Source: an optimization exercise on an open RTL-to-GDS flow (aim: small area). Production flows keep margins and buffers that such runs may drop. In this exercise RTL edits were held to simulation tests only and were not proved equivalent to the original. Not every run is shown, and edits may drop behaviour that the tests do not exercise. Power figures rest on the tool's default switching activity, not on a simulated workload.

[design/flow/run.sh]
#!/bin/bash
# synth_recipe.tcl (not shown) runs the flow's synth.tcl, then flattens the netlist and writes it again
# the make line also repeats each setting of config.mk as NAME=value (left out here)
make -C /OpenROAD-flow-scripts/flow DESIGN_CONFIG=/design/flow/config.mk WORK_HOME=/design/flow/orfs CLKGATE_MAP_FILE= SYNTH_SCRIPT=/design/flow/synth_recipe.tcl finish
[design/flow/config.mk]
export PLATFORM = sky130hd
export DESIGN_NAME = execute
export DESIGN_NICKNAME = execute
export VERILOG_FILES = /design/flow/design.v
export SDC_FILE = /design/flow/constraint.sdc
export NUM_CORES = 4
export LEC_CHECK = 0
export CAP_MARGIN = 20
export CORE_MARGIN = 2
export CORE_UTILIZATION = 40
export SLEW_MARGIN = 20
[design/flow/constraint.sdc]
create_clock -name core_clock -period 12.0 [get_ports {clk}]
set_input_delay 2.4000 -clock core_clock [delete_from_list [all_inputs] [get_ports {clk}]]
set_output_delay 2.4000 -clock core_clock [all_outputs]
set_load 0.01 [all_outputs]
[design/flow/design.v]
localparam  [31: 0] NOP        = 32'h0000_0013;      
localparam  [ 6: 0] LUI     = 7'b0110111,         
                    JAL     = 7'b1101111,         
                    JALR    = 7'b1100111,         
                    BRANCH  = 7'b1100011,         
                    LOAD    = 7'b0000011,         
                    STORE   = 7'b0100011,         
                    ARITHI  = 7'b0010011,         
                    ARITHR  = 7'b0110011;         
localparam  [ 2: 0] BEQ     = 3'b000,
                    BNE     = 3'b001,
                    BLT     = 3'b100,
                    BGE     = 3'b101,
                    BLTU    = 3'b110,
                    BGEU    = 3'b111;
localparam  [ 2: 0] LB      = 3'b000,
                    LH      = 3'b001,
                    LW      = 3'b010,
                    LBU     = 3'b100,
                    LHU     = 3'b101;
localparam  [ 2: 0] SB      = 3'b000,
                    SH      = 3'b001,
                    SW      = 3'b010;
localparam  [ 2: 0] ADD     = 3'b000,     
                    SLL     = 3'b001,
                    SLT     = 3'b010,
                    SLTU    = 3'b011,
                    XOR     = 3'b100,
                    SR      = 3'b101,     
                    OR      = 3'b110,
                    AND     = 3'b111;
`timescale 1ns/1ps
module execute
#(
	parameter [31:0] RESET = 32'h0000_0000
)
(
	input clk,
	input reset,
	input  [31:0] reg_rdata1,
	input  [31:0] reg_rdata2,
	input  [31:0] execute_imm,
	input  [31:0] pc,
	input  [31:0] fetch_pc,
	input     	immediate_sel,
	input     	mem_write,
	input     	jal,
	input     	jalr,
	input     	lui,
	input     	alu,
	input     	branch,
	input     	arithsubtype,
	input     	mem_to_reg,
	input     	stall_read,
	input  [4:0]  dest_reg_sel,
	input  [2:0]  alu_op,
	input  [1:0]  dmem_raddr,
	input     	wb_branch_i,
	input     	wb_branch_nxt_i,
	output [31:0] alu_operand1,
	output [31:0] alu_operand2,
	output [31:0] write_address,
	output    	branch_stall,
	output reg [31:0] next_pc,
	output reg    	branch_taken,
	output [31:0] wb_result,
	output    	wb_mem_write,
	output    	wb_alu_to_reg,
	output [4:0]  wb_dest_reg_sel,
	output    	wb_branch,
	output    	wb_branch_nxt,
	output    	wb_mem_to_reg,
	output [1:0]  wb_read_address,
	output [2:0]  mem_alu_operation
);
localparam  [31: 0] NOP        = 32'h0000_0013;      
localparam  [ 6: 0] LUI     = 7'b0110111,         
                    JAL     = 7'b1101111,         
                    JALR    = 7'b1100111,         
                    BRANCH  = 7'b1100011,         
                    LOAD    = 7'b0000011,         
                    STORE   = 7'b0100011,         
                    ARITHI  = 7'b0010011,         
                    ARITHR  = 7'b0110011;         
localparam  [ 2: 0] BEQ     = 3'b000,
                    BNE     = 3'b001,
                    BLT     = 3'b100,
                    BGE     = 3'b101,
                    BLTU    = 3'b110,
                    BGEU    = 3'b111;
localparam  [ 2: 0] LB      = 3'b000,
                    LH      = 3'b001,
                    LW      = 3'b010,
                    LBU     = 3'b100,
                    LHU     = 3'b101;
localparam  [ 2: 0] SB      = 3'b000,
                    SH      = 3'b001,
                    SW      = 3'b010;
localparam  [ 2: 0] ADD     = 3'b000,     
                    SLL     = 3'b001,
                    SLT     = 3'b010,
                    SLTU    = 3'b011,
                    XOR     = 3'b100,
                    SR      = 3'b101,     
                    OR      = 3'b110,
                    AND     = 3'b111;
reg  [31:0] ex_result;
wire [32:0] ex_result_subs;
wire [32:0] ex_result_subu;
wire [31:0] ex_result_sra = $signed(alu_operand1) >>> alu_operand2[4:0];
assign alu_operand1 = reg_rdata1;
assign alu_operand2 = immediate_sel ? execute_imm : reg_rdata2;  
assign ex_result_subs =
	{alu_operand1[31], alu_operand1} -
	{alu_operand2[31], alu_operand2};
assign ex_result_subu = $unsigned(alu_operand1) - $unsigned(alu_operand2);
assign write_address = alu_operand1 + execute_imm;
assign branch_stall  = wb_branch_nxt_i || wb_branch_i;
always @(*) begin
	next_pc  	= fetch_pc + 4;
	branch_taken = !branch_stall;
	case (1'b1)
    	jal  : next_pc = pc + execute_imm;
    	jalr : next_pc = alu_operand1 + execute_imm;
    	branch: begin
        	case (alu_op)
            	BEQ:  begin
                	next_pc = (ex_result_subs == 0)
                          	? pc + execute_imm
                          	: fetch_pc + 4;
                	if (ex_result_subs != 0)
                    	branch_taken = 1'b0;
            	end
            	BNE:  begin
					next_pc = (ex_result_subs != 0)
                          	? pc + execute_imm
                          	: fetch_pc + 4;
					if (ex_result_subs == 0)
                    	branch_taken = 1'b0;
            	end
            	BLT:  begin
                	next_pc = ex_result_subs[32]
                          	? pc + execute_imm
                          	: fetch_pc + 4;
                	if (!ex_result_subs[32])
                    	branch_taken = 1'b0;
            	end
            	BGE:  begin
                	next_pc = !ex_result_subs[32]
                          	? pc + execute_imm
                          	: fetch_pc + 4;
                	if (ex_result_subs[32])
                    	branch_taken = 1'b0;
            	end
            	BLTU: begin
                	next_pc = ex_result_subu[32]
                          	? pc + execute_imm
                          	: fetch_pc + 4;
                	if (!ex_result_subu[32])
                    	branch_taken = 1'b0;
            	end
            	BGEU: begin
                	next_pc = !ex_result_subu[32]
                          	? pc + execute_imm
                          	: fetch_pc + 4;
                	if (ex_result_subu[32])
                    	branch_taken = 1'b0;
            	end
            	default: next_pc = fetch_pc;  
        	endcase
    	end
    	default: begin     	 
        	next_pc  	= fetch_pc + 4;
        	branch_taken = 1'b0;
    	end
	endcase
end
always @(*) begin
	case (1'b1)
    	mem_write: ex_result = alu_operand2;
    	jal,
    	jalr:  	ex_result = pc + 4;
    	lui:   	ex_result = execute_imm;
    	alu: begin
        	case (alu_op)
            	ADD : ex_result =
                  	arithsubtype
                  	? alu_operand1 - alu_operand2
                  	: alu_operand1 + alu_operand2;
            	SLL : ex_result = alu_operand1 << alu_operand2[4:0];  
            	SLT : ex_result = ex_result_subs[32];
				SLTU: ex_result = ($unsigned(alu_operand1) < $unsigned(alu_operand2)) ? 1 : 0;  
            	XOR : ex_result = alu_operand1 ^ alu_operand2;
            	SR  : ex_result =
                  	arithsubtype
                  	? ex_result_sra
                  	: alu_operand1 >> alu_operand2[4:0];
            	OR  : ex_result = alu_operand1 | alu_operand2;
            	AND : ex_result = alu_operand1 & alu_operand2;
            	default: ex_result = 'hx;
        	endcase
    	end
    	default: ex_result = 'hx;
	endcase
end
ex_mem_wb_reg u_ex_mem_wb (
	.clk        	(clk),
	.reset_n    	(reset),
	.stall_n    	(stall_read),
	.ex_result  	(ex_result),
	.mem_write  	(mem_write && !branch_stall),
	.alu_to_reg 	(alu | lui | jal |
                  	jalr | mem_to_reg),
	.dest_reg_sel   (dest_reg_sel),
	.branch_taken   (branch_taken),
	.mem_to_reg 	(mem_to_reg),
	.read_address   (dmem_raddr),
	.alu_operation  (alu_op),
	.ex_mem_result    	(wb_result),
	.ex_mem_mem_write 	(wb_mem_write),
	.ex_mem_alu_to_reg	(wb_alu_to_reg),
	.ex_mem_dest_reg_sel  (wb_dest_reg_sel),
	.ex_mem_branch    	(wb_branch),
	.ex_mem_branch_nxt	(wb_branch_nxt),
	.ex_mem_mem_to_reg	(wb_mem_to_reg),
	.ex_mem_read_address  (wb_read_address),
	.ex_mem_alu_operation (mem_alu_operation)
);
endmodule
module ex_mem_wb_reg (
	input     	clk,
	input     	reset_n,
	input     	stall_n,
	input  [31:0] ex_result,
	input     	mem_write,
	input     	alu_to_reg,
	input  [4:0]  dest_reg_sel,
	input     	branch_taken,
	input     	mem_to_reg,
	input  [1:0]  read_address,
	input  [2:0]  alu_operation,
	output reg [31:0] ex_mem_result,
	output reg    	ex_mem_mem_write,
	output reg    	ex_mem_alu_to_reg,
	output reg [4:0]  ex_mem_dest_reg_sel,
	output reg    	ex_mem_branch,
	output reg    	ex_mem_branch_nxt,
	output reg    	ex_mem_mem_to_reg,
	output reg [1:0]  ex_mem_read_address,
	output reg [2:0]  ex_mem_alu_operation
);
always @(posedge clk or negedge reset_n) begin
	if (!reset_n) begin
    	ex_mem_result     	<= 32'h0;
    	ex_mem_mem_write  	<= 1'b0;
    	ex_mem_alu_to_reg 	<= 1'b0;
    	ex_mem_dest_reg_sel   <= 5'h0;
    	ex_mem_branch     	<= 1'b0;
    	ex_mem_branch_nxt 	<= 1'b0;
    	ex_mem_mem_to_reg 	<= 1'b0;
    	ex_mem_read_address   <= 2'h0;
    	ex_mem_alu_operation  <= 3'h0;
	end
	else if (!stall_n) begin
    	ex_mem_result     	<= ex_result;
    	ex_mem_mem_write  	<= mem_write;
    	ex_mem_alu_to_reg 	<= alu_to_reg;
    	ex_mem_dest_reg_sel   <= dest_reg_sel;
    	ex_mem_branch     	<= branch_taken;
    	ex_mem_branch_nxt 	<= ex_mem_branch;   
    	ex_mem_mem_to_reg 	<= mem_to_reg;
    	ex_mem_read_address   <= read_address;
    	ex_mem_alu_operation  <= alu_operation;
	end
end
endmodule
==> run_1/wires.png <==
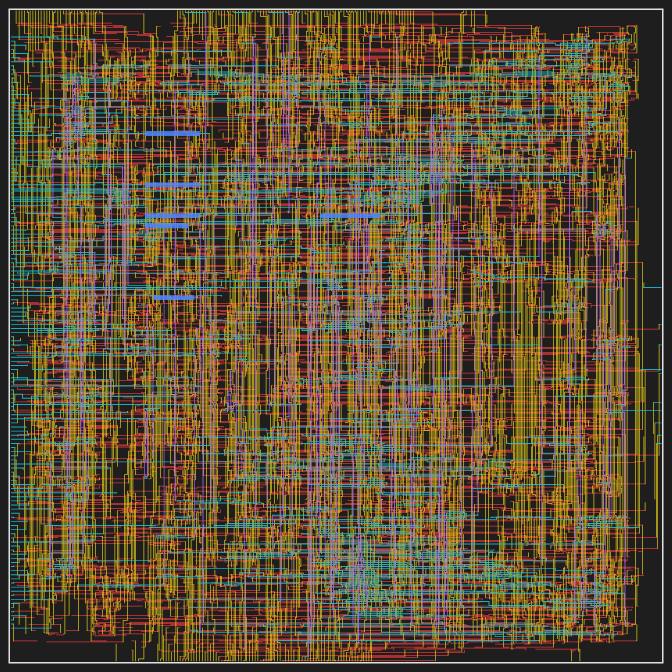
Key: red = metal 1 [wire length 40.4 mm]; cyan = metal 3 [wire length 13300 um]; yellow = metal 2 [wire length 47.2 mm]; purple = metal 4 [wire length 8490 um]; blue = metal 5 [wire length 92.9 um]
gr usage total: 45.13%
wire per inst: 31.18 um
via count: 23860
Detailed Route WL: 109500 um

==> run_1/logic_types.png <==
Bar = 50 um.
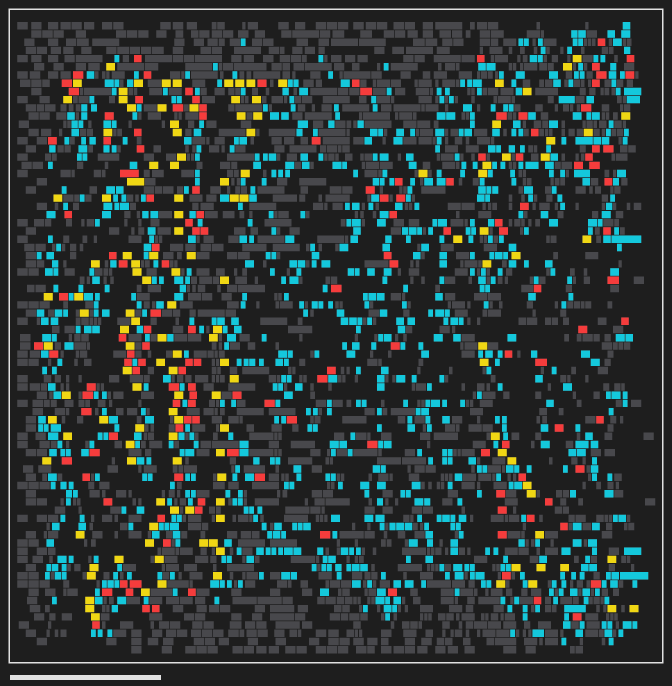
Key: cyan = aoi and oai cells [cells 856, most used a21oi_1, where all over the die]; red = non-inverting ao/oa cells [cells 142, most used a21o_1, where all over the die]; yellow = xor and xnor cells [cells 136, most used xnor2_1, where all over the die]
commonest non-fill, non-tap cell in the layout: clkdlybuf4s50_1
post-route non-filler standard cell count: 3511

==> run_1/congestion.png <==
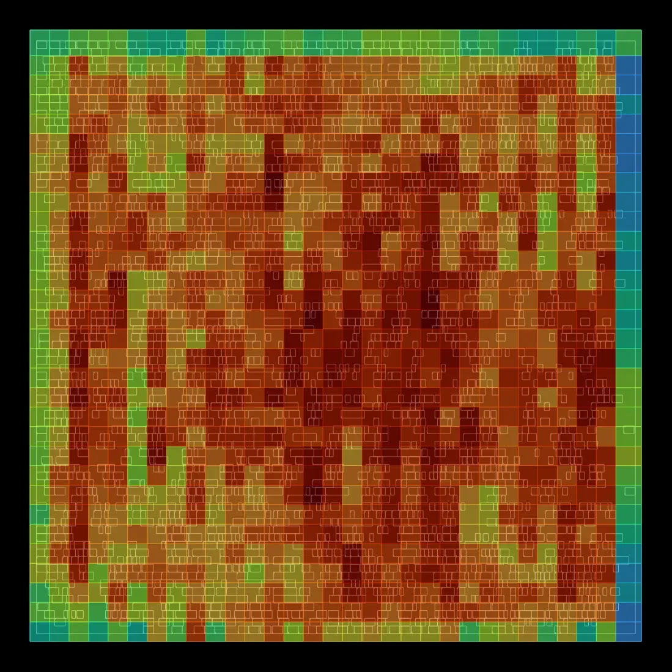
final core utilization: 50.65%
GR Util met1: 54.52%
GRT met3 Usage: 13.35%
met2 Usage GRT: 70.26%

==> reports/metrics.yaml, run 1 <==
io_buffer_count: 360
maxCapViolCount: 0
layout_setup_ws_ps: 641.3
top_usage_layer: "met2"
yosysMostFrequentCell: "a21oi_1"
ff2ff_setup_slack_ps: 11110
grt_pass1_vias: 23080
post-cts-setup-buffers: 0
top_register: "u_ex_mem_wb.ex_mem_result"
endpoint_kind: "primary output"
mostFrequentLayoutCells: "352 x clkdlybuf4s50_1, 292 x a21oi_1, 270 x nor2_1"
clock-skew-final_ps: 0.2639
syn-cell-area_um2: 17980
drtIter0Drc: 3149
yosys_most_used_dff: "dfrtp_1"
power_mw: 1.843
crit_fanout: 14
nets: 3262
place_ws_ps: 1053
clock.fmax_ghz: 0.08804
die-area_um2: 46670
finalHoldViolations: 0
reg2reg_from: "u_ex_mem_wb.ex_mem_result[11]$_DFFE_PN0N_"
dp_cells: 3498
outcome: "timing/DRC/antenna clean"
synth_cells: 2640
root_buffer: "clkbuf_16"
dr.pass1.iters: 6
r2r-end: "u_ex_mem_wb.ex_mem_result[11]$_DFFE_PN0N_"
path_depth: 19
ant_nets: 0
min_path_type: "reg -> reg"
synthTopCellsByArea: "ha_1 11%, a21oi_1 8.1%, dfrtp_1 6.5%"
grt_max_degree: 68
holdWs_ps: 500.7
highest_layer: "met5"
netlist_top_cells_count: "292 x a21oi_1, 271 x nor2_1, 230 x nand2_1"
relSlewSlack_pct: 22.82
grt_setup_unrepaired: "false"
worst-setup-path-type: "in -> out"
drc_errors: 0
period_needed_ps: 11360
biggestRegsByFlops: "u_ex_mem_wb.ex_mem_result (32), u_ex_mem_wb.ex_mem_dest_reg_sel (5), u_ex_mem_wb.ex_mem_alu_operation (3)"
synth_area_per_cell_um2: 6.811
gp_congestion: 1.057
yosysSeqAreaShare_pct: 6.540
cts_hold_buf: 0
yosys.area.top_type: "ha_1"
dr_wl_met3_um: 13310
yosys_warnings: 2
core_area_um2: 44320
post_dp_cell_area_um2: 22260
netlist.area_leader.share_pct: 11.20
cp-start-kind: "input pin"
==> run 1: final cells by class <==
type | instances | area (um2) | area share (%)
Inverter | 133 | 499.2 | 2.224
Sequential cell | 47 | 1176 | 5.240
Multi-Input combinational cell | 2264 | 15490 | 69.02
Clock inverter | 3 | 46.29 | 0.2062
Clock buffer | 5 | 125.1 | 0.5574
Tap cell | 592 | 740.7 | 3.300
Antenna cell | 5 | 12.51 | 0.05574
Timing Repair Buffer | 462 | 4354 | 19.40
==> run 1: power by group <==
part	total [mW]	internal (mW)	leakage (nW)	switching (mW)
Clock	0.181	0.0997	0.0805	0.0814
Combinational	1.47	0.562	8.53	0.910
Sequential	0.190	0.176	0.564	0.0137
Total	1.84	0.838	9.17	1.01
==> run 1: worst min-delay path, stage by stage (launching register included) <==
cell	delay [ps]
dfrtp_1	360
nand2_1	50
o21ai_0	60
==> run 1: logic make-up (layout without fill, tap and decap cells) <==
kind of cell               count (synthesis)  count (layout)  synth area share, %
buffers and inverters                    329             603                7.695
muxes                                    139             139                9.644
other                                      0               5                    0
adders and majority gates                165             165                11.65
xor gates and xnor gates                 136             136                6.666
AOI/OAI and AO/OA                        998             998                36.27
and+or+nand+nor                          826             826                21.54
DFF                                       47              47                6.541
==> run_1/detail.png <==
Bar = 10 um. Region (96, 52) to (121, 77) um. Cells in grey, sequential cells in the stronger grey; small squares are vias.
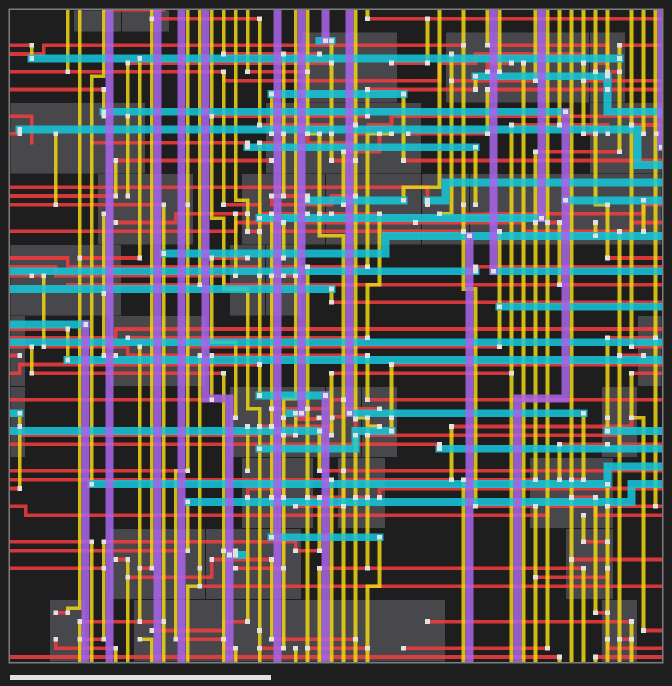

==> run 2: a larger rewrite; changed files in full <==
==> design/flow/design.v <==
localparam  [ 2: 0] BEQ     = 3'b000,
                    BNE     = 3'b001,
                    BLT     = 3'b100,
                    BGE     = 3'b101,
                    BLTU    = 3'b110,
                    BGEU    = 3'b111;
localparam  [ 2: 0] ADD     = 3'b000,     
                    SLL     = 3'b001,
                    SLT     = 3'b010,
                    SLTU    = 3'b011,
                    XOR     = 3'b100,
                    SR      = 3'b101,     
                    OR      = 3'b110,
                    AND     = 3'b111;
`timescale 1ns/1ps
module execute
#(
	parameter [31:0] RESET = 32'h0000_0000
)
(
	input clk,
	input reset,
	input  [31:0] reg_rdata1,
	input  [31:0] reg_rdata2,
	input  [31:0] execute_imm,
	input  [31:0] pc,
	input  [31:0] fetch_pc,
	input     	immediate_sel,
	input     	mem_write,
	input     	jal,
	input     	jalr,
	input     	lui,
	input     	alu,
	input     	branch,
	input     	arithsubtype,
	input     	mem_to_reg,
	input     	stall_read,
	input  [4:0]  dest_reg_sel,
	input  [2:0]  alu_op,
	input  [1:0]  dmem_raddr,
	input     	wb_branch_i,
	input     	wb_branch_nxt_i,
	output [31:0] alu_operand1,
	output [31:0] alu_operand2,
	output [31:0] write_address,
	output    	branch_stall,
	output [31:0] next_pc,
	output    	branch_taken,
	output reg [31:0] wb_result,
	output reg    	wb_mem_write,
	output reg    	wb_alu_to_reg,
	output reg [4:0]  wb_dest_reg_sel,
	output reg    	wb_branch,
	output reg    	wb_branch_nxt,
	output reg    	wb_mem_to_reg,
	output reg [1:0]  wb_read_address,
	output reg [2:0]  mem_alu_operation
);
localparam  [ 2: 0] BEQ     = 3'b000,
                    BNE     = 3'b001,
                    BLT     = 3'b100,
                    BGE     = 3'b101,
                    BLTU    = 3'b110,
                    BGEU    = 3'b111;
localparam  [ 2: 0] ADD     = 3'b000,     
                    SLL     = 3'b001,
                    SLT     = 3'b010,
                    SLTU    = 3'b011,
                    XOR     = 3'b100,
                    SR      = 3'b101,     
                    OR      = 3'b110,
                    AND     = 3'b111;
wire [31:0] a = reg_rdata1;
wire [31:0] b = immediate_sel ? execute_imm : reg_rdata2;
assign alu_operand1 = a;
assign alu_operand2 = b;
assign branch_stall = wb_branch_i | wb_branch_nxt_i;
wire [31:0] addr_sum;
bk_add #(.N(32)) u_addr (.x(a), .y(execute_imm), .ci(1'b0), .s(addr_sum), .co());
assign write_address = addr_sum;
wire [31:0] target;
bk_add #(.N(32)) u_target (.x(pc), .y(execute_imm), .ci(1'b0), .s(target), .co());
wire [29:0] seq_hi;
inc_n #(.N(30)) u_seq (.x(fetch_pc[31:2]), .s(seq_hi));
wire [31:0] seq_pc = {seq_hi, fetch_pc[1:0]};
wire [29:0] link_hi;
inc_n #(.N(30)) u_link (.x(pc[31:2]), .s(link_hi));
wire [31:0] link_pc = {link_hi, pc[1:0]};
wire        sub = branch | (~alu_op[2] & (alu_op[1] | arithsubtype));
wire [31:0] alu_sum;
wire        alu_co;
bk_add #(.N(32)) u_alu (.x(a), .y(b ^ {32{sub}}), .ci(sub), .s(alu_sum), .co(alu_co));
wire ltu = ~alu_co;
wire lt  = (a[31] ^ b[31]) ? a[31] : alu_sum[31];
wire eq  = (a == b);
wire cmp  = alu_op[2] ? (alu_op[1] ? ltu : lt) : eq;
wire cond = cmp ^ alu_op[0];
wire to_target = jal | (branch & cond);
assign next_pc      = jalr ? addr_sum : (to_target ? target : seq_pc);
assign branch_taken = (jal | jalr | (branch & cond)) & ~branch_stall;
wire        left = ~alu_op[2];
wire [31:0] a_rev;
genvar gi;
generate for (gi = 0; gi < 32; gi = gi + 1) begin : g_rev_in
	assign a_rev[gi] = a[31 - gi];
end endgenerate
wire [31:0] sh_in = left ? a_rev : a;
wire        fill  = arithsubtype & a[31] & ~left;
wire [31:0] s0 = b[0] ? {fill, sh_in[31:1]}              : sh_in;
wire [31:0] s1 = b[1] ? {{2{fill}}, s0[31:2]}            : s0;
wire [31:0] s2 = b[2] ? {{4{fill}}, s1[31:4]}            : s1;
wire [31:0] s3 = b[3] ? {{8{fill}}, s2[31:8]}            : s2;
wire [31:0] s4 = b[4] ? {{16{fill}}, s3[31:16]}          : s3;
wire [31:0] s4_rev;
generate for (gi = 0; gi < 32; gi = gi + 1) begin : g_rev_out
	assign s4_rev[gi] = s4[31 - gi];
end endgenerate
wire [31:0] shift_res = left ? s4_rev : s4;
reg [31:0] alu_res;
always @(*) begin
	case (alu_op)
		ADD : alu_res = alu_sum;
		SLL : alu_res = shift_res;
		SLT : alu_res = {31'b0, lt};
		SLTU: alu_res = {31'b0, ltu};
		XOR : alu_res = a ^ b;
		SR  : alu_res = shift_res;
		OR  : alu_res = a | b;
		default: alu_res = a & b;
	endcase
end
wire [31:0] ex_result = mem_write    ? b :
                        (jal | jalr) ? link_pc :
                        lui          ? execute_imm :
                                       alu_res;
always @(posedge clk or negedge reset) begin
	if (!reset) begin
		wb_result         <= 32'h0;
		wb_mem_write      <= 1'b0;
		wb_alu_to_reg     <= 1'b0;
		wb_dest_reg_sel   <= 5'h0;
		wb_branch         <= 1'b0;
		wb_branch_nxt     <= 1'b0;
		wb_mem_to_reg     <= 1'b0;
		wb_read_address   <= 2'h0;
		mem_alu_operation <= 3'h0;
	end
	else if (!stall_read) begin
		wb_result         <= ex_result;
		wb_mem_write      <= mem_write & ~branch_stall;
		wb_alu_to_reg     <= alu | lui | jal | jalr | mem_to_reg;
		wb_dest_reg_sel   <= dest_reg_sel;
		wb_branch         <= branch_taken;
		wb_branch_nxt     <= wb_branch;
		wb_mem_to_reg     <= mem_to_reg;
		wb_read_address   <= dmem_raddr;
		mem_alu_operation <= alu_op;
	end
end
endmodule
module bk_add #(parameter N = 32) (
	input  [N-1:0] x,
	input  [N-1:0] y,
	input          ci,
	output [N-1:0] s,
	output         co
);
	reg [N-1:0] g, p, G, P;
	integer i, l;
	always @(*) begin
		p = x ^ y;
		g = x & y;
		G = g;
		P = p;
		G[0] = g[0] | (p[0] & ci);
		for (l = 1; l < N; l = l * 2)
			for (i = 2 * l - 1; i < N; i = i + 2 * l) begin
				G[i] = G[i] | (P[i] & G[i - l]);
				P[i] = P[i] & P[i - l];
			end
		for (l = N / 4; l >= 1; l = l / 2)
			for (i = 3 * l - 1; i < N; i = i + 2 * l) begin
				G[i] = G[i] | (P[i] & G[i - l]);
				P[i] = P[i] & P[i - l];
			end
	end
	assign s  = p ^ {G[N-2:0], ci};
	assign co = G[N-1];
endmodule
module inc_n #(parameter N = 30) (
	input  [N-1:0] x,
	output [N-1:0] s
);
	reg [N-1:0] c;
	integer i;
	always @(*) begin
		c[0] = 1'b1;
		for (i = 1; i < N; i = i + 1)
			c[i] = c[i - 1] & x[i - 1];
	end
	assign s = x ^ c;
endmodule
==> run_2/detail.png <==
Bar = 10 um. Region (81, 44) to (106, 69) um. Cells in grey, sequential cells in the stronger grey; small squares are vias.
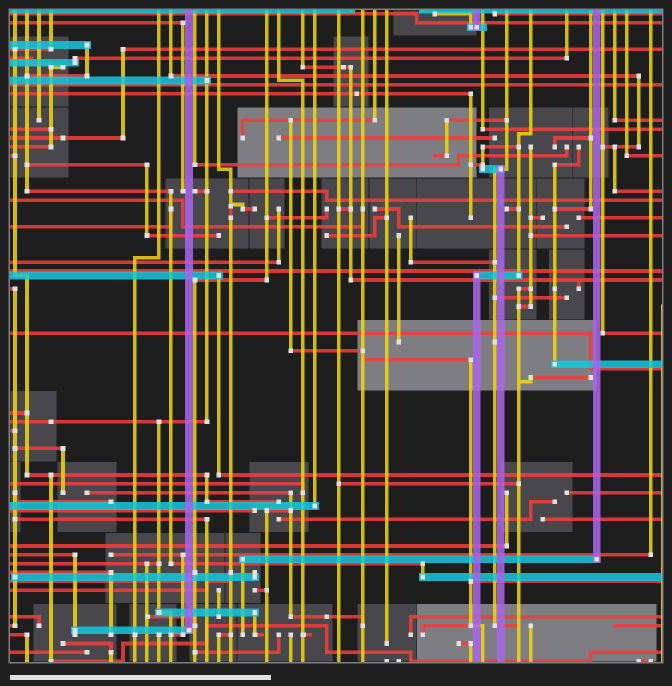
Key: purple = metal 4; yellow = metal 2; red = metal 1; cyan = metal 3
Most frequent: a21oi_1 (4), dfrtp_1 (3). Sequential cells in the window: 3. Netlist names of flops here include `wb_result` (3). 27 logic cells have their middle in the window.

==> run_2/worst_path.png <==
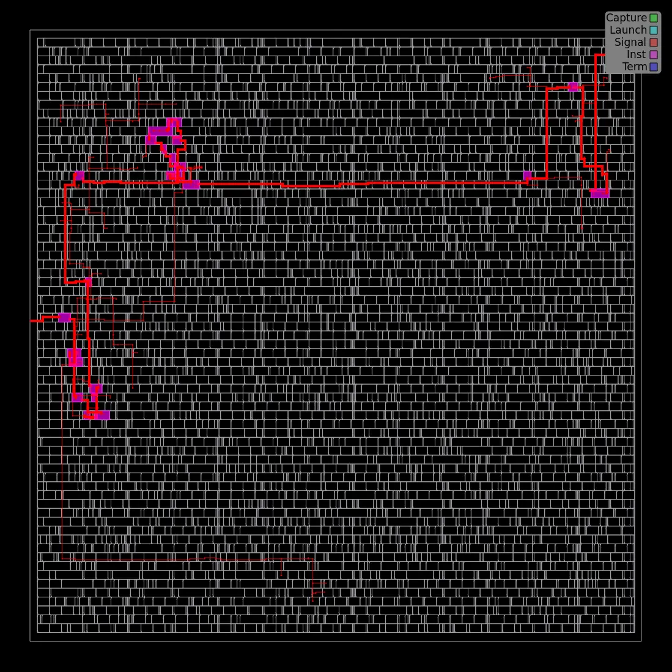
post-route non-filler standard cell count: 2426
fin crit period: 11640 ps

==> run_2/cell_density.png <==
19 x 19 tiles, from black (low) to pale yellow (high), 0 to 100% covered.
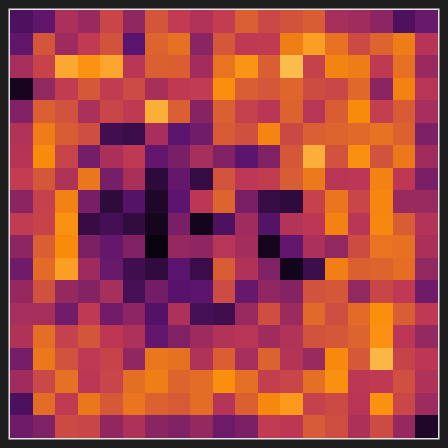
The mean over all tiles is 49%. 5.3% of the tiles are over 75% full. The emptiest ninth of the die: middle. The fullest tile reaches 86%.
final core utilization: 53.47%
initial core utilization: 40.35%

==> run_2/congestion.png <==
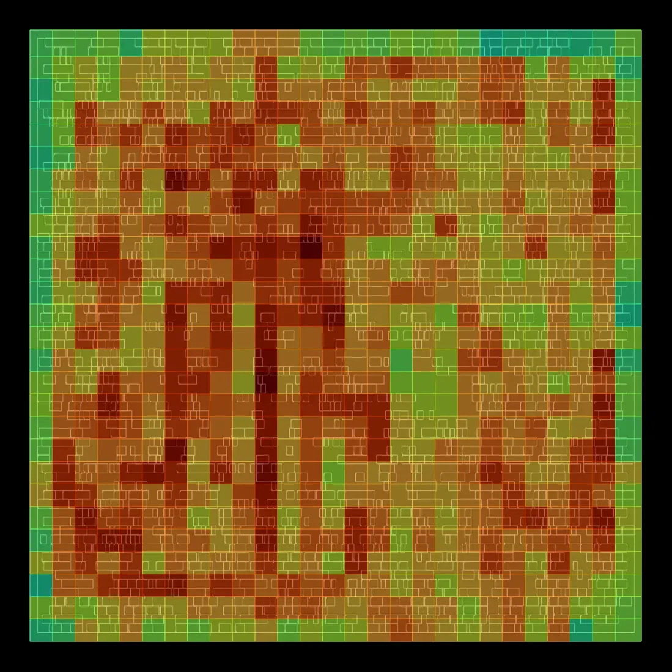
GRT met3 Usage: 8.724%
GR Util met1: 56.09%

==> reports/metrics.yaml, run 2 <==
synthTopCellsByArea: "ha_1 19%, dfrtp_1 8.7%, fa_1 7.1%"
n_all_inverters: 127
synth_fa_ha_area_share_pct: 26.47
signal_buffers: 453
regArea_um2: 1176
top_register: "wb_result"
grt_remaining_overflow: 0
ys_ff_latch: 47
yosys_most_used_dff: "dfrtp_1"
cpLargestDelayFamily: "compound AO/OA/AOI/OAI gates"
worst-setup-path-type: "in -> out"
clock-skew-final_ps: 0.1477
switching_share_pct: 48.44
clock.fmax_ghz: 0.08588
fin_crit_sh_pct: 97.03
outcome: "timing/DRC/antenna clean"
synth_cells: 1654
antenna_found_initial: 1
synth_top_family_by_area: "adder cells"
tightest_slew_ps: 1204
p_clk_share_pct: 12.1
relSlewSlack_pct: 18.88
cpPeakStageDelay_ps: 600
p_comb_mw: 1.08
final.setup.tns_ps: 0
pwr-share-comb_pct: 74.6
multi_input_area_share_pct: 62.53
dominant_cells: "multi-input gates"
n_clock_buffer: 5
die-area_um2: 35140
leakagePower_nw: 7.963
die_height_um: 187.5
buffer_area_share_pct: 24.06
pin_count: 361
p_seq_share_pct: 13.3
holdWs_ps: 484.0
grt_setup_unrepaired: "false"
cts_hold_buf: 0
synth_xor_area_share_pct: 5.269
report.final.setup_viol: 0
power_mw: 1.444
dp_cells: 2417
grt_usage_pct: 40.75
post_dp_cell_area_um2: 17660
seq_cell_count: 47
intPower_uw: 744.4
p_sw_uw: 699.3
io_buffer_count: 360
area_share_clock_buf_inv_pct: 0.9609
clock_latency_ps: 310
fin_area_um2: 17840
min_path_type: "reg -> reg"
pg_seq_uw: 192
yosys.area.top_type: "ha_1"
finalHoldViolations: 0
maxCapViolCount: 0
core_area_um2: 33360
grt_max_degree: 56
tritoncts: "built"
synth-compound-area-share_pct: 24.99
netlist.area_leader.share_pct: 19.33
mostFrequentLayoutCell: "clkdlybuf4s50_1"
top_power_group: "combinational logic"
drc_errors: 0
seq-cell-share_pct: 6.593
place_ws_ps: 366.6
drive_above_1_share_pct: 9.155
multi_input_area_um2: 11150
grt_pass1_vias: 14730
yosys.area_share.simple_pct: 12.08
diodes: 1
syn-cell-area_um2: 13460
root_buffer: "clkbuf_16"
routedWlPerCell_um: 30.22
wl_um: 73310
endpoint_kind: "primary output"
synth_mux_area_share_pct: 13.85
layout_setup_ws_ps: 356.4
crit_fanout: 26
pwr.group.clock_uw: 175
taps: 448
synth_area_per_cell_um2: 8.140
nets: 2416
netlist_top_cells_count: "208 x ha_1, 159 x a21oi_1, 143 x nor2_1"
yosysSeqAreaShare_pct: 8.735
nMultiInputCombCells: 1342
cts_sinks: 47
dr_total_vias: 15220
biggestRegsByFlops: "wb_result (32), wb_dest_reg_sel (5), mem_alu_operation (3)"
gp_congestion: 1.093
dr.pass1.iters: 6
ant_nets: 0
mostFrequentLayoutCells: "355 x clkdlybuf4s50_1, 208 x ha_1, 159 x a21oi_1"
cp-start-kind: "input pin"
yosysMostFrequentCell: "ha_1"
drtIter0Drc: 1783
yosys_warnings: 3
## run 2: layer usage
metal | wire, um | GRT usage, % | vias up
met5 | 0 | 0 | -
met2 | 30620 | 60.57 | 973
met3 | 7810 | 8.724 | 139
met4 | 4224 | 19.62 | 0
met1 | 30660 | 56.09 | 7365
li1 | - | - | 6740
## run 2: repair_timing
action	4_1_cts	5_1_grt
resized for setup	0	1
setup endpoints to repair	0	22
hold endpoints to repair	0	0
buffers inserted	0	0
## run 2: path summary, 6_finish.rpt
kind,slack [ps],start,depth (start not counted),end
worst max-delay path,360,branch,26,next_pc[19]
min in group asynchronous,2220,reset,2,wb_dest_reg_sel[2]$_DFFE_PN0N_
worst min register to register,480,mem_alu_operation[1]$_DFFE_PN0N_,2,mem_alu_operation[1]$_DFFE_PN0N_
worst max register to register,10710,wb_result[14]$_DFFE_PN0N_,4,wb_result[14]$_DFFE_PN0N_
max in group asynchronous,9270,reset,2,wb_result[12]$_DFFE_PN0N_
worst min-delay path,480,mem_alu_operation[1]$_DFFE_PN0N_,2,mem_alu_operation[1]$_DFFE_PN0N_
## run 2: worst min-delay path: stages (launching register included)
cell	delay, ps
dfrtp_1	340
nand2_1	50
o21ai_0	60
==> run_2/wires.png <==
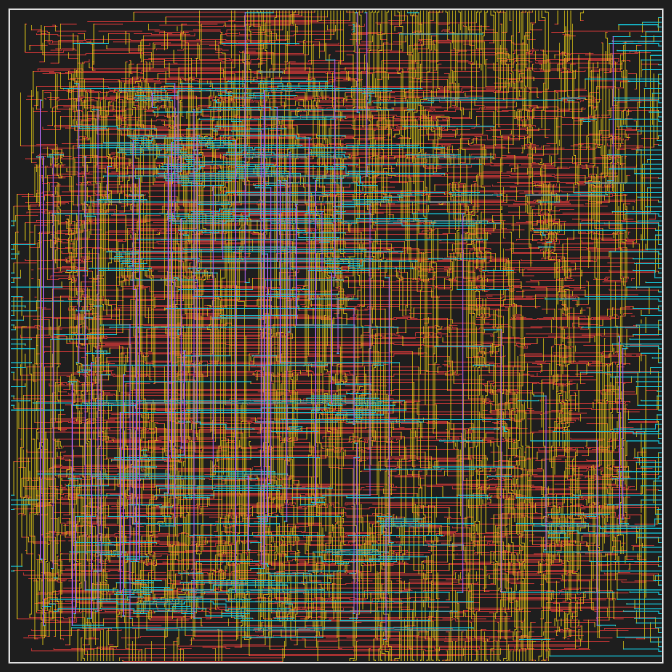

==> run 2 -> run 3 <==
==> design/flow/flow/run.sh (new file) <==
#!/bin/bash
# Standard ORFS layout, with the port buffers made from the smallest buffer
# cell (buf_1) instead of the one buffer_ports picks by default.
set -euo pipefail
export BUFFER_PORTS_ARGS="-buffer_cell sky130_fd_sc_hd__buf_1"
bash standard.sh > standard_flow.log 2>&1
==> design/flow/standard.sh (new file) <==
#!/bin/bash
# synth_recipe.tcl (not shown) runs the flow's synth.tcl, then flattens the netlist and writes it again
# the make line also repeats each setting of config.mk as NAME=value (left out here)
make -C /OpenROAD-flow-scripts/flow DESIGN_CONFIG=/design/flow/config.mk WORK_HOME=/design/flow/orfs CLKGATE_MAP_FILE= SYNTH_SCRIPT=/design/flow/synth_recipe.tcl "${@:-finish}"
removed: design/flow/run.sh
==> run_3/wires.png <==
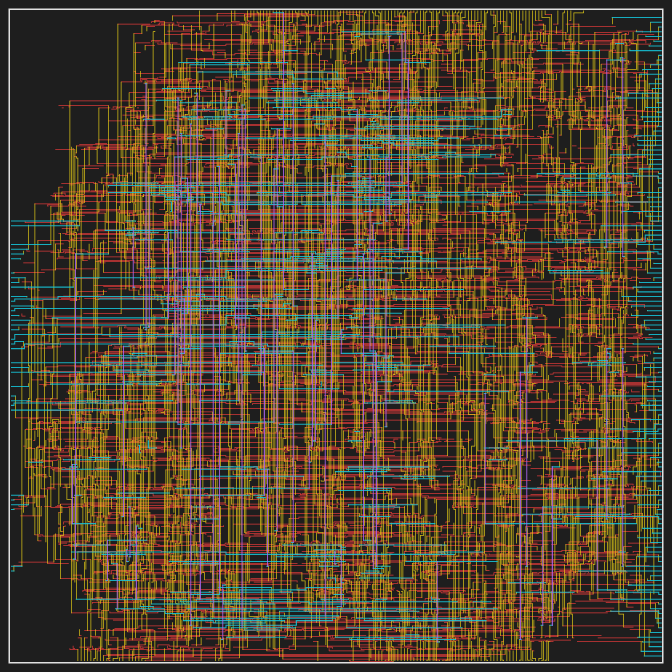
Key: purple = metal 4 [wire length 3590 um]; cyan = metal 3 [wire length 7160 um]; yellow = metal 2 [wire length 30.2 mm]; red = metal 1 [wire length 29.3 mm]
via count: 15070
gr usage total: 38.79%

==> run_3/worst_path.png <==
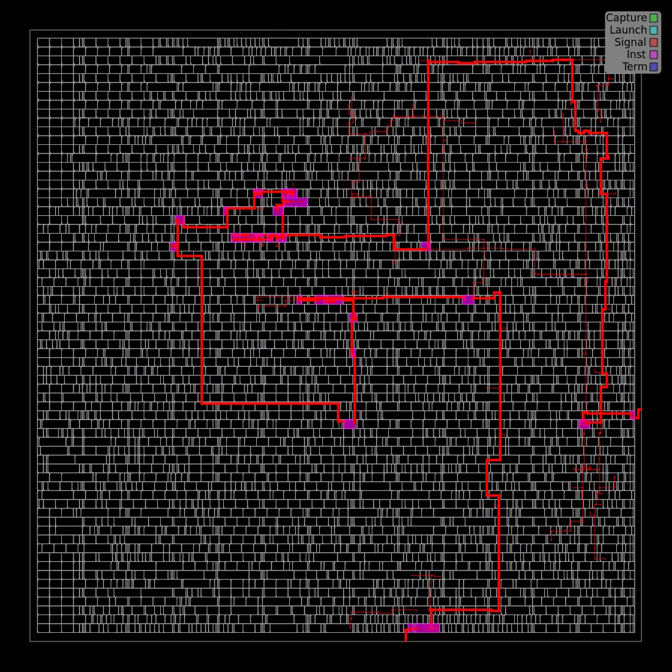
Post-Route Setup TNS: 0 ps
final core utilization: 46.29%
post-layout worst setup margin: 894.2 ps

==> run_3/logic_types.png <==
Bar = 50 um.
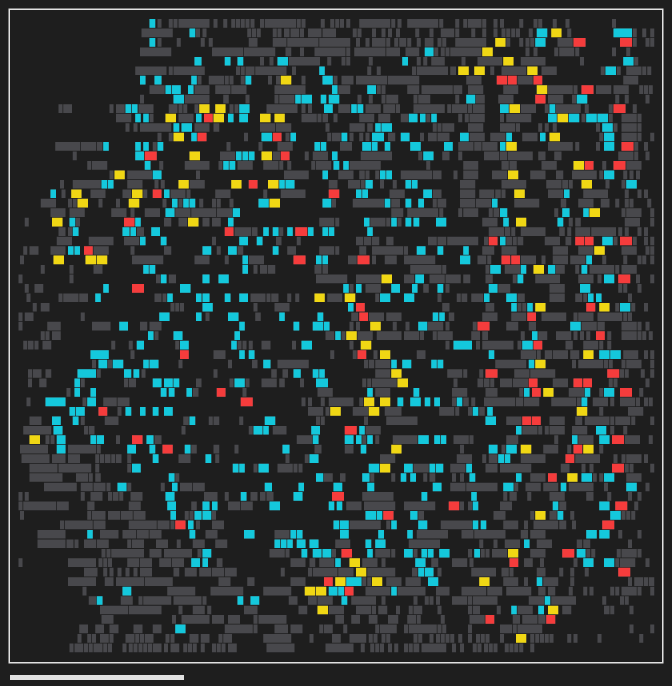
Key: cyan = aoi and oai cells [cells 429, most used a21oi_1, where all over the die]; yellow = xor and xnor cells [cells 81, most used xnor2_1, where all over the die]; red = non-inverting ao/oa cells [cells 76, most used a21o_1, where all over the die]
fraction of area in multi-input gates: 72.25%
commonest non-fill, non-tap cell in the layout: buf_1
post-route non-filler standard cell count: 2404

==> run_3/congestion.png <==
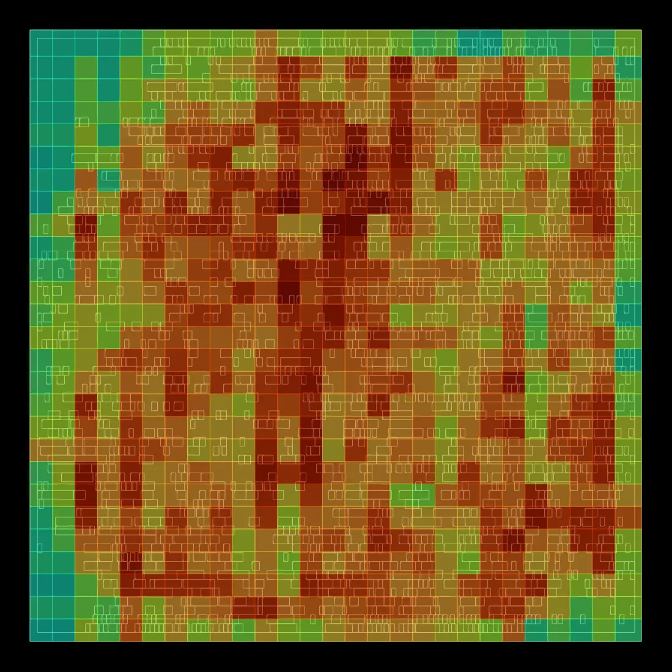
wire per inst: 29.25 um
GR peak layer: met2

==> reports/metrics.yaml, run 3 <==
report.final.setup_viol: 0
relSlewSlack_pct: 22.77
nets: 2396
dp_cells: 2397
worstHoldPathCells: 2
drtIter0Drc: 1550
cts_resized: 0
startpoint: "immediate_sel"
yosys.area_share.simple_pct: 12.08
maxCapViolCount: 0
reg2reg_from: "wb_result[14]$_DFFE_PN0N_"
cp-start-kind: "input pin"
diodes: 0
p_sw_uw: 670.5
endpoint: "next_pc[9]"
io_buffer_count: 360
grt_max_degree: 49
wl_met1_um: 29350
dr_wl_met3_um: 7161
pwr-share-comb_pct: 72.2
cpPeakStageDelay_ps: 680
p_clk_share_pct: 12.5
tritoncts: "built"
period_needed_ps: 11110
synth-compound-area-share_pct: 24.99
met3_usage_pct: 8.143
pin_count: 361
fin_crit_sh_pct: 92.55
yosysSeqAreaShare_pct: 8.735
hp-start: "mem_alu_operation[1]$_DFFE_PN0N_"
grt_pass1_vias: 14400
switching_share_pct: 53.38
grt.met2_usage_pct: 59.84
leakagePower_nw: 6.897
clock-skew-final_ps: 0.3456
ys_ff_latch: 47
yosys.area.top_type: "ha_1"
root_buffer: "clkbuf_16"
yosys_warnings: 3
ff2ff_setup_slack_ps: 10560
core_area_um2: 33360
async_flop_share_pct: 100.0
worst-setup-path-type: "in -> out"
clock_latency_ps: 300
yosys_most_used_dff: "dfrtp_1"
pwr.group.clock_uw: 157
cts_sinks: 47
grt_use_met1_pct: 52.20
crit_fanout: 32
top_power_group: "combinational logic"
intPower_uw: 585.7
synth_mux_area_share_pct: 13.85
syn-cell-area_um2: 13460
synth_top_family_by_area: "adder cells"
dr.pass1.iters: 5
die_height_um: 187.5
die-area_um2: 35140
cpLargestDelayFamily: "compound AO/OA/AOI/OAI gates"
ant_nets: 0
post_dp_cell_area_um2: 15290
r2r-end: "wb_result[14]$_DFFE_PN0N_"
synth_cells: 1654
netlist.area_leader.share_pct: 19.33
clock.fmax_ghz: 0.09004
fin_area_um2: 15440
mostFrequentLayoutCells: "354 x buf_1, 208 x ha_1, 159 x a21oi_1"
p_comb_uw: 906
outcome: "timing/DRC/antenna clean"
netlist_top_cells_count: "208 x ha_1, 159 x a21oi_1, 143 x nor2_1"
synth_area_per_cell_um2: 8.140
gp_congestion: 1.016
met2RoutedLength_um: 30210
synthTopCellsByArea: "ha_1 19%, dfrtp_1 8.7%, fa_1 7.1%"
wl_um: 70310
drive_above_1_share_pct: 8.333
synth_fa_ha_area_share_pct: 26.47
grt_remaining_overflow: 0
min_path_type: "reg -> reg"
endpoint_kind: "primary output"
antenna_found_initial: 1
finalHoldViolations: 0
[run 3: cell counts after synthesis]
Identical to the previous run, type by type.
[run 3: cell families (layout without fill, tap and decap cells)]
group	Yosys count	count (layout)
XOR/XNOR	81	81
AND/OR/NAND/NOR	364	364
flip-flops	47	47
multiplexers	136	136
AO/OA/AOI/OAI	505	505
buffers and inverters	265	567
adder cells (fa/ha/maj)	256	256
[run 3: cell type report]
cell class                      instances  area, um2  share of cell area (%)
Multi-Input combinational cell       1342      11160                   72.25
Timing Repair Buffer                  433       1919                   12.43
Sequential cell                        47       1176                   7.615
Tap cell                              448      560.5                   3.629
Inverter                              127      481.7                   3.119
Clock buffer                            6      138.9                  0.8992
Clock inverter                          1      8.758                 0.05671
[run 3: metrics by stage]
stage | util (%) | worst slack [ps] | hold slack (ps) | power, mW
finish | 46.29 | 894.2 | 491.5 | 1.256
global route | 46.29 | 565.8 | 516.0 | 1.324
CTS | 46.28 | 1009 | 491.3 | 1.234
detailed placement | 45.84 | 1022 | 473.1 | 1.075
global placement | 45.83 | 878.7 | 469.9 | 1.074
floorplan | - | 1072 | 518.7 | 0.7327
==> run_3/cell_density.png <==
19 x 19 tiles, from black (low) to pale yellow (high), 0 to 100% covered.
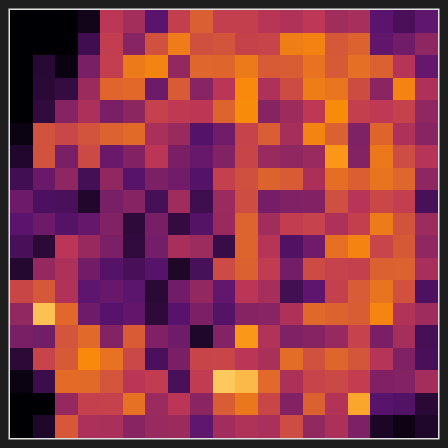

--- run 4 (changed files replaced; the others as in run 3) ---
==> design/flow/design.v <==
localparam  [ 2: 0] BEQ     = 3'b000,
                    BNE     = 3'b001,
                    BLT     = 3'b100,
                    BGE     = 3'b101,
                    BLTU    = 3'b110,
                    BGEU    = 3'b111;
localparam  [ 2: 0] ADD     = 3'b000,     
                    SLL     = 3'b001,
                    SLT     = 3'b010,
                    SLTU    = 3'b011,
                    XOR     = 3'b100,
                    SR      = 3'b101,     
                    OR      = 3'b110,
                    AND     = 3'b111;
`timescale 1ns/1ps
module execute
#(
	parameter [31:0] RESET = 32'h0000_0000
)
(
	input clk,
	input reset,
	input  [31:0] reg_rdata1,
	input  [31:0] reg_rdata2,
	input  [31:0] execute_imm,
	input  [31:0] pc,
	input  [31:0] fetch_pc,
	input     	immediate_sel,
	input     	mem_write,
	input     	jal,
	input     	jalr,
	input     	lui,
	input     	alu,
	input     	branch,
	input     	arithsubtype,
	input     	mem_to_reg,
	input     	stall_read,
	input  [4:0]  dest_reg_sel,
	input  [2:0]  alu_op,
	input  [1:0]  dmem_raddr,
	input     	wb_branch_i,
	input     	wb_branch_nxt_i,
	output [31:0] alu_operand1,
	output [31:0] alu_operand2,
	output [31:0] write_address,
	output    	branch_stall,
	output [31:0] next_pc,
	output    	branch_taken,
	output reg [31:0] wb_result,
	output reg    	wb_mem_write,
	output reg    	wb_alu_to_reg,
	output reg [4:0]  wb_dest_reg_sel,
	output reg    	wb_branch,
	output reg    	wb_branch_nxt,
	output reg    	wb_mem_to_reg,
	output reg [1:0]  wb_read_address,
	output reg [2:0]  mem_alu_operation
);
localparam  [ 2: 0] BEQ     = 3'b000,
                    BNE     = 3'b001,
                    BLT     = 3'b100,
                    BGE     = 3'b101,
                    BLTU    = 3'b110,
                    BGEU    = 3'b111;
localparam  [ 2: 0] ADD     = 3'b000,     
                    SLL     = 3'b001,
                    SLT     = 3'b010,
                    SLTU    = 3'b011,
                    XOR     = 3'b100,
                    SR      = 3'b101,     
                    OR      = 3'b110,
                    AND     = 3'b111;
genvar gi, gk;
wire [31:0] a   = reg_rdata1;
wire [31:0] imm = execute_imm;
wire        isel  = immediate_sel;
wire        nisel = ~immediate_sel;
wire [31:0] b;
generate for (gi = 0; gi < 32; gi = gi + 1) begin : g_op2
	g_a22o u (.a1(imm[gi]), .a2(isel), .b1(reg_rdata2[gi]), .b2(nisel), .y(b[gi]));
end endgenerate
assign alu_operand1 = a;
assign alu_operand2 = b;
assign branch_stall = wb_branch_i | wb_branch_nxt_i;
wire [31:0] addr_sum;
add32 u_addr (.x(a), .y(imm), .s(addr_sum));
assign write_address = addr_sum;
wire [31:0] target;
add32 u_target (.x(pc), .y(imm), .s(target));
wire [29:0] seq_hi;
inc30_fast u_seq (.x(fetch_pc[31:2]), .s(seq_hi));
wire [31:0] seq_pc = {seq_hi, fetch_pc[1:0]};
wire [29:0] link_hi;
inc30_slow u_link (.x(pc[31:2]), .s(link_hi));
wire [31:0] link_pc = {link_hi, pc[1:0]};
wire        sub = branch | (~alu_op[2] & (alu_op[1] | arithsubtype));
wire [31:0] y;
generate for (gi = 0; gi < 32; gi = gi + 1) begin : g_suby
	g_xor2 u (.a(b[gi]), .b(sub), .y(y[gi]));
end endgenerate
wire [31:0] alu_sum;
wire        alu_co;
wire        alu_ones;
add32c u_alu (.x(a), .y(y), .ci(sub), .s(alu_sum), .co(alu_co), .ones(alu_ones));
wire ltu = ~alu_co;
wire lt  = ~(a[31] ^ b[31]) ^ alu_co;
wire eq  = alu_ones;
wire cmp  = alu_op[2] ? (alu_op[1] ? ltu : lt) : eq;
wire cond = cmp ^ alu_op[0];
wire take = jal | (branch & cond);
assign branch_taken = (jal | jalr | (branch & cond)) & ~branch_stall;
wire sel_jr  = jalr;
wire sel_tgt = ~jalr & take;
wire sel_seq = ~jalr & ~take;
generate for (gi = 0; gi < 32; gi = gi + 1) begin : g_npc
	wire n;
	g_a222oi u (.a1(addr_sum[gi]), .a2(sel_jr), .b1(target[gi]), .b2(sel_tgt),
	            .c1(seq_pc[gi]), .c2(sel_seq), .y(n));
	g_inv ui (.a(n), .y(next_pc[gi]));
end endgenerate
wire        left  = ~alu_op[2];
wire        fill  = arithsubtype & a[31] & ~left;
wire [5:0]  sel   = {b[4:0], left};
wire [5:0]  nsel  = ~sel;
wire [31:0] st [1:6];
generate
	for (gi = 0; gi < 32; gi = gi + 1) begin : g_rev
		g_o22ai u (.a1(a[31 - gi]), .a2(nsel[0]), .b1(a[gi]), .b2(sel[0]), .y(st[1][gi]));
	end
	for (gk = 0; gk < 5; gk = gk + 1) begin : g_stage
		for (gi = 0; gi < 32; gi = gi + 1) begin : g_bit
			wire hi;
			if (gi + (1 << gk) < 32) begin : g_in
				assign hi = st[gk + 1][(gi + (1 << gk)) % 32];
			end else if (gk % 2 == 0) begin : g_fill_n
				assign hi = ~fill;
			end else begin : g_fill
				assign hi = fill;
			end
			g_o22ai u (.a1(hi), .a2(nsel[gk + 1]), .b1(st[gk + 1][gi]), .b2(sel[gk + 1]), .y(st[gk + 2][gi]));
		end
	end
endgenerate
wire [31:0] shr = st[6];
wire en      = ~stall_read;
wire is_op   = en & alu;
wire selA    = is_op & (alu_op == ADD);
wire selSR   = is_op & (alu_op == SR);
wire selSL   = is_op & (alu_op == SLL);
wire selSLT  = is_op & (alu_op == SLT);
wire selSLTU = is_op & (alu_op == SLTU);
wire selJ    = en & (jal | jalr);
wire selU    = en & lui;
wire hold    = stall_read;
wire opXOR   = is_op & (alu_op == XOR);
wire opOR    = is_op & (alu_op == OR);
wire opAND   = is_op & (alu_op == AND);
wire opST    = en & mem_write;
wire [3:0] t;
assign t[0] = 1'b0;
assign t[1] = opXOR | opOR;
assign t[2] = opXOR | opOR | opST;
assign t[3] = opOR | opAND | opST;
wire [3:0] nt = ~t;
wire [31:0] d_result;
generate for (gi = 0; gi < 32; gi = gi + 1) begin : g_res
	wire n1, n2, nl;
	g_a222oi u1 (.a1(alu_sum[gi]), .a2(selA), .b1(shr[gi]), .b2(selSR), .c1(shr[31 - gi]), .c2(selSL), .y(n1));
	g_a222oi u2 (.a1(link_pc[gi]), .a2(selJ), .b1(imm[gi]), .b2(selU), .c1(wb_result[gi]), .c2(hold), .y(n2));
	g_mux4   um (.a0(nt[0]), .a1(nt[1]), .a2(nt[2]), .a3(nt[3]), .s0(a[gi]), .s1(b[gi]), .y(nl));
	if (gi == 0) begin : g_slt
		wire n3 = ~((lt & selSLT) | (ltu & selSLTU));
		g_nand4 un (.a(n1), .b(n2), .c(nl), .d(n3), .y(d_result[gi]));
	end else begin : g_nslt
		g_nand3 un (.a(n1), .b(n2), .c(nl), .y(d_result[gi]));
	end
end endgenerate
wire [14:0] ctl_q = {wb_mem_write, wb_alu_to_reg, wb_dest_reg_sel, wb_branch, wb_branch_nxt,
                     wb_mem_to_reg, wb_read_address, mem_alu_operation};
wire [14:0] ctl_new = {mem_write & ~branch_stall, alu | lui | jal | jalr | mem_to_reg, dest_reg_sel,
                       branch_taken, wb_branch, mem_to_reg, dmem_raddr, alu_op};
wire [14:0] ctl_d;
generate for (gi = 0; gi < 15; gi = gi + 1) begin : g_ctl
	g_a22o u (.a1(ctl_q[gi]), .a2(hold), .b1(ctl_new[gi]), .b2(en), .y(ctl_d[gi]));
end endgenerate
always @(posedge clk or negedge reset) begin
	if (!reset) begin
		wb_result         <= 32'h0;
		wb_mem_write      <= 1'b0;
		wb_alu_to_reg     <= 1'b0;
		wb_dest_reg_sel   <= 5'h0;
		wb_branch         <= 1'b0;
		wb_branch_nxt     <= 1'b0;
		wb_mem_to_reg     <= 1'b0;
		wb_read_address   <= 2'h0;
		mem_alu_operation <= 3'h0;
	end
	else begin
		wb_result <= d_result;
		{wb_mem_write, wb_alu_to_reg, wb_dest_reg_sel, wb_branch, wb_branch_nxt,
		 wb_mem_to_reg, wb_read_address, mem_alu_operation} <= ctl_d;
	end
end
endmodule
module add32 (
	input  [31:0] x,
	input  [31:0] y,
	output [31:0] s
);
	wire [31:0] s0;
	wire [32:0] c;
	wire [3:0]  cb;
	wire [3:0]  ones;
	wire [32:0] t;
	genvar k, j;
	generate for (k = 0; k < 4; k = k + 1) begin : g_blk
		g_ha uh (.a(x[8*k]), .b(y[8*k]), .s(s0[8*k]), .co(c[8*k+1]));
		for (j = 1; j < 8; j = j + 1) begin : g_fa
			g_fa uf (.a(x[8*k+j]), .b(y[8*k+j]), .c(c[8*k+j]), .s(s0[8*k+j]), .co(c[8*k+j+1]));
		end
		if (k == 0) begin : g_first
			assign s[7:0] = s0[7:0];
			assign cb[1] = c[8];
		end else begin : g_inc
			assign t[8*k] = cb[k];
			for (j = 0; j < 7; j = j + 1) begin : g_i
				g_ha ui (.a(s0[8*k+j]), .b(t[8*k+j]), .s(s[8*k+j]), .co(t[8*k+j+1]));
			end
			g_xor2 ux (.a(s0[8*k+7]), .b(t[8*k+7]), .y(s[8*k+7]));
			if (k < 3) begin : g_carry
				wire n0, n1;
				g_nand4 ua (.a(s0[8*k]), .b(s0[8*k+1]), .c(s0[8*k+2]), .d(s0[8*k+3]), .y(n0));
				g_nand4 ub (.a(s0[8*k+4]), .b(s0[8*k+5]), .c(s0[8*k+6]), .d(s0[8*k+7]), .y(n1));
				g_nor2  uo (.a(n0), .b(n1), .y(ones[k]));
				g_a21o  uc (.a1(cb[k]), .a2(ones[k]), .b1(c[8*k+8]), .y(cb[k+1]));
			end
		end
	end endgenerate
endmodule
module add32c (
	input  [31:0] x,
	input  [31:0] y,
	input         ci,
	output [31:0] s,
	output        co,
	output        ones
);
	wire [31:0] s0;
	wire [32:0] c;
	wire [4:0]  cb;
	wire [3:0]  bo;
	wire [32:0] t;
	assign cb[0] = ci;
	genvar k, j;
	generate for (k = 0; k < 4; k = k + 1) begin : g_blk
		g_ha uh (.a(x[8*k]), .b(y[8*k]), .s(s0[8*k]), .co(c[8*k+1]));
		for (j = 1; j < 8; j = j + 1) begin : g_fa
			g_fa uf (.a(x[8*k+j]), .b(y[8*k+j]), .c(c[8*k+j]), .s(s0[8*k+j]), .co(c[8*k+j+1]));
		end
		assign t[8*k] = cb[k];
		for (j = 0; j < 7; j = j + 1) begin : g_i
			g_ha ui (.a(s0[8*k+j]), .b(t[8*k+j]), .s(s[8*k+j]), .co(t[8*k+j+1]));
		end
		g_xor2 ux (.a(s0[8*k+7]), .b(t[8*k+7]), .y(s[8*k+7]));
		wire n0, n1;
		g_nand4 ua (.a(s0[8*k]), .b(s0[8*k+1]), .c(s0[8*k+2]), .d(s0[8*k+3]), .y(n0));
		g_nand4 ub (.a(s0[8*k+4]), .b(s0[8*k+5]), .c(s0[8*k+6]), .d(s0[8*k+7]), .y(n1));
		g_nor2  uo (.a(n0), .b(n1), .y(bo[k]));
		g_a21o  uc (.a1(cb[k]), .a2(bo[k]), .b1(c[8*k+8]), .y(cb[k+1]));
	end endgenerate
	assign co   = cb[4];
	assign ones = &bo;
endmodule
module inc30_fast (
	input  [29:0] x,
	output [29:0] s
);
	wire [30:0] t;
	wire [2:0]  all8;
	genvar k, j;
	generate for (k = 0; k < 3; k = k + 1) begin : g_and8
		wire n0, n1;
		g_nand4 ua (.a(x[8*k]), .b(x[8*k+1]), .c(x[8*k+2]), .d(x[8*k+3]), .y(n0));
		g_nand4 ub (.a(x[8*k+4]), .b(x[8*k+5]), .c(x[8*k+6]), .d(x[8*k+7]), .y(n1));
		g_nor2  uo (.a(n0), .b(n1), .y(all8[k]));
	end endgenerate
	g_inv u0 (.a(x[0]), .y(s[0]));
	assign t[1]  = x[0];
	assign t[8]  = all8[0];
	assign t[16] = all8[0] & all8[1];
	assign t[24] = all8[0] & all8[1] & all8[2];
	generate for (j = 1; j < 30; j = j + 1) begin : g_bit
		if (j == 7 || j == 15 || j == 23 || j == 29) begin : g_last
			g_xor2 ux (.a(x[j]), .b(t[j]), .y(s[j]));
		end else begin : g_ha
			g_ha uh (.a(x[j]), .b(t[j]), .s(s[j]), .co(t[j+1]));
		end
	end endgenerate
endmodule
module inc30_slow (
	input  [29:0] x,
	output [29:0] s
);
	wire [30:0] t;
	g_inv u0 (.a(x[0]), .y(s[0]));
	assign t[1] = x[0];
	genvar j;
	generate for (j = 1; j < 30; j = j + 1) begin : g_bit
		if (j == 29) begin : g_last
			g_xor2 ux (.a(x[j]), .b(t[j]), .y(s[j]));
		end else begin : g_ha
			g_ha uh (.a(x[j]), .b(t[j]), .s(s[j]), .co(t[j+1]));
		end
	end endgenerate
endmodule
module g_inv (input a, output y);
	assign y = ~a;
endmodule
module g_nor2 (input a, input b, output y);
	assign y = ~(a | b);
endmodule
module g_nand3 (input a, input b, input c, output y);
	assign y = ~(a & b & c);
endmodule
module g_nand4 (input a, input b, input c, input d, output y);
	assign y = ~(a & b & c & d);
endmodule
module g_xor2 (input a, input b, output y);
	assign y = a ^ b;
endmodule
module g_a21o (input a1, input a2, input b1, output y);
	assign y = (a1 & a2) | b1;
endmodule
module g_a22o (input a1, input a2, input b1, input b2, output y);
	assign y = (a1 & a2) | (b1 & b2);
endmodule
module g_o22ai (input a1, input a2, input b1, input b2, output y);
	assign y = ~((a1 | a2) & (b1 | b2));
endmodule
module g_a222oi (input a1, input a2, input b1, input b2, input c1, input c2, output y);
	assign y = ~((a1 & a2) | (b1 & b2) | (c1 & c2));
endmodule
module g_mux4 (input a0, input a1, input a2, input a3, input s0, input s1, output y);
	assign y = s1 ? (s0 ? a3 : a2) : (s0 ? a1 : a0);
endmodule
module g_ha (input a, input b, output s, output co);
	assign s  = a ^ b;
	assign co = a & b;
endmodule
module g_fa (input a, input b, input c, output s, output co);
	assign s  = a ^ b ^ c;
	assign co = (a & b) | (a & c) | (b & c);
endmodule
==> design/flow/config.mk <==
export PLATFORM = sky130hd
export DESIGN_NAME = execute
export DESIGN_NICKNAME = execute
export VERILOG_FILES = /design/flow/design.v
export SDC_FILE = /design/flow/constraint.sdc
export NUM_CORES = 4
export LEC_CHECK = 0
export CAP_MARGIN = 20
export CORE_MARGIN = 2
export CORE_UTILIZATION = 40
export SLEW_MARGIN = 20
export SYNTH_HIERARCHICAL = 1
==> run_4/cell_density.png <==
16 x 16 tiles, from black (low) to pale yellow (high), 0 to 100% covered.
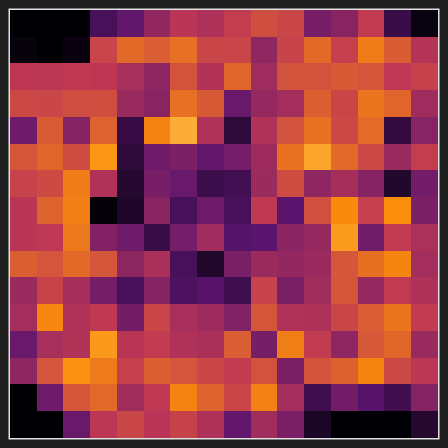
4.3% of the tiles are nearly empty. The emptiest ninth of the die: middle. The fullest tile reaches 82%. 2.7% of the tiles are over 75% full.
final core utilization: 48.86%
core region area: 23330 um2
initial core utilization: 40.47%

==> run_4/congestion.png <==
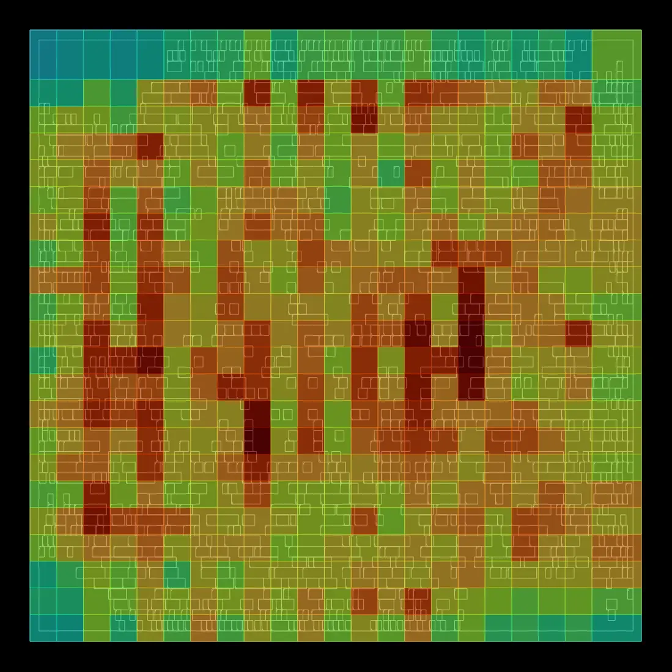
GRT met3 Usage: 3.148%
met2 Usage GRT: 51.37%
wire per inst: 24.43 um

==> reports/metrics.yaml, run 4 <==
fin_area_um2: 11400
io_buffer_count: 360
gp_congestion: 0.9807
startpoint: "immediate_sel"
pin_count: 361
synth_mux_area_share_pct: 7.738
finalHoldViolations: 0
min_to: "wb_read_address[1]$_DFF_PN0_"
yosysMostFrequentCell: "o22ai_1"
synth_fa_ha_area_share_pct: 35.70
yosys.area_share.simple_pct: 5.340
async_flop_share_pct: 100.0
post-cts-setup-buffers: 0
grt_pass1_vias: 9733
crit_fanout: 18
clock-skew-final_ps: 4.948
die-area_um2: 24850
drive_above_1_share_pct: 7.013
netlist_top_cells_count: "192 x o22ai_1, 135 x ha_1, 96 x a222oi_1"
ff2ff_setup_slack_ps: 11010
cp-start-kind: "input pin"
nets: 1671
grt_remaining_overflow: 0
cts_hold_buf: 0
clock.fmax_ghz: 0.08621
grt_usage_pct: 30.30
synth_xor_area_share_pct: 4.624
r2r-end: "wb_result[30]$_DFF_PN0_"
dr_total_vias: 10160
holdWs_ps: 517.5
synth_cells: 888
antenna_found_initial: 0
endpoint_kind: "primary output"
top_register: "wb_result"
diodes: 0
mostFrequentLayoutCells: "356 x buf_1, 192 x o22ai_1, 135 x ha_1"
final.setup.tns_ps: 0
yosys.area.top_type: "ha_1"
maxCapViolCount: 0
relSlewSlack_pct: 29.72
hp-start: "wb_read_address[1]$_DFF_PN0_"
outcome: "timing/DRC/antenna clean"
report.final.setup_viol: 0
min_path_type: "reg -> reg"
yosys_warnings: 7
grt_setup_unrepaired: "false"
place_ws_ps: 459.1
synth_top_family_by_area: "adder cells"
netlist.area_leader.share_pct: 17.89
synthTopCellsByArea: "ha_1 18%, fa_1 18%, o22ai_1 13%"
mostFrequentLayoutCell: "buf_1"
dr.pass1.iters: 11
endpoint: "next_pc[7]"
wl_um: 38800
tritoncts: "built"
==> run_4/worst_path.png <==
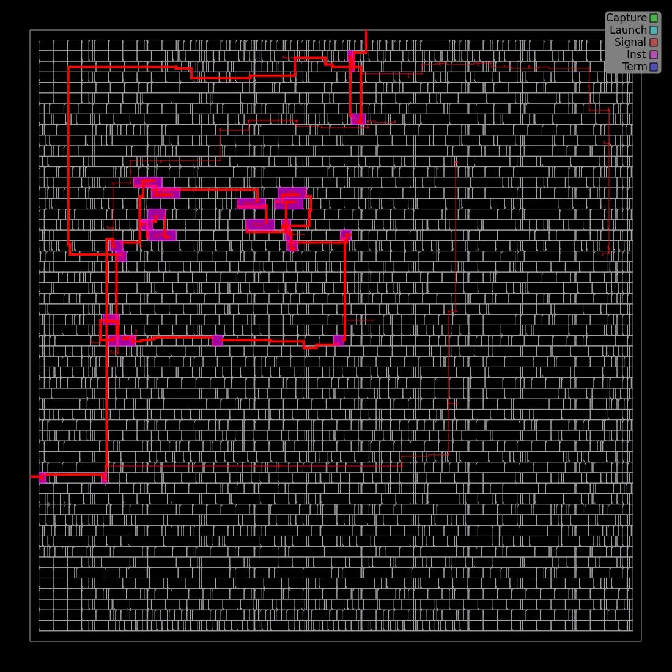
fin crit period: 11600 ps
post-layout worst setup margin: 400.4 ps
post-route non-filler standard cell count: 1588

==> run_4/detail.png <==
Bar = 10 um. Region (66, 35) to (91, 60) um. Cells in grey, sequential cells in the stronger grey; small squares are vias.
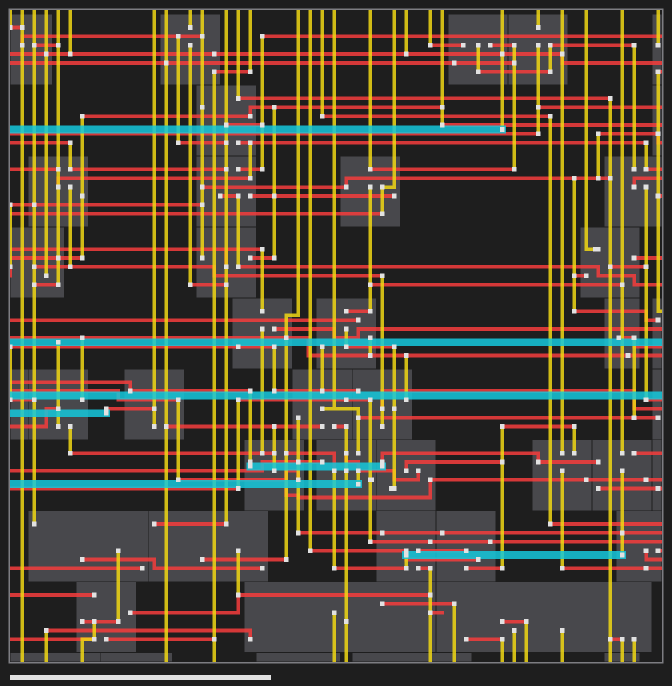
Key: red = metal 1; cyan = metal 3; yellow = metal 2
Most frequent: o22ai_1 (26), ha_1 (2). Sequential cells in the window: 0. 32 logic cells have their middle in the window.

run 4: layout make-up:
type,instances,area (um2)
clock buffer,5,125.1
clock inverter,3,46.29
fill,2352,11930
inverter,46,172.7
multi-input combinational,777,7891
sequential,47,1176
tap,319,399.1
timing repair buffer,391,1589
run 4: modules after synthesis (local to each module, per instance), a selection:
module / cell area, um2 / times used
g_a222oi: 10.01 / 96
g_a21o: 7.507 / 8
add32c: 8.758 / 1
g_ha: 12.51 / 135
g_mux4: 22.52 / 32
g_nand4: 6.256 / 23
g_xor2: 8.758 / 47
g_inv: 3.754 / 34
inc30_fast: 12.51 / 1
g_fa: 20.02 / 84
g_o22ai: 6.256 / 192
run 4: layer usage:
| metal | up-vias | routed length, um | GRT usage (%) |
|---|---|---|---|
| li1 | 4528 | - | - |
| met1 | 5059 | 16390 | 41.01 |
| met2 | 515 | 18870 | 51.37 |
| met3 | 54 | 2541 | 3.148 |
| met4 | 0 | 998 | 8.874 |
| met5 | - | 0 | 0 |
run 4: where the power goes:
part / switching, mW / internal (mW) / leakage (nW)
sequential: 0.0121 / 0.179 / 0.527
combinational: 0.415 / 0.265 / 4.04
clock: 0.0731 / 0.0994 / 0.0804
==> run_4/wires.png <==
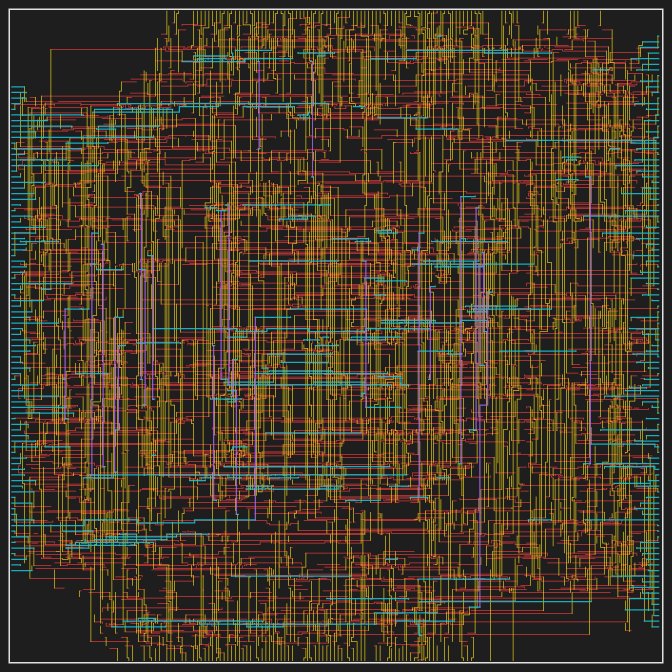

==> run 4 -> run 5 <==
--- a/design/flow/design.v
+++ b/design/flow/design.v
@@ -88,10 +88,14 @@
 wire [31:0] target;
 add32 u_target (.x(pc), .y(imm), .s(target));
-wire [29:0] seq_hi;
-inc30_fast u_seq (.x(fetch_pc[31:2]), .s(seq_hi));
-wire [31:0] seq_pc = {seq_hi, fetch_pc[1:0]};
-wire [29:0] link_hi;
-inc30_slow u_link (.x(pc[31:2]), .s(link_hi));
-wire [31:0] link_pc = {link_hi, pc[1:0]};
+wire        jump  = jal | jalr;
+wire        njump = ~jump;
+wire [29:0] inc_in;
+generate for (gi = 0; gi < 30; gi = gi + 1) begin : g_incin
+	g_a22o u (.a1(pc[gi + 2]), .a2(jump), .b1(fetch_pc[gi + 2]), .b2(njump), .y(inc_in[gi]));
+end endgenerate
+wire [29:0] inc_out;
+inc30_fast u_seq (.x(inc_in), .s(inc_out));
+wire [31:0] seq_pc  = {inc_out, fetch_pc[1:0]};
+wire [31:0] link_pc = {inc_out, pc[1:0]};
 wire        sub = branch | (~alu_op[2] & (alu_op[1] | arithsubtype));
 wire [31:0] y;
@@ -150,28 +154,22 @@
 wire selSLT  = is_op & (alu_op == SLT);
 wire selSLTU = is_op & (alu_op == SLTU);
-wire selJ    = en & (jal | jalr);
+wire selJ    = en & jump;
 wire selU    = en & lui;
 wire hold    = stall_read;
-wire opXOR   = is_op & (alu_op == XOR);
-wire opOR    = is_op & (alu_op == OR);
-wire opAND   = is_op & (alu_op == AND);
-wire opST    = en & mem_write;
-wire [3:0] t;
-assign t[0] = 1'b0;
-assign t[1] = opXOR | opOR;
-assign t[2] = opXOR | opOR | opST;
-assign t[3] = opOR | opAND | opST;
-wire [3:0] nt = ~t;
+wire tX      = is_op & ((alu_op == XOR) | (alu_op == OR));
+wire tG      = is_op & ((alu_op == AND) | (alu_op == OR));
+wire tB      = en & mem_write;
 wire [31:0] d_result;
 generate for (gi = 0; gi < 32; gi = gi + 1) begin : g_res
-	wire n1, n2, nl;
+	wire x, g, n1, n2, n3;
+	g_ha     uh (.a(a[gi]), .b(b[gi]), .s(x), .co(g));
 	g_a222oi u1 (.a1(alu_sum[gi]), .a2(selA), .b1(shr[gi]), .b2(selSR), .c1(shr[31 - gi]), .c2(selSL), .y(n1));
 	g_a222oi u2 (.a1(link_pc[gi]), .a2(selJ), .b1(imm[gi]), .b2(selU), .c1(wb_result[gi]), .c2(hold), .y(n2));
-	g_mux4   um (.a0(nt[0]), .a1(nt[1]), .a2(nt[2]), .a3(nt[3]), .s0(a[gi]), .s1(b[gi]), .y(nl));
+	g_a222oi u3 (.a1(x), .a2(tX), .b1(g), .b2(tG), .c1(b[gi]), .c2(tB), .y(n3));
 	if (gi == 0) begin : g_slt
-		wire n3 = ~((lt & selSLT) | (ltu & selSLTU));
-		g_nand4 un (.a(n1), .b(n2), .c(nl), .d(n3), .y(d_result[gi]));
+		wire n4 = ~((lt & selSLT) | (ltu & selSLTU));
+		g_nand4 un (.a(n1), .b(n2), .c(n3), .d(n4), .y(d_result[gi]));
 	end else begin : g_nslt
-		g_nand3 un (.a(n1), .b(n2), .c(nl), .y(d_result[gi]));
+		g_nand3 un (.a(n1), .b(n2), .c(n3), .y(d_result[gi]));
 	end
 end endgenerate
@@ -249,9 +247,19 @@
 	wire [32:0] c;
 	wire [4:0]  cb;
-	wire [3:0]  bo;
+	wire [3:1]  bo;
 	wire [32:0] t;
-	assign cb[0] = ci;
 	genvar k, j;
-	generate for (k = 0; k < 4; k = k + 1) begin : g_blk
+	assign c[0] = ci;
+	generate for (j = 0; j < 8; j = j + 1) begin : g_b0
+		g_fa uf (.a(x[j]), .b(y[j]), .c(c[j]), .s(s[j]), .co(c[j+1]));
+	end endgenerate
+	assign cb[1] = c[8];
+	wire z0, z1, z2, z3, nz;
+	g_nor2  uz0 (.a(s[0]), .b(s[1]), .y(z0));
+	g_nor2  uz1 (.a(s[2]), .b(s[3]), .y(z1));
+	g_nor2  uz2 (.a(s[4]), .b(s[5]), .y(z2));
+	g_nor2  uz3 (.a(s[6]), .b(s[7]), .y(z3));
+	g_nand4 uzn (.a(z0), .b(z1), .c(z2), .d(z3), .y(nz));
+	generate for (k = 1; k < 4; k = k + 1) begin : g_blk
 		g_ha uh (.a(x[8*k]), .b(y[8*k]), .s(s0[8*k]), .co(c[8*k+1]));
 		for (j = 1; j < 8; j = j + 1) begin : g_fa
@@ -270,5 +278,5 @@
 	end endgenerate
 	assign co   = cb[4];
-	assign ones = &bo;
+	assign ones = ~nz & c[8] & bo[1] & bo[2] & bo[3];
 endmodule
 module inc30_fast (
@@ -298,20 +306,4 @@
 	end endgenerate
 endmodule
-module inc30_slow (
-	input  [29:0] x,
-	output [29:0] s
-);
-	wire [30:0] t;
-	g_inv u0 (.a(x[0]), .y(s[0]));
-	assign t[1] = x[0];
-	genvar j;
-	generate for (j = 1; j < 30; j = j + 1) begin : g_bit
-		if (j == 29) begin : g_last
-			g_xor2 ux (.a(x[j]), .b(t[j]), .y(s[j]));
-		end else begin : g_ha
-			g_ha uh (.a(x[j]), .b(t[j]), .s(s[j]), .co(t[j+1]));
-		end
-	end endgenerate
-endmodule
 module g_inv (input a, output y);
 	assign y = ~a;
@@ -341,7 +333,4 @@
 	assign y = ~((a1 & a2) | (b1 & b2) | (c1 & c2));
 endmodule
-module g_mux4 (input a0, input a1, input a2, input a3, input s0, input s1, output y);
-	assign y = s1 ? (s0 ? a3 : a2) : (s0 ? a1 : a0);
-endmodule
 module g_ha (input a, input b, output s, output co);
 	assign s  = a ^ b;
--- a/design/flow/config.mk
+++ b/design/flow/config.mk
@@ -9,4 +9,5 @@
 export CORE_MARGIN = 2
 export CORE_UTILIZATION = 40
+export CTS_BUF_LIST = sky130_fd_sc_hd__clkbuf_8
 export SLEW_MARGIN = 20
 export SYNTH_HIERARCHICAL = 1
==> run_5/wires.png <==
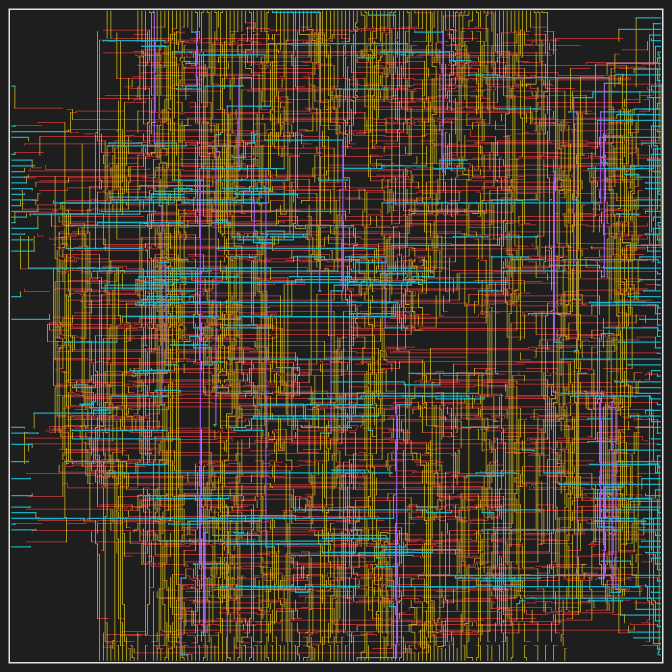
Key: cyan = metal 3 [wire length 3860 um]; yellow = metal 2 [wire length 19500 um]; purple = metal 4 [wire length 1150 um]; red = metal 1 [wire length 18300 um]
Detailed Route WL: 42790 um
wire per inst: 27.66 um

==> run_5/detail.png <==
Bar = 10 um. Region (65, 34) to (90, 59) um. Cells in grey, sequential cells in the stronger grey; small squares are vias.
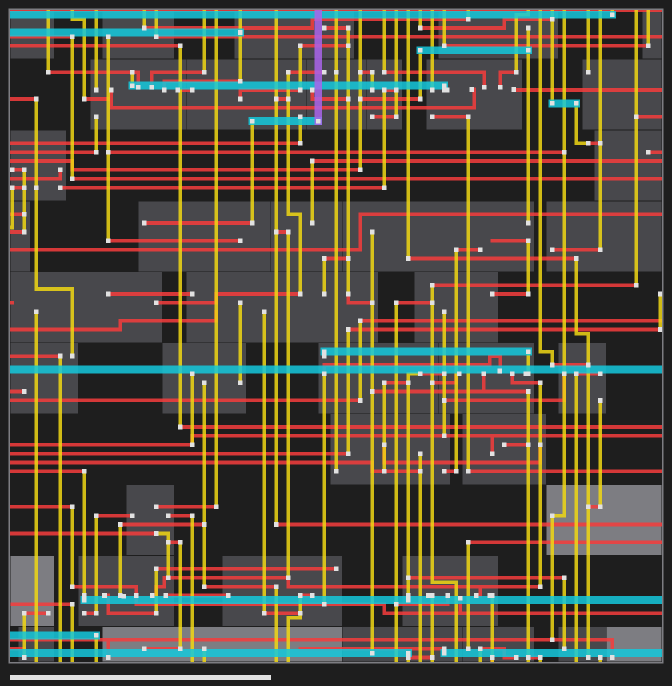
Key: purple = metal 4; cyan = metal 3; yellow = metal 2; red = metal 1
34 logic cells have their middle in the window. Most frequent: ha_1 (9), a222oi_1 (5). Netlist names of flops here include `wb_result` (1). Sequential cells in the window: 1.

==> reports/metrics.yaml, run 5 <==
synth_top_family_by_area: "adder cells"
regArea_um2: 1176
cts_resized: 0
dr.pass1.iters: 15
die_height_um: 155.9
buffer_area_share_pct: 14.52
n_all_inverters: 46
min_path_type: "reg -> reg"
cts_hold_buf: 0
grt_remaining_overflow: 0
p_sw_uw: 522.0
top_register: "wb_result"
period_needed_ps: 11670
synth_fa_ha_area_share_pct: 36.18
outcome: "timing/DRC/antenna clean"
grt_setup_unrepaired: "false"
relSlewSlack_pct: 35.29
synthTopCellsByArea: "fa_1 18%, ha_1 18%, a222oi_1 14%"
yosysMostFrequentCell: "o22ai_1"
syn-cell-area_um2: 9233
yosysSeqAreaShare_pct: 12.74
cpPeakStageDelay_ps: 530
synth_mux_area_share_pct: 0.1084
place_ws_ps: 398.7
p_seq_share_pct: 19.1
async_flop_share_pct: 100.0
multi_input_area_um2: 7592
gp_congestion: 0.9357
drc_errors: 0
holdWs_ps: 521.1
drive_above_1_share_pct: 4.286
final.setup.tns_ps: 0
nets: 1659
finalHoldViolations: 0
seq-cell-share_pct: 10.69
synth-compound-area-share_pct: 35.17
root_buffer: "clkbuf_8"
fin_area_um2: 11000
antenna_found_initial: 1
p_comb_uw: 707
layout_setup_ws_ps: 325.3
pin_count: 361
yosys.area_share.simple_pct: 5.583
mostFrequentLayoutCell: "buf_1"
pwr-share-comb_pct: 69.3
top_power_group: "combinational logic"
dp_cells: 1537
seq_cell_count: 47
ys_ff_latch: 47
p_clk_share_pct: 11.7
tightest_slew_ps: 969.5
io_buffer_count: 360
cts_sinks: 47
netlist_top_cells_count: "192 x o22ai_1, 131 x ha_1, 128 x a222oi_1"
post-cts-setup-buffers: 0
clock.fmax_ghz: 0.08566
grt_pass1_vias: 10040
endpoint_kind: "primary output"
clock-skew-final_ps: 0.2784
drtIter0Drc: 1713
ant_nets: 0
crit_fanout: 23
power_mw: 1.020
fin_crit_sh_pct: 97.29
pwr.group.clock_uw: 119
nMultiInputCombCells: 771
n_clock_buffer: 7
diodes: 2
cpLargestDelayFamily: "adder cells"
die-area_um2: 24310
yosys_most_used_dff: "dfrtp_1"
yosys.area.top_type: "fa_1"
post_dp_cell_area_um2: 10900
yosys_warnings: 7
report.final.setup_viol: 0
synth_xor_area_share_pct: 4.445
leakagePower_nw: 4.436
signal_buffers: 388
area_share_clock_buf_inv_pct: 0.9437
==> run_5/logic_types.png <==
Bar = 50 um.
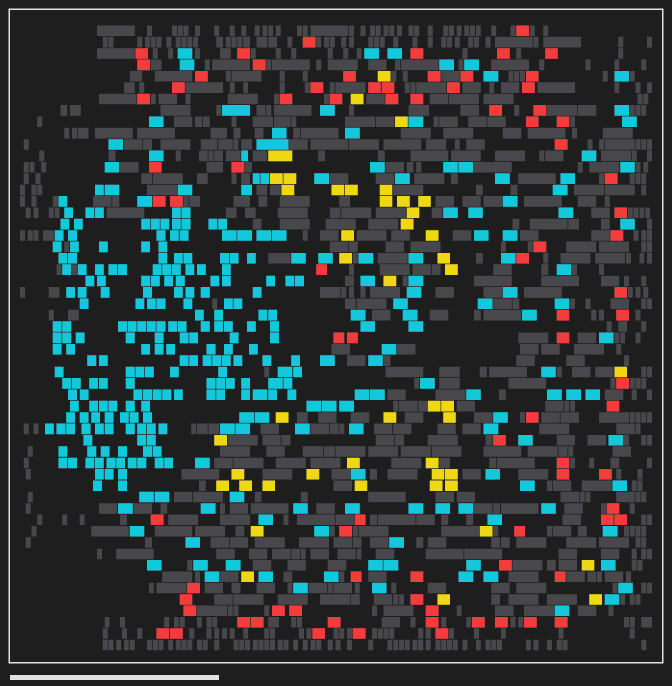
Key: yellow = xor and xnor cells [cells 46, most used xor2_1]; cyan = aoi and oai cells [cells 326, most used o22ai_1]; red = non-inverting ao/oa cells [cells 84, most used a22o_1, where all over the die]
post-route non-filler standard cell count: 1547
fraction of area in multi-input gates: 68.99%

==> run_5/cell_density.png <==
16 x 16 tiles, from black (low) to pale yellow (high), 0 to 100% covered.
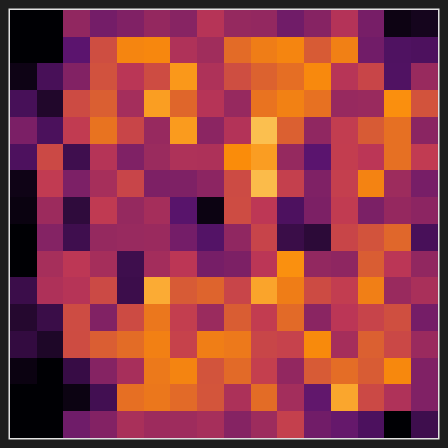
4.7% of the tiles are nearly empty. The fullest tile reaches 86%. 4.3% of the tiles are over 75% full. The mean over all tiles is 44%.
core region area: 22640 um2
initial core utilization: 40.78%
final core utilization: 48.60%

## run 5: cell count changes after synthesis, moves of 2 or more
cell / change
a222oi_1: +32
a22o_1: +30
ha_1: -4
mux4_2: -32
nor2_1: +5
xor2_1: -2
## run 5: worst paths after layout
| path | start | to | slack [ps] | cells after the start |
|---|---|---|---|---|
| setup / recovery | alu_op[1] | next_pc[24] | 330 | 25 |
| hold / removal | wb_read_address[1]$_DFF_PN0_ | wb_read_address[1]$_DFF_PN0_ | 520 | 1 |
| setup reg to reg | wb_result[3]$_DFF_PN0_ | wb_result[3]$_DFF_PN0_ | 10950 | 2 |
| hold reg to reg | wb_read_address[1]$_DFF_PN0_ | wb_read_address[1]$_DFF_PN0_ | 520 | 1 |
| max in group asynchronous | reset | wb_result[14]$_DFF_PN0_ | 9340 | 2 |
| min in group asynchronous | reset | mem_alu_operation[1]$_DFF_PN0_ | 2180 | 2 |
## run 5: metal layers
layer  vias up  part of all wire [%]  wire length (um)  track usage, %
met4         0                   2.7              1150           8.825
met1      5284                    43             18330           49.07
met2       657                    45             19460           53.35
met5         -                     0                 0               0
li1       4662                     -                 -               -
met3        63                   9.0              3860           4.944
==> run_5/congestion.png <==
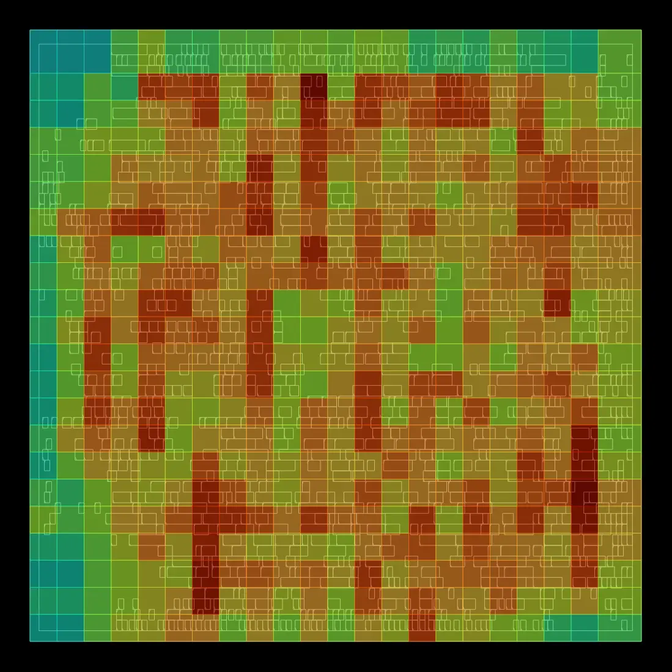

==> run 5 -> run 6 <==
--- a/design/flow/config.mk
+++ b/design/flow/config.mk
@@ -9,5 +9,4 @@
 export CORE_MARGIN = 2
 export CORE_UTILIZATION = 40
-export CTS_BUF_LIST = sky130_fd_sc_hd__clkbuf_8
 export SLEW_MARGIN = 20
 export SYNTH_HIERARCHICAL = 1
==> run_6/congestion.png <==
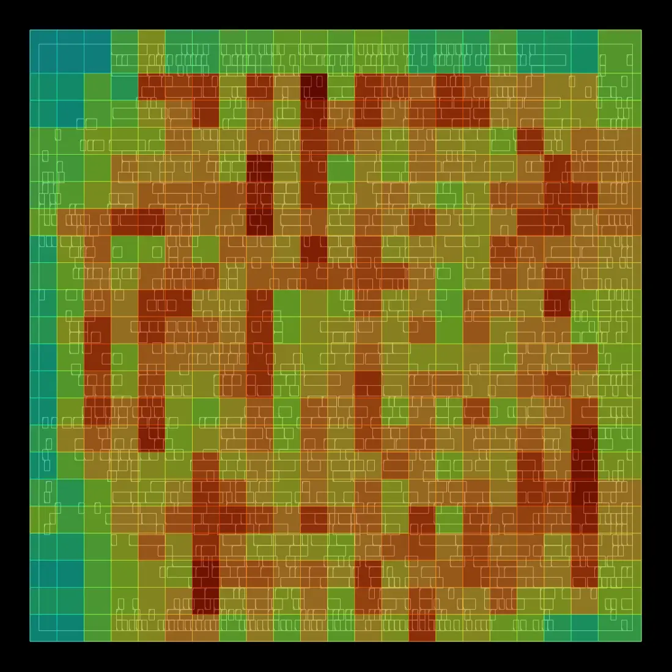
wire per inst: 27.73 um
final core utilization: 48.85%
GR Util met1: 49.31%
gr usage total: 33.95%
met2 Usage GRT: 53.81%

==> run_6/wires.png <==
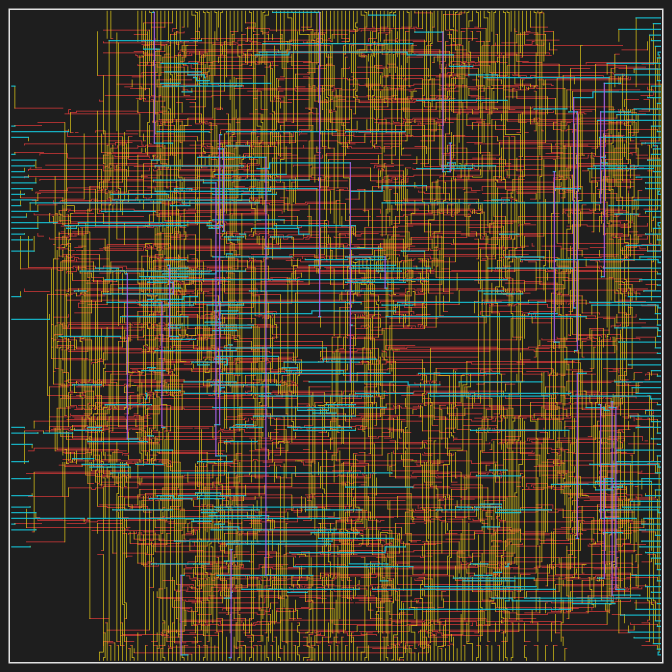
Key: purple = metal 4 [wire length 989 um]; cyan = metal 3 [wire length 4070 um]; red = metal 1 [wire length 18200 um]; yellow = metal 2 [wire length 19700 um]
Detailed Route WL: 42890 um
via count: 10780

==> run_6/logic_types.png <==
Bar = 50 um.
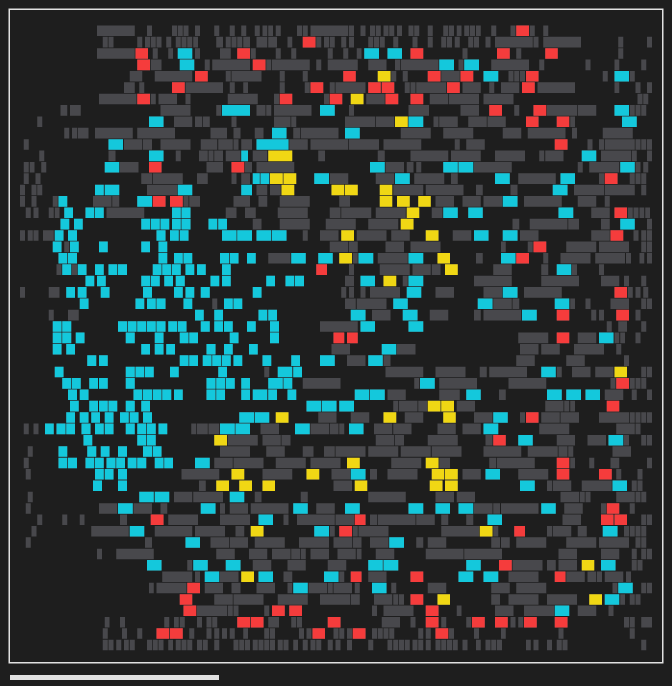
Key: cyan = aoi and oai cells [cells 326, most used o22ai_1]; yellow = xor and xnor cells [cells 46, most used xor2_1]; red = non-inverting ao/oa cells [cells 84, most used a22o_1, where all over the die]
fraction of area in multi-input gates: 68.64%

==> run_6/detail.png <==
Bar = 10 um. Region (65, 34) to (90, 59) um. Cells in grey, sequential cells in the stronger grey; small squares are vias.
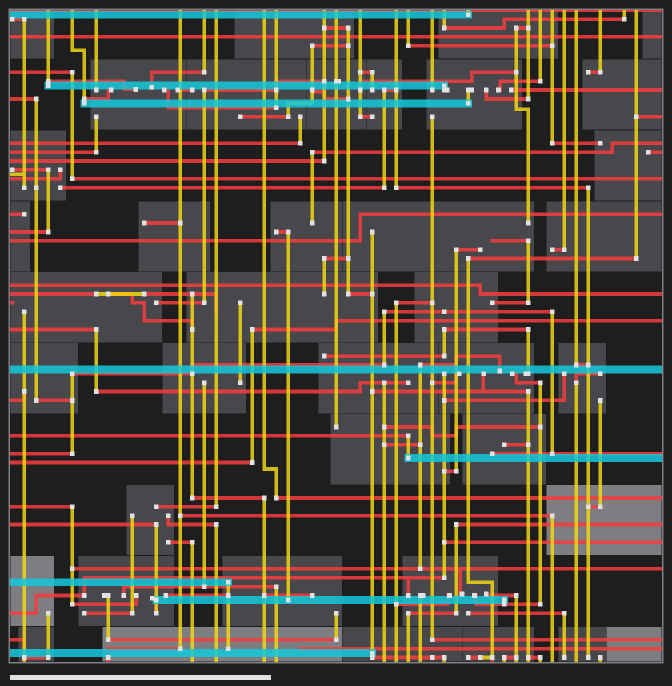
Key: red = metal 1; cyan = metal 3; yellow = metal 2
Most frequent: ha_1 (9), a222oi_1 (5). 33 logic cells have their middle in the window. Netlist names of flops here include `wb_result` (1). Sequential cells in the window: 1.

==> reports/metrics.yaml, run 6 <==
startpoint: "alu_op[1]"
synth-compound-area-share_pct: 35.17
outcome: "timing/DRC/antenna clean"
grt_setup_unrepaired: "false"
drive_above_1_share_pct: 4.286
root_buffer: "clkbuf_16"
p_sw_uw: 524.5
synth_mux_area_share_pct: 0.1084
layout_setup_ws_ps: 358.9
crit_fanout: 23
buffer_area_share_pct: 14.45
p_seq_share_pct: 18.4
reg2reg_from: "wb_result[3]$_DFF_PN0_"
top_register: "wb_result"
relSlewSlack_pct: 36.25
grt_remaining_overflow: 0
yosys.area_share.simple_pct: 5.583
area_share_clock_buf_inv_pct: 1.448
report.final.setup_viol: 0
post_dp_cell_area_um2: 10900
n_all_inverters: 46
antenna_found_initial: 1
yosys_most_used_dff: "dfrtp_1"
p_clk_share_pct: 14.8
leakagePower_nw: 4.462
met3_usage_pct: 4.611
yosysSeqAreaShare_pct: 12.74
synth_area_per_cell_um2: 10.12
async_flop_share_pct: 100.0
start_util_pct: 40.78
clock-skew-final_ps: 0.3658
cts_sinks: 47
post-cts-setup-buffers: 0
intPower_uw: 534.9
grt_pass1_vias: 10030
drtIter0Drc: 1717
synth_top_family_by_area: "adder cells"
cp-start-kind: "input pin"
highest_layer: "met4"
min_path_type: "reg -> reg"
power_mw: 1.059
switching_share_pct: 49.51
gp_congestion: 0.9357
netlist_top_cells_count: "192 x o22ai_1, 131 x ha_1, 128 x a222oi_1"
met2RoutedLength_um: 19650
fin_area_um2: 11060
endpoint_kind: "primary output"
regArea_um2: 1176
fin_crit_sh_pct: 97.01
netlist.area_leader.share_pct: 18.43
stdcell_count: 1547
yosys_warnings: 7
period_needed_ps: 11640
==> run 6: cell types whose count changed in the layout (fill, tap and decap cells not counted) <==
| cell | previous run | this run |
|---|---|---|
| clkbuf_16 | 0 | 5 |
| clkbuf_8 | 7 | 2 |
==> run 6: worst min path at each step <==
stage | start | to | slack (ps) | cells past startpoint
6_report | wb_dest_reg_sel[3]$_DFF_PN0_ | wb_dest_reg_sel[3]$_DFF_PN0_ | 510 | 1
5_1_grt | wb_dest_reg_sel[3]$_DFF_PN0_ | wb_dest_reg_sel[3]$_DFF_PN0_ | 520 | 1
4_1_cts | wb_dest_reg_sel[2]$_DFF_PN0_ | wb_dest_reg_sel[2]$_DFF_PN0_ | 510 | 1
3_5_place_dp | mem_alu_operation[1]$_DFF_PN0_ | mem_alu_operation[1]$_DFF_PN0_ | 500 | 1
3_3_place_gp | wb_dest_reg_sel[3]$_DFF_PN0_ | wb_dest_reg_sel[3]$_DFF_PN0_ | 490 | 1
2_1_floorplan | mem_alu_operation[0]$_DFF_PN0_ | mem_alu_operation[0]$_DFF_PN0_ | 550 | 1
==> run_6/worst_path.png <==
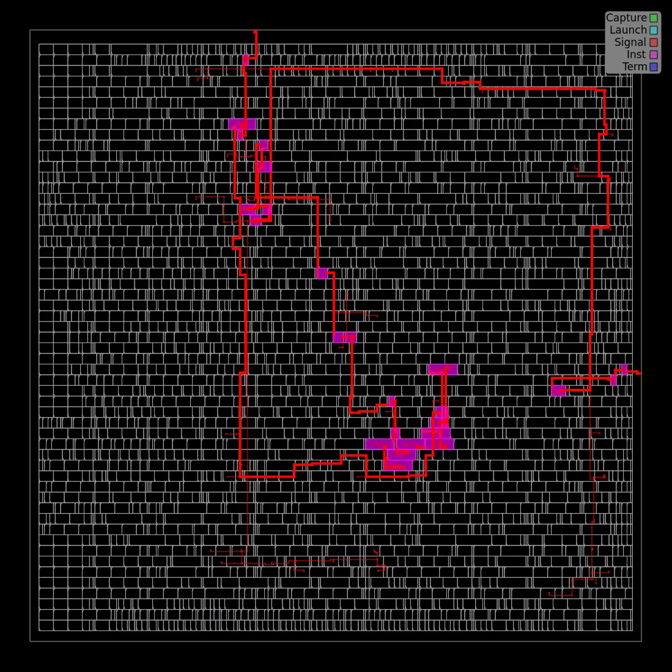

==> run 6 -> run 7 <==
--- a/design/flow/design.v
+++ b/design/flow/design.v
@@ -84,8 +84,8 @@
 assign branch_stall = wb_branch_i | wb_branch_nxt_i;
 wire [31:0] addr_sum;
-add32 u_addr (.x(a), .y(imm), .s(addr_sum));
+add32 #(.B1(10), .B2(18), .B3(26)) u_addr (.x(a), .y(imm), .s(addr_sum));
 assign write_address = addr_sum;
 wire [31:0] target;
-add32 u_target (.x(pc), .y(imm), .s(target));
+add32 #(.B1(10), .B2(18), .B3(26)) u_target (.x(pc), .y(imm), .s(target));
 wire        jump  = jal | jalr;
 wire        njump = ~jump;
@@ -201,36 +201,38 @@
 end
 endmodule
-module add32 (
+module add32 #(parameter B1 = 8, parameter B2 = 16, parameter B3 = 24) (
 	input  [31:0] x,
 	input  [31:0] y,
 	output [31:0] s
 );
+	localparam [4*8-1:0] LO = {8'd32, B3[7:0], B2[7:0], B1[7:0]};
 	wire [31:0] s0;
 	wire [32:0] c;
 	wire [3:0]  cb;
-	wire [3:0]  ones;
 	wire [32:0] t;
+	g_ha uh0 (.a(x[0]), .b(y[0]), .s(s[0]), .co(c[1]));
 	genvar k, j;
-	generate for (k = 0; k < 4; k = k + 1) begin : g_blk
-		g_ha uh (.a(x[8*k]), .b(y[8*k]), .s(s0[8*k]), .co(c[8*k+1]));
-		for (j = 1; j < 8; j = j + 1) begin : g_fa
-			g_fa uf (.a(x[8*k+j]), .b(y[8*k+j]), .c(c[8*k+j]), .s(s0[8*k+j]), .co(c[8*k+j+1]));
+	generate for (j = 1; j < B1; j = j + 1) begin : g_b0
+		g_fa uf (.a(x[j]), .b(y[j]), .c(c[j]), .s(s[j]), .co(c[j+1]));
+	end endgenerate
+	assign cb[1] = c[B1];
+	generate for (k = 1; k < 4; k = k + 1) begin : g_blk
+		localparam integer L = (k == 1) ? B1 : (k == 2) ? B2 : B3;
+		localparam integer H = (k == 1) ? B2 : (k == 2) ? B3 : 32;
+		g_ha uh (.a(x[L]), .b(y[L]), .s(s0[L]), .co(c[L+1]));
+		for (j = L + 1; j < H; j = j + 1) begin : g_fa
+			g_fa uf (.a(x[j]), .b(y[j]), .c(c[j]), .s(s0[j]), .co(c[j+1]));
 		end
-		if (k == 0) begin : g_first
-			assign s[7:0] = s0[7:0];
-			assign cb[1] = c[8];
-		end else begin : g_inc
-			assign t[8*k] = cb[k];
-			for (j = 0; j < 7; j = j + 1) begin : g_i
-				g_ha ui (.a(s0[8*k+j]), .b(t[8*k+j]), .s(s[8*k+j]), .co(t[8*k+j+1]));
-			end
-			g_xor2 ux (.a(s0[8*k+7]), .b(t[8*k+7]), .y(s[8*k+7]));
-			if (k < 3) begin : g_carry
-				wire n0, n1;
-				g_nand4 ua (.a(s0[8*k]), .b(s0[8*k+1]), .c(s0[8*k+2]), .d(s0[8*k+3]), .y(n0));
-				g_nand4 ub (.a(s0[8*k+4]), .b(s0[8*k+5]), .c(s0[8*k+6]), .d(s0[8*k+7]), .y(n1));
-				g_nor2  uo (.a(n0), .b(n1), .y(ones[k]));
-				g_a21o  uc (.a1(cb[k]), .a2(ones[k]), .b1(c[8*k+8]), .y(cb[k+1]));
-			end
+		assign t[L] = cb[k];
+		for (j = L; j < H - 1; j = j + 1) begin : g_i
+			g_ha ui (.a(s0[j]), .b(t[j]), .s(s[j]), .co(t[j+1]));
+		end
+		g_xor2 ux (.a(s0[H-1]), .b(t[H-1]), .y(s[H-1]));
+		if (k < 3) begin : g_carry
+			wire n0, n1, ones;
+			g_nand4 ua (.a(s0[L]), .b(s0[L+1]), .c(s0[L+2]), .d(s0[L+3]), .y(n0));
+			g_nand4 ub (.a(s0[L+4]), .b(s0[L+5]), .c(s0[L+6]), .d(s0[L+7]), .y(n1));
+			g_nor2  uo (.a(n0), .b(n1), .y(ones));
+			g_a21o  uc (.a1(cb[k]), .a2(ones), .b1(c[H]), .y(cb[k+1]));
 		end
 	end endgenerate
@@ -285,19 +287,9 @@
 );
 	wire [30:0] t;
-	wire [2:0]  all8;
-	genvar k, j;
-	generate for (k = 0; k < 3; k = k + 1) begin : g_and8
-		wire n0, n1;
-		g_nand4 ua (.a(x[8*k]), .b(x[8*k+1]), .c(x[8*k+2]), .d(x[8*k+3]), .y(n0));
-		g_nand4 ub (.a(x[8*k+4]), .b(x[8*k+5]), .c(x[8*k+6]), .d(x[8*k+7]), .y(n1));
-		g_nor2  uo (.a(n0), .b(n1), .y(all8[k]));
-	end endgenerate
 	g_inv u0 (.a(x[0]), .y(s[0]));
-	assign t[1]  = x[0];
-	assign t[8]  = all8[0];
-	assign t[16] = all8[0] & all8[1];
-	assign t[24] = all8[0] & all8[1] & all8[2];
+	assign t[1] = x[0];
+	genvar j;
 	generate for (j = 1; j < 30; j = j + 1) begin : g_bit
-		if (j == 7 || j == 15 || j == 23 || j == 29) begin : g_last
+		if (j == 29) begin : g_last
 			g_xor2 ux (.a(x[j]), .b(t[j]), .y(s[j]));
 		end else begin : g_ha
--- a/design/flow/config.mk
+++ b/design/flow/config.mk
@@ -9,4 +9,7 @@
 export CORE_MARGIN = 2
 export CORE_UTILIZATION = 40
+export CTS_BUF_LIST = sky130_fd_sc_hd__clkbuf_8
+export CTS_CLUSTER_DIAMETER = 100
+export CTS_CLUSTER_SIZE = 30
 export SLEW_MARGIN = 20
 export SYNTH_HIERARCHICAL = 1
==> run_7/worst_path.png <==
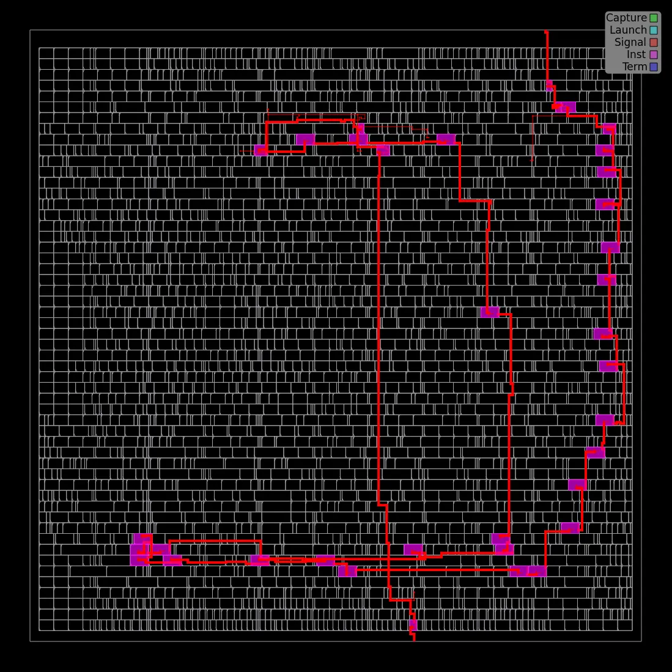
post-route non-filler standard cell count: 1529
final core utilization: 49.66%

==> run_7/detail.png <==
Bar = 10 um. Region (65, 34) to (90, 59) um. Cells in grey, sequential cells in the stronger grey; small squares are vias.
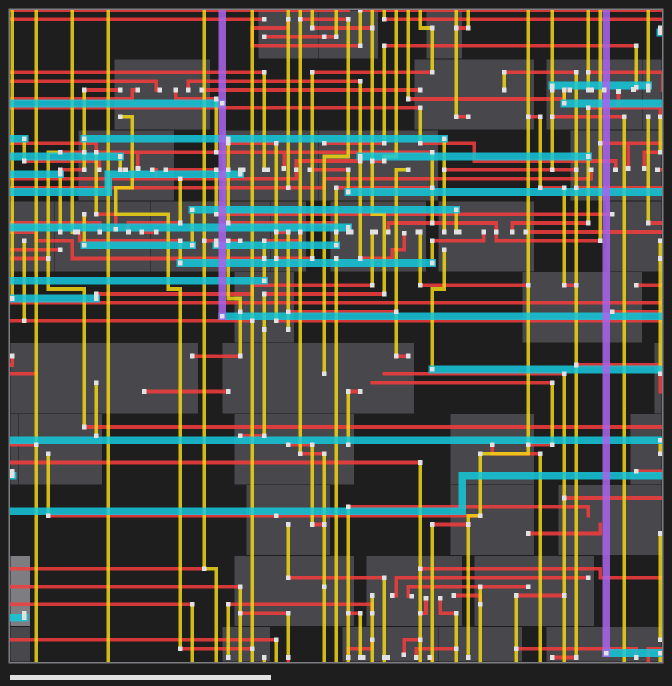
Key: red = metal 1; yellow = metal 2; cyan = metal 3; purple = metal 4
Most frequent: a222oi_1 (10), ha_1 (8), xor2_1 (5). Sequential cells in the window: 0. 32 logic cells have their middle in the window.

==> reports/metrics.yaml, run 7 <==
outcome: "timing/DRC/antenna clean"
die_height_um: 154.1
seq_cell_count: 47
relSlewSlack_pct: 32.76
pin_count: 361
ant_nets: 0
nMultiInputCombCells: 756
period_needed_ps: 11710
buffer_area_share_pct: 14.63
area_share_clock_buf_inv_pct: 1.056
yosys_warnings: 7
yosysMostFrequentCell: "o22ai_1"
n_all_inverters: 46
p_seq_share_pct: 19.0
post_dp_cell_area_um2: 10770
multi_input_area_share_pct: 68.69
taps: 280
yosysSeqAreaShare_pct: 13.05
synth_fa_ha_area_share_pct: 36.93
grt_remaining_overflow: 0
seq-cell-share_pct: 10.79
syn-cell-area_um2: 9012
regArea_um2: 1176
gp_congestion: 0.9965
grt_setup_unrepaired: "false"
ys_ff_latch: 47
p_clk_share_pct: 13.1
finalHoldViolations: 0
synth_top_family_by_area: "adder cells"
grt_max_degree: 52
p_comb_uw: 700
grt_pass1_vias: 10140
signal_buffers: 390
fin_area_um2: 10900
synth-compound-area-share_pct: 36.03
final.setup.tns_ps: 0
nets: 1645
dominant_cells: "multi-input gates"
top_register: "wb_result"
drc_errors: 0
tritoncts: "built"
root_buffer: "clkbuf_8"
layout_setup_ws_ps: 288.9
drtIter0Drc: 1763
diodes: 2
synth_xor_area_share_pct: 4.262
tightest_slew_ps: 1006
antenna_found_initial: 2
min_path_type: "reg -> reg"
cts_sinks: 47
yosys.area.top_type: "fa_1"
maxCapViolCount: 0
top_power_group: "combinational logic"
fin_crit_sh_pct: 97.59
pg_seq_uw: 196
die-area_um2: 23750
cp-start-kind: "input pin"
drive_above_1_share_pct: 4.651
n_clock_buffer: 5
core_area_um2: 21960
clock-skew-final_ps: 2.260
synth_cells: 881
switching_share_pct: 50.84
cpLargestDelayFamily: "adder cells"
io_buffer_count: 360
pwr-share-comb_pct: 67.9
cpPeakStageDelay_ps: 320
netlist.area_leader.share_pct: 18.88
p_sw_uw: 524.2
netlist_top_cells_count: "192 x o22ai_1, 130 x ha_1, 128 x a222oi_1"
synth_mux_area_share_pct: 0.1111
start_util_pct: 41.04
synthTopCellsByArea: "fa_1 19%, ha_1 18%, a222oi_1 14%"
dp_cells: 1519
fill_cells: 2192
intPower_uw: 506.9
worst-setup-path-type: "in -> out"
yosys_most_used_dff: "dfrtp_1"
leakagePower_nw: 4.406
mostFrequentLayoutCell: "buf_1"
place_ws_ps: 315.9
==> run_7/wires.png <==
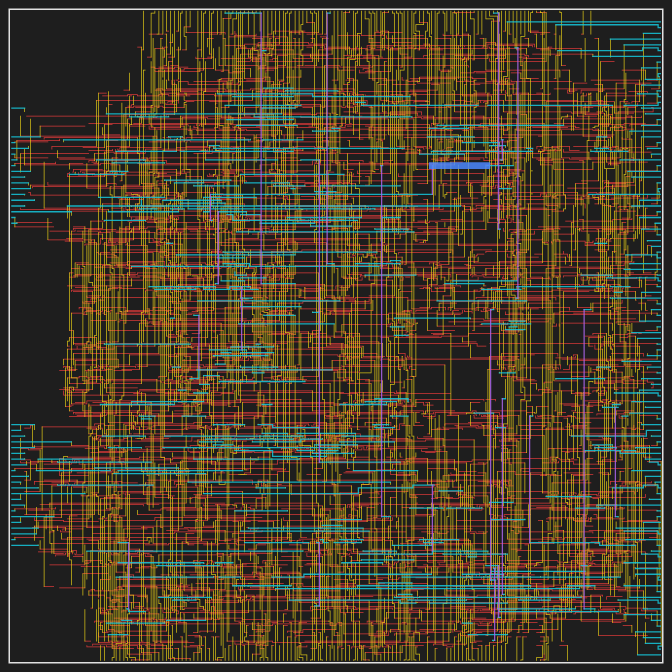
Key: cyan = metal 3 [wire length 4160 um]; purple = metal 4 [wire length 762 um]; red = metal 1 [wire length 17800 um]; yellow = metal 2 [wire length 19200 um]; blue = metal 5 [wire length 12.9 um]
gr usage total: 34.16%
Detailed Route WL: 41890 um
via count: 10650
wire per inst: 27.40 um

==> run_7/congestion.png <==
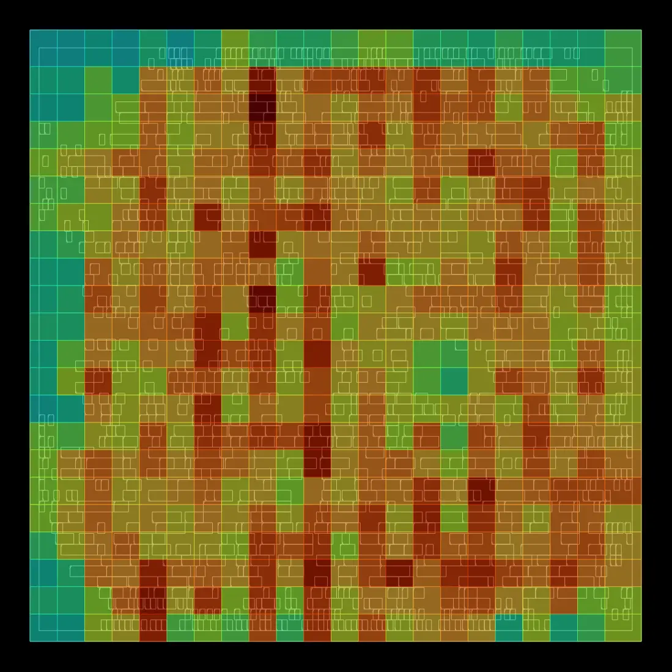
GRT met3 Usage: 5.778%
met2 Usage GRT: 54.49%
GR Util met1: 48.76%

## run 7: cell types whose count changed in the layout (fill, tap and decap cells not counted), sizes merged
cell / delta
and2: -1
nand4: -6
ha: -1
and3: -1
bufinv: +1
inv: +1
xor2: -3
nor2: -3
## run 7: final timing paths
path,end,cells past startpoint,start,slack [ps]
worst max-delay path,next_pc[31],36,jalr,290
worst min-delay path,wb_dest_reg_sel[4]$_DFF_PN0_,1,wb_dest_reg_sel[4]$_DFF_PN0_,530
worst max register to register,wb_result[23]$_DFF_PN0_,2,wb_result[23]$_DFF_PN0_,10980
worst min register to register,wb_dest_reg_sel[4]$_DFF_PN0_,1,wb_dest_reg_sel[4]$_DFF_PN0_,530
max in group asynchronous,wb_result[14]$_DFF_PN0_,2,reset,9360
min in group asynchronous,wb_dest_reg_sel[3]$_DFF_PN0_,2,reset,2170
## run 7: routing by layer
metal  vias up  wire length (um)  GRT usage [%]
met1      5284             17790          48.76
li1       4609                 -              -
met2       706             19170          54.49
met5         -                12              0
met4         2               762          7.299
met3        47              4162          5.778
## run 7: what timing repair did
action                     CTS  global route
setup buffers                0             0
setup endpoints to repair    0             1
gates resized for setup      0             1
==> run 7 -> run 8 <==
--- a/design/flow/config.mk
+++ b/design/flow/config.mk
@@ -10,6 +10,4 @@
 export CORE_UTILIZATION = 40
 export CTS_BUF_LIST = sky130_fd_sc_hd__clkbuf_8
-export CTS_CLUSTER_DIAMETER = 100
-export CTS_CLUSTER_SIZE = 30
 export SLEW_MARGIN = 20
 export SYNTH_HIERARCHICAL = 1
==> run_8/cell_density.png <==
15 x 15 tiles, from black (low) to pale yellow (high), 0 to 100% covered.
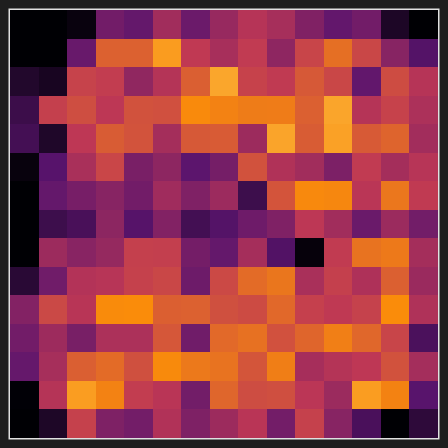
The fullest tile reaches 81%. 3.6% of the tiles are over 75% full. 5.3% of the tiles are nearly empty. The mean over all tiles is 44%.
core region area: 21960 um2
initial core utilization: 41.04%

==> run_8/logic_types.png <==
Bar = 50 um.
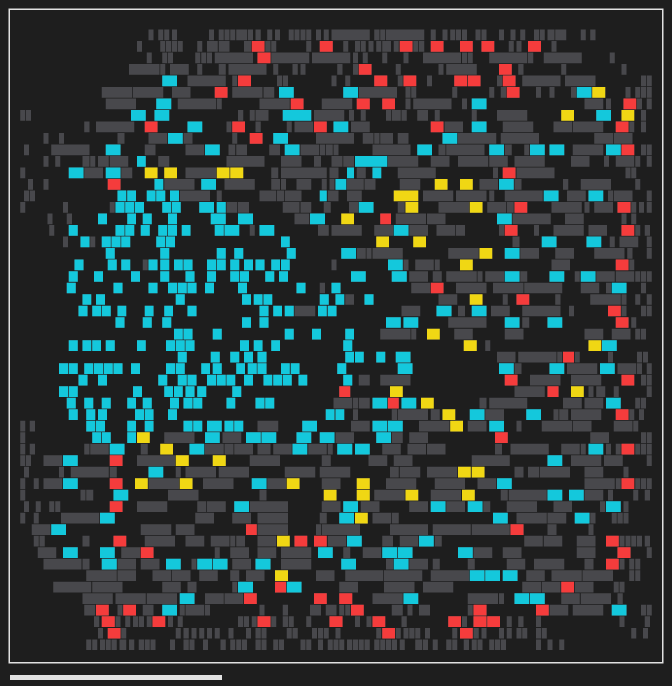
Key: yellow = xor and xnor cells [cells 43, most used xor2_1]; cyan = aoi and oai cells [cells 326, most used o22ai_1]; red = non-inverting ao/oa cells [cells 84, most used a22o_1, where all over the die]
fraction of area in multi-input gates: 68.69%

==> reports/metrics.yaml, run 8 <==
highest_layer: "met5"
grt.met2_usage_pct: 54.49
synth_mux_area_share_pct: 0.1111
top_usage_layer: "met2"
routedWlPerCell_um: 27.40
biggestRegsByFlops: "wb_result (32), wb_dest_reg_sel (5), mem_alu_operation (3)"
dp_cells: 1519
yosys.area.top_type: "fa_1"
io_buffer_count: 360
crit_fanout: 6
post-route-util_pct: 49.66
cts_resized: 0
cpPeakStageDelay_ps: 320
place_ws_ps: 315.9
yosysMostFrequentCell: "o22ai_1"
outcome: "timing/DRC/antenna clean"
top_register: "wb_result"
mostFrequentLayoutCell: "buf_1"
clock_latency_ps: 340
wl_um: 41890
synth-compound-area-share_pct: 36.03
yosys_most_used_dff: "dfrtp_1"
worst-setup-path-type: "in -> out"
fill_cells: 2192
dr.pass1.iters: 14
period_needed_ps: 11710
clock-skew-final_ps: 2.260
synth_area_per_cell_um2: 10.23
met2RoutedLength_um: 19170
ff2ff_setup_slack_ps: 10980
nets: 1645
grt_max_degree: 52
reg2reg_from: "wb_result[23]$_DFF_PN0_"
endpoint: "next_pc[31]"
synth_cells: 881
power_mw: 1.031
maxCapViolCount: 0
min_path_type: "reg -> reg"
netlist.area_leader.share_pct: 18.88
regArea_um2: 1176
fin_crit_sh_pct: 97.59
report.final.setup_viol: 0
r2r-end: "wb_result[23]$_DFF_PN0_"
tritoncts: "built"
post-cts-setup-buffers: 0
grt_setup_unrepaired: "false"
met3_usage_pct: 5.778
worstHoldPathCells: 1
dr_total_vias: 10650
hp-start: "wb_dest_reg_sel[4]$_DFF_PN0_"
gp_congestion: 0.9965
syn-cell-area_um2: 9012
grt_pass1_vias: 10140
async_flop_share_pct: 100.0
mostFrequentLayoutCells: "355 x buf_1, 192 x o22ai_1, 130 x ha_1"
antenna_found_initial: 2
tightest_slew_ps: 1006
drc_errors: 0
synth_fa_ha_area_share_pct: 36.93
rr_worst_depth: 2
dr_wl_met3_um: 4162
startpoint: "jalr"
grt_remaining_overflow: 0
leakagePower_nw: 4.406
yosys_warnings: 7
drtIter0Drc: 1763
[run 8: how the worst min path moves through the flow]
stage / endpoint / slack (ps)
floorplan: mem_alu_operation[0]$_DFF_PN0_ / 550
global placement: wb_dest_reg_sel[1]$_DFF_PN0_ / 490
detailed placement: mem_alu_operation[1]$_DFF_PN0_ / 500
CTS: mem_alu_operation[1]$_DFF_PN0_ / 520
global route: mem_alu_operation[2]$_DFF_PN0_ / 540
finish: wb_dest_reg_sel[4]$_DFF_PN0_ / 530
[run 8: report_power, final]
group	total (mW)	internal, mW	switching [mW]
sequential	0.196	0.181	0.0150
combinational	0.700	0.263	0.437
clock	0.135	0.0631	0.0720
[run 8: critical path, delay by kind of cell]
kind / cells / cell delay, ps
buffers and inverters: 4 / 470
adders and majority gates: 28 / 5490
AOI/OAI and AO/OA: 2 / 550
and+or+nand+nor: 1 / 180
xor gates and xnor gates: 1 / 190
[run 8: cell type report]
cell class,count,share of cell area (%)
Multi-Input combinational cell,756,68.69
Timing Repair Buffer,390,14.63
Sequential cell,47,10.79
Tap cell,280,3.213
Inverter,46,1.583
Clock buffer,5,0.6311
Clock inverter,3,0.4246
Antenna cell,2,0.04590

## static timing again, ports no longer ideal
No port has a modelled driver above. Below, the same layouts with a new extraction and two added sets of constraints.
Step 1 assumes that a clkbuf_16 drives the clock port and a buf_2 every other input.
Step 2 moves the port delays by t, midway between the first and last clock arrival at a register: inputs arrive t later, outputs are due t later. That takes back most of the time a late clock gives input paths.
Slacks: ideal ports / drivers / drivers and shift; pairs: ideal ports / drivers.
| run | shift t [ns] | slack for setup (ns) | worst register clock-pin slew, ns |
|---|---|---|---|
| run 1 | 0.358 | 0.641 / 0.612 / 0.612 | 0.08 / 0.08 |
| run 2 | 0.343 | 0.356 / 0.333 / 0.333 | 0.08 / 0.08 |
| run 3 | 0.346 | 0.894 / 0.871 / 0.871 | 0.08 / 0.08 |
| run 4 | 0.349 | 0.400 / 0.380 / 0.380 | 0.08 / 0.08 |
| run 5 | 0.364 | 0.325 / 0.296 / 0.296 | 0.11 / 0.11 |
| run 6 | 0.338 | 0.359 / 0.330 / 0.330 | 0.07 / 0.07 |
| run 7 | 0.367 | 0.289 / 0.266 / 0.266 | 0.11 / 0.11 |
| run 8 | 0.367 | 0.289 / 0.266 / 0.266 | 0.11 / 0.11 |
After both steps setup and hold are still met in every run listed.
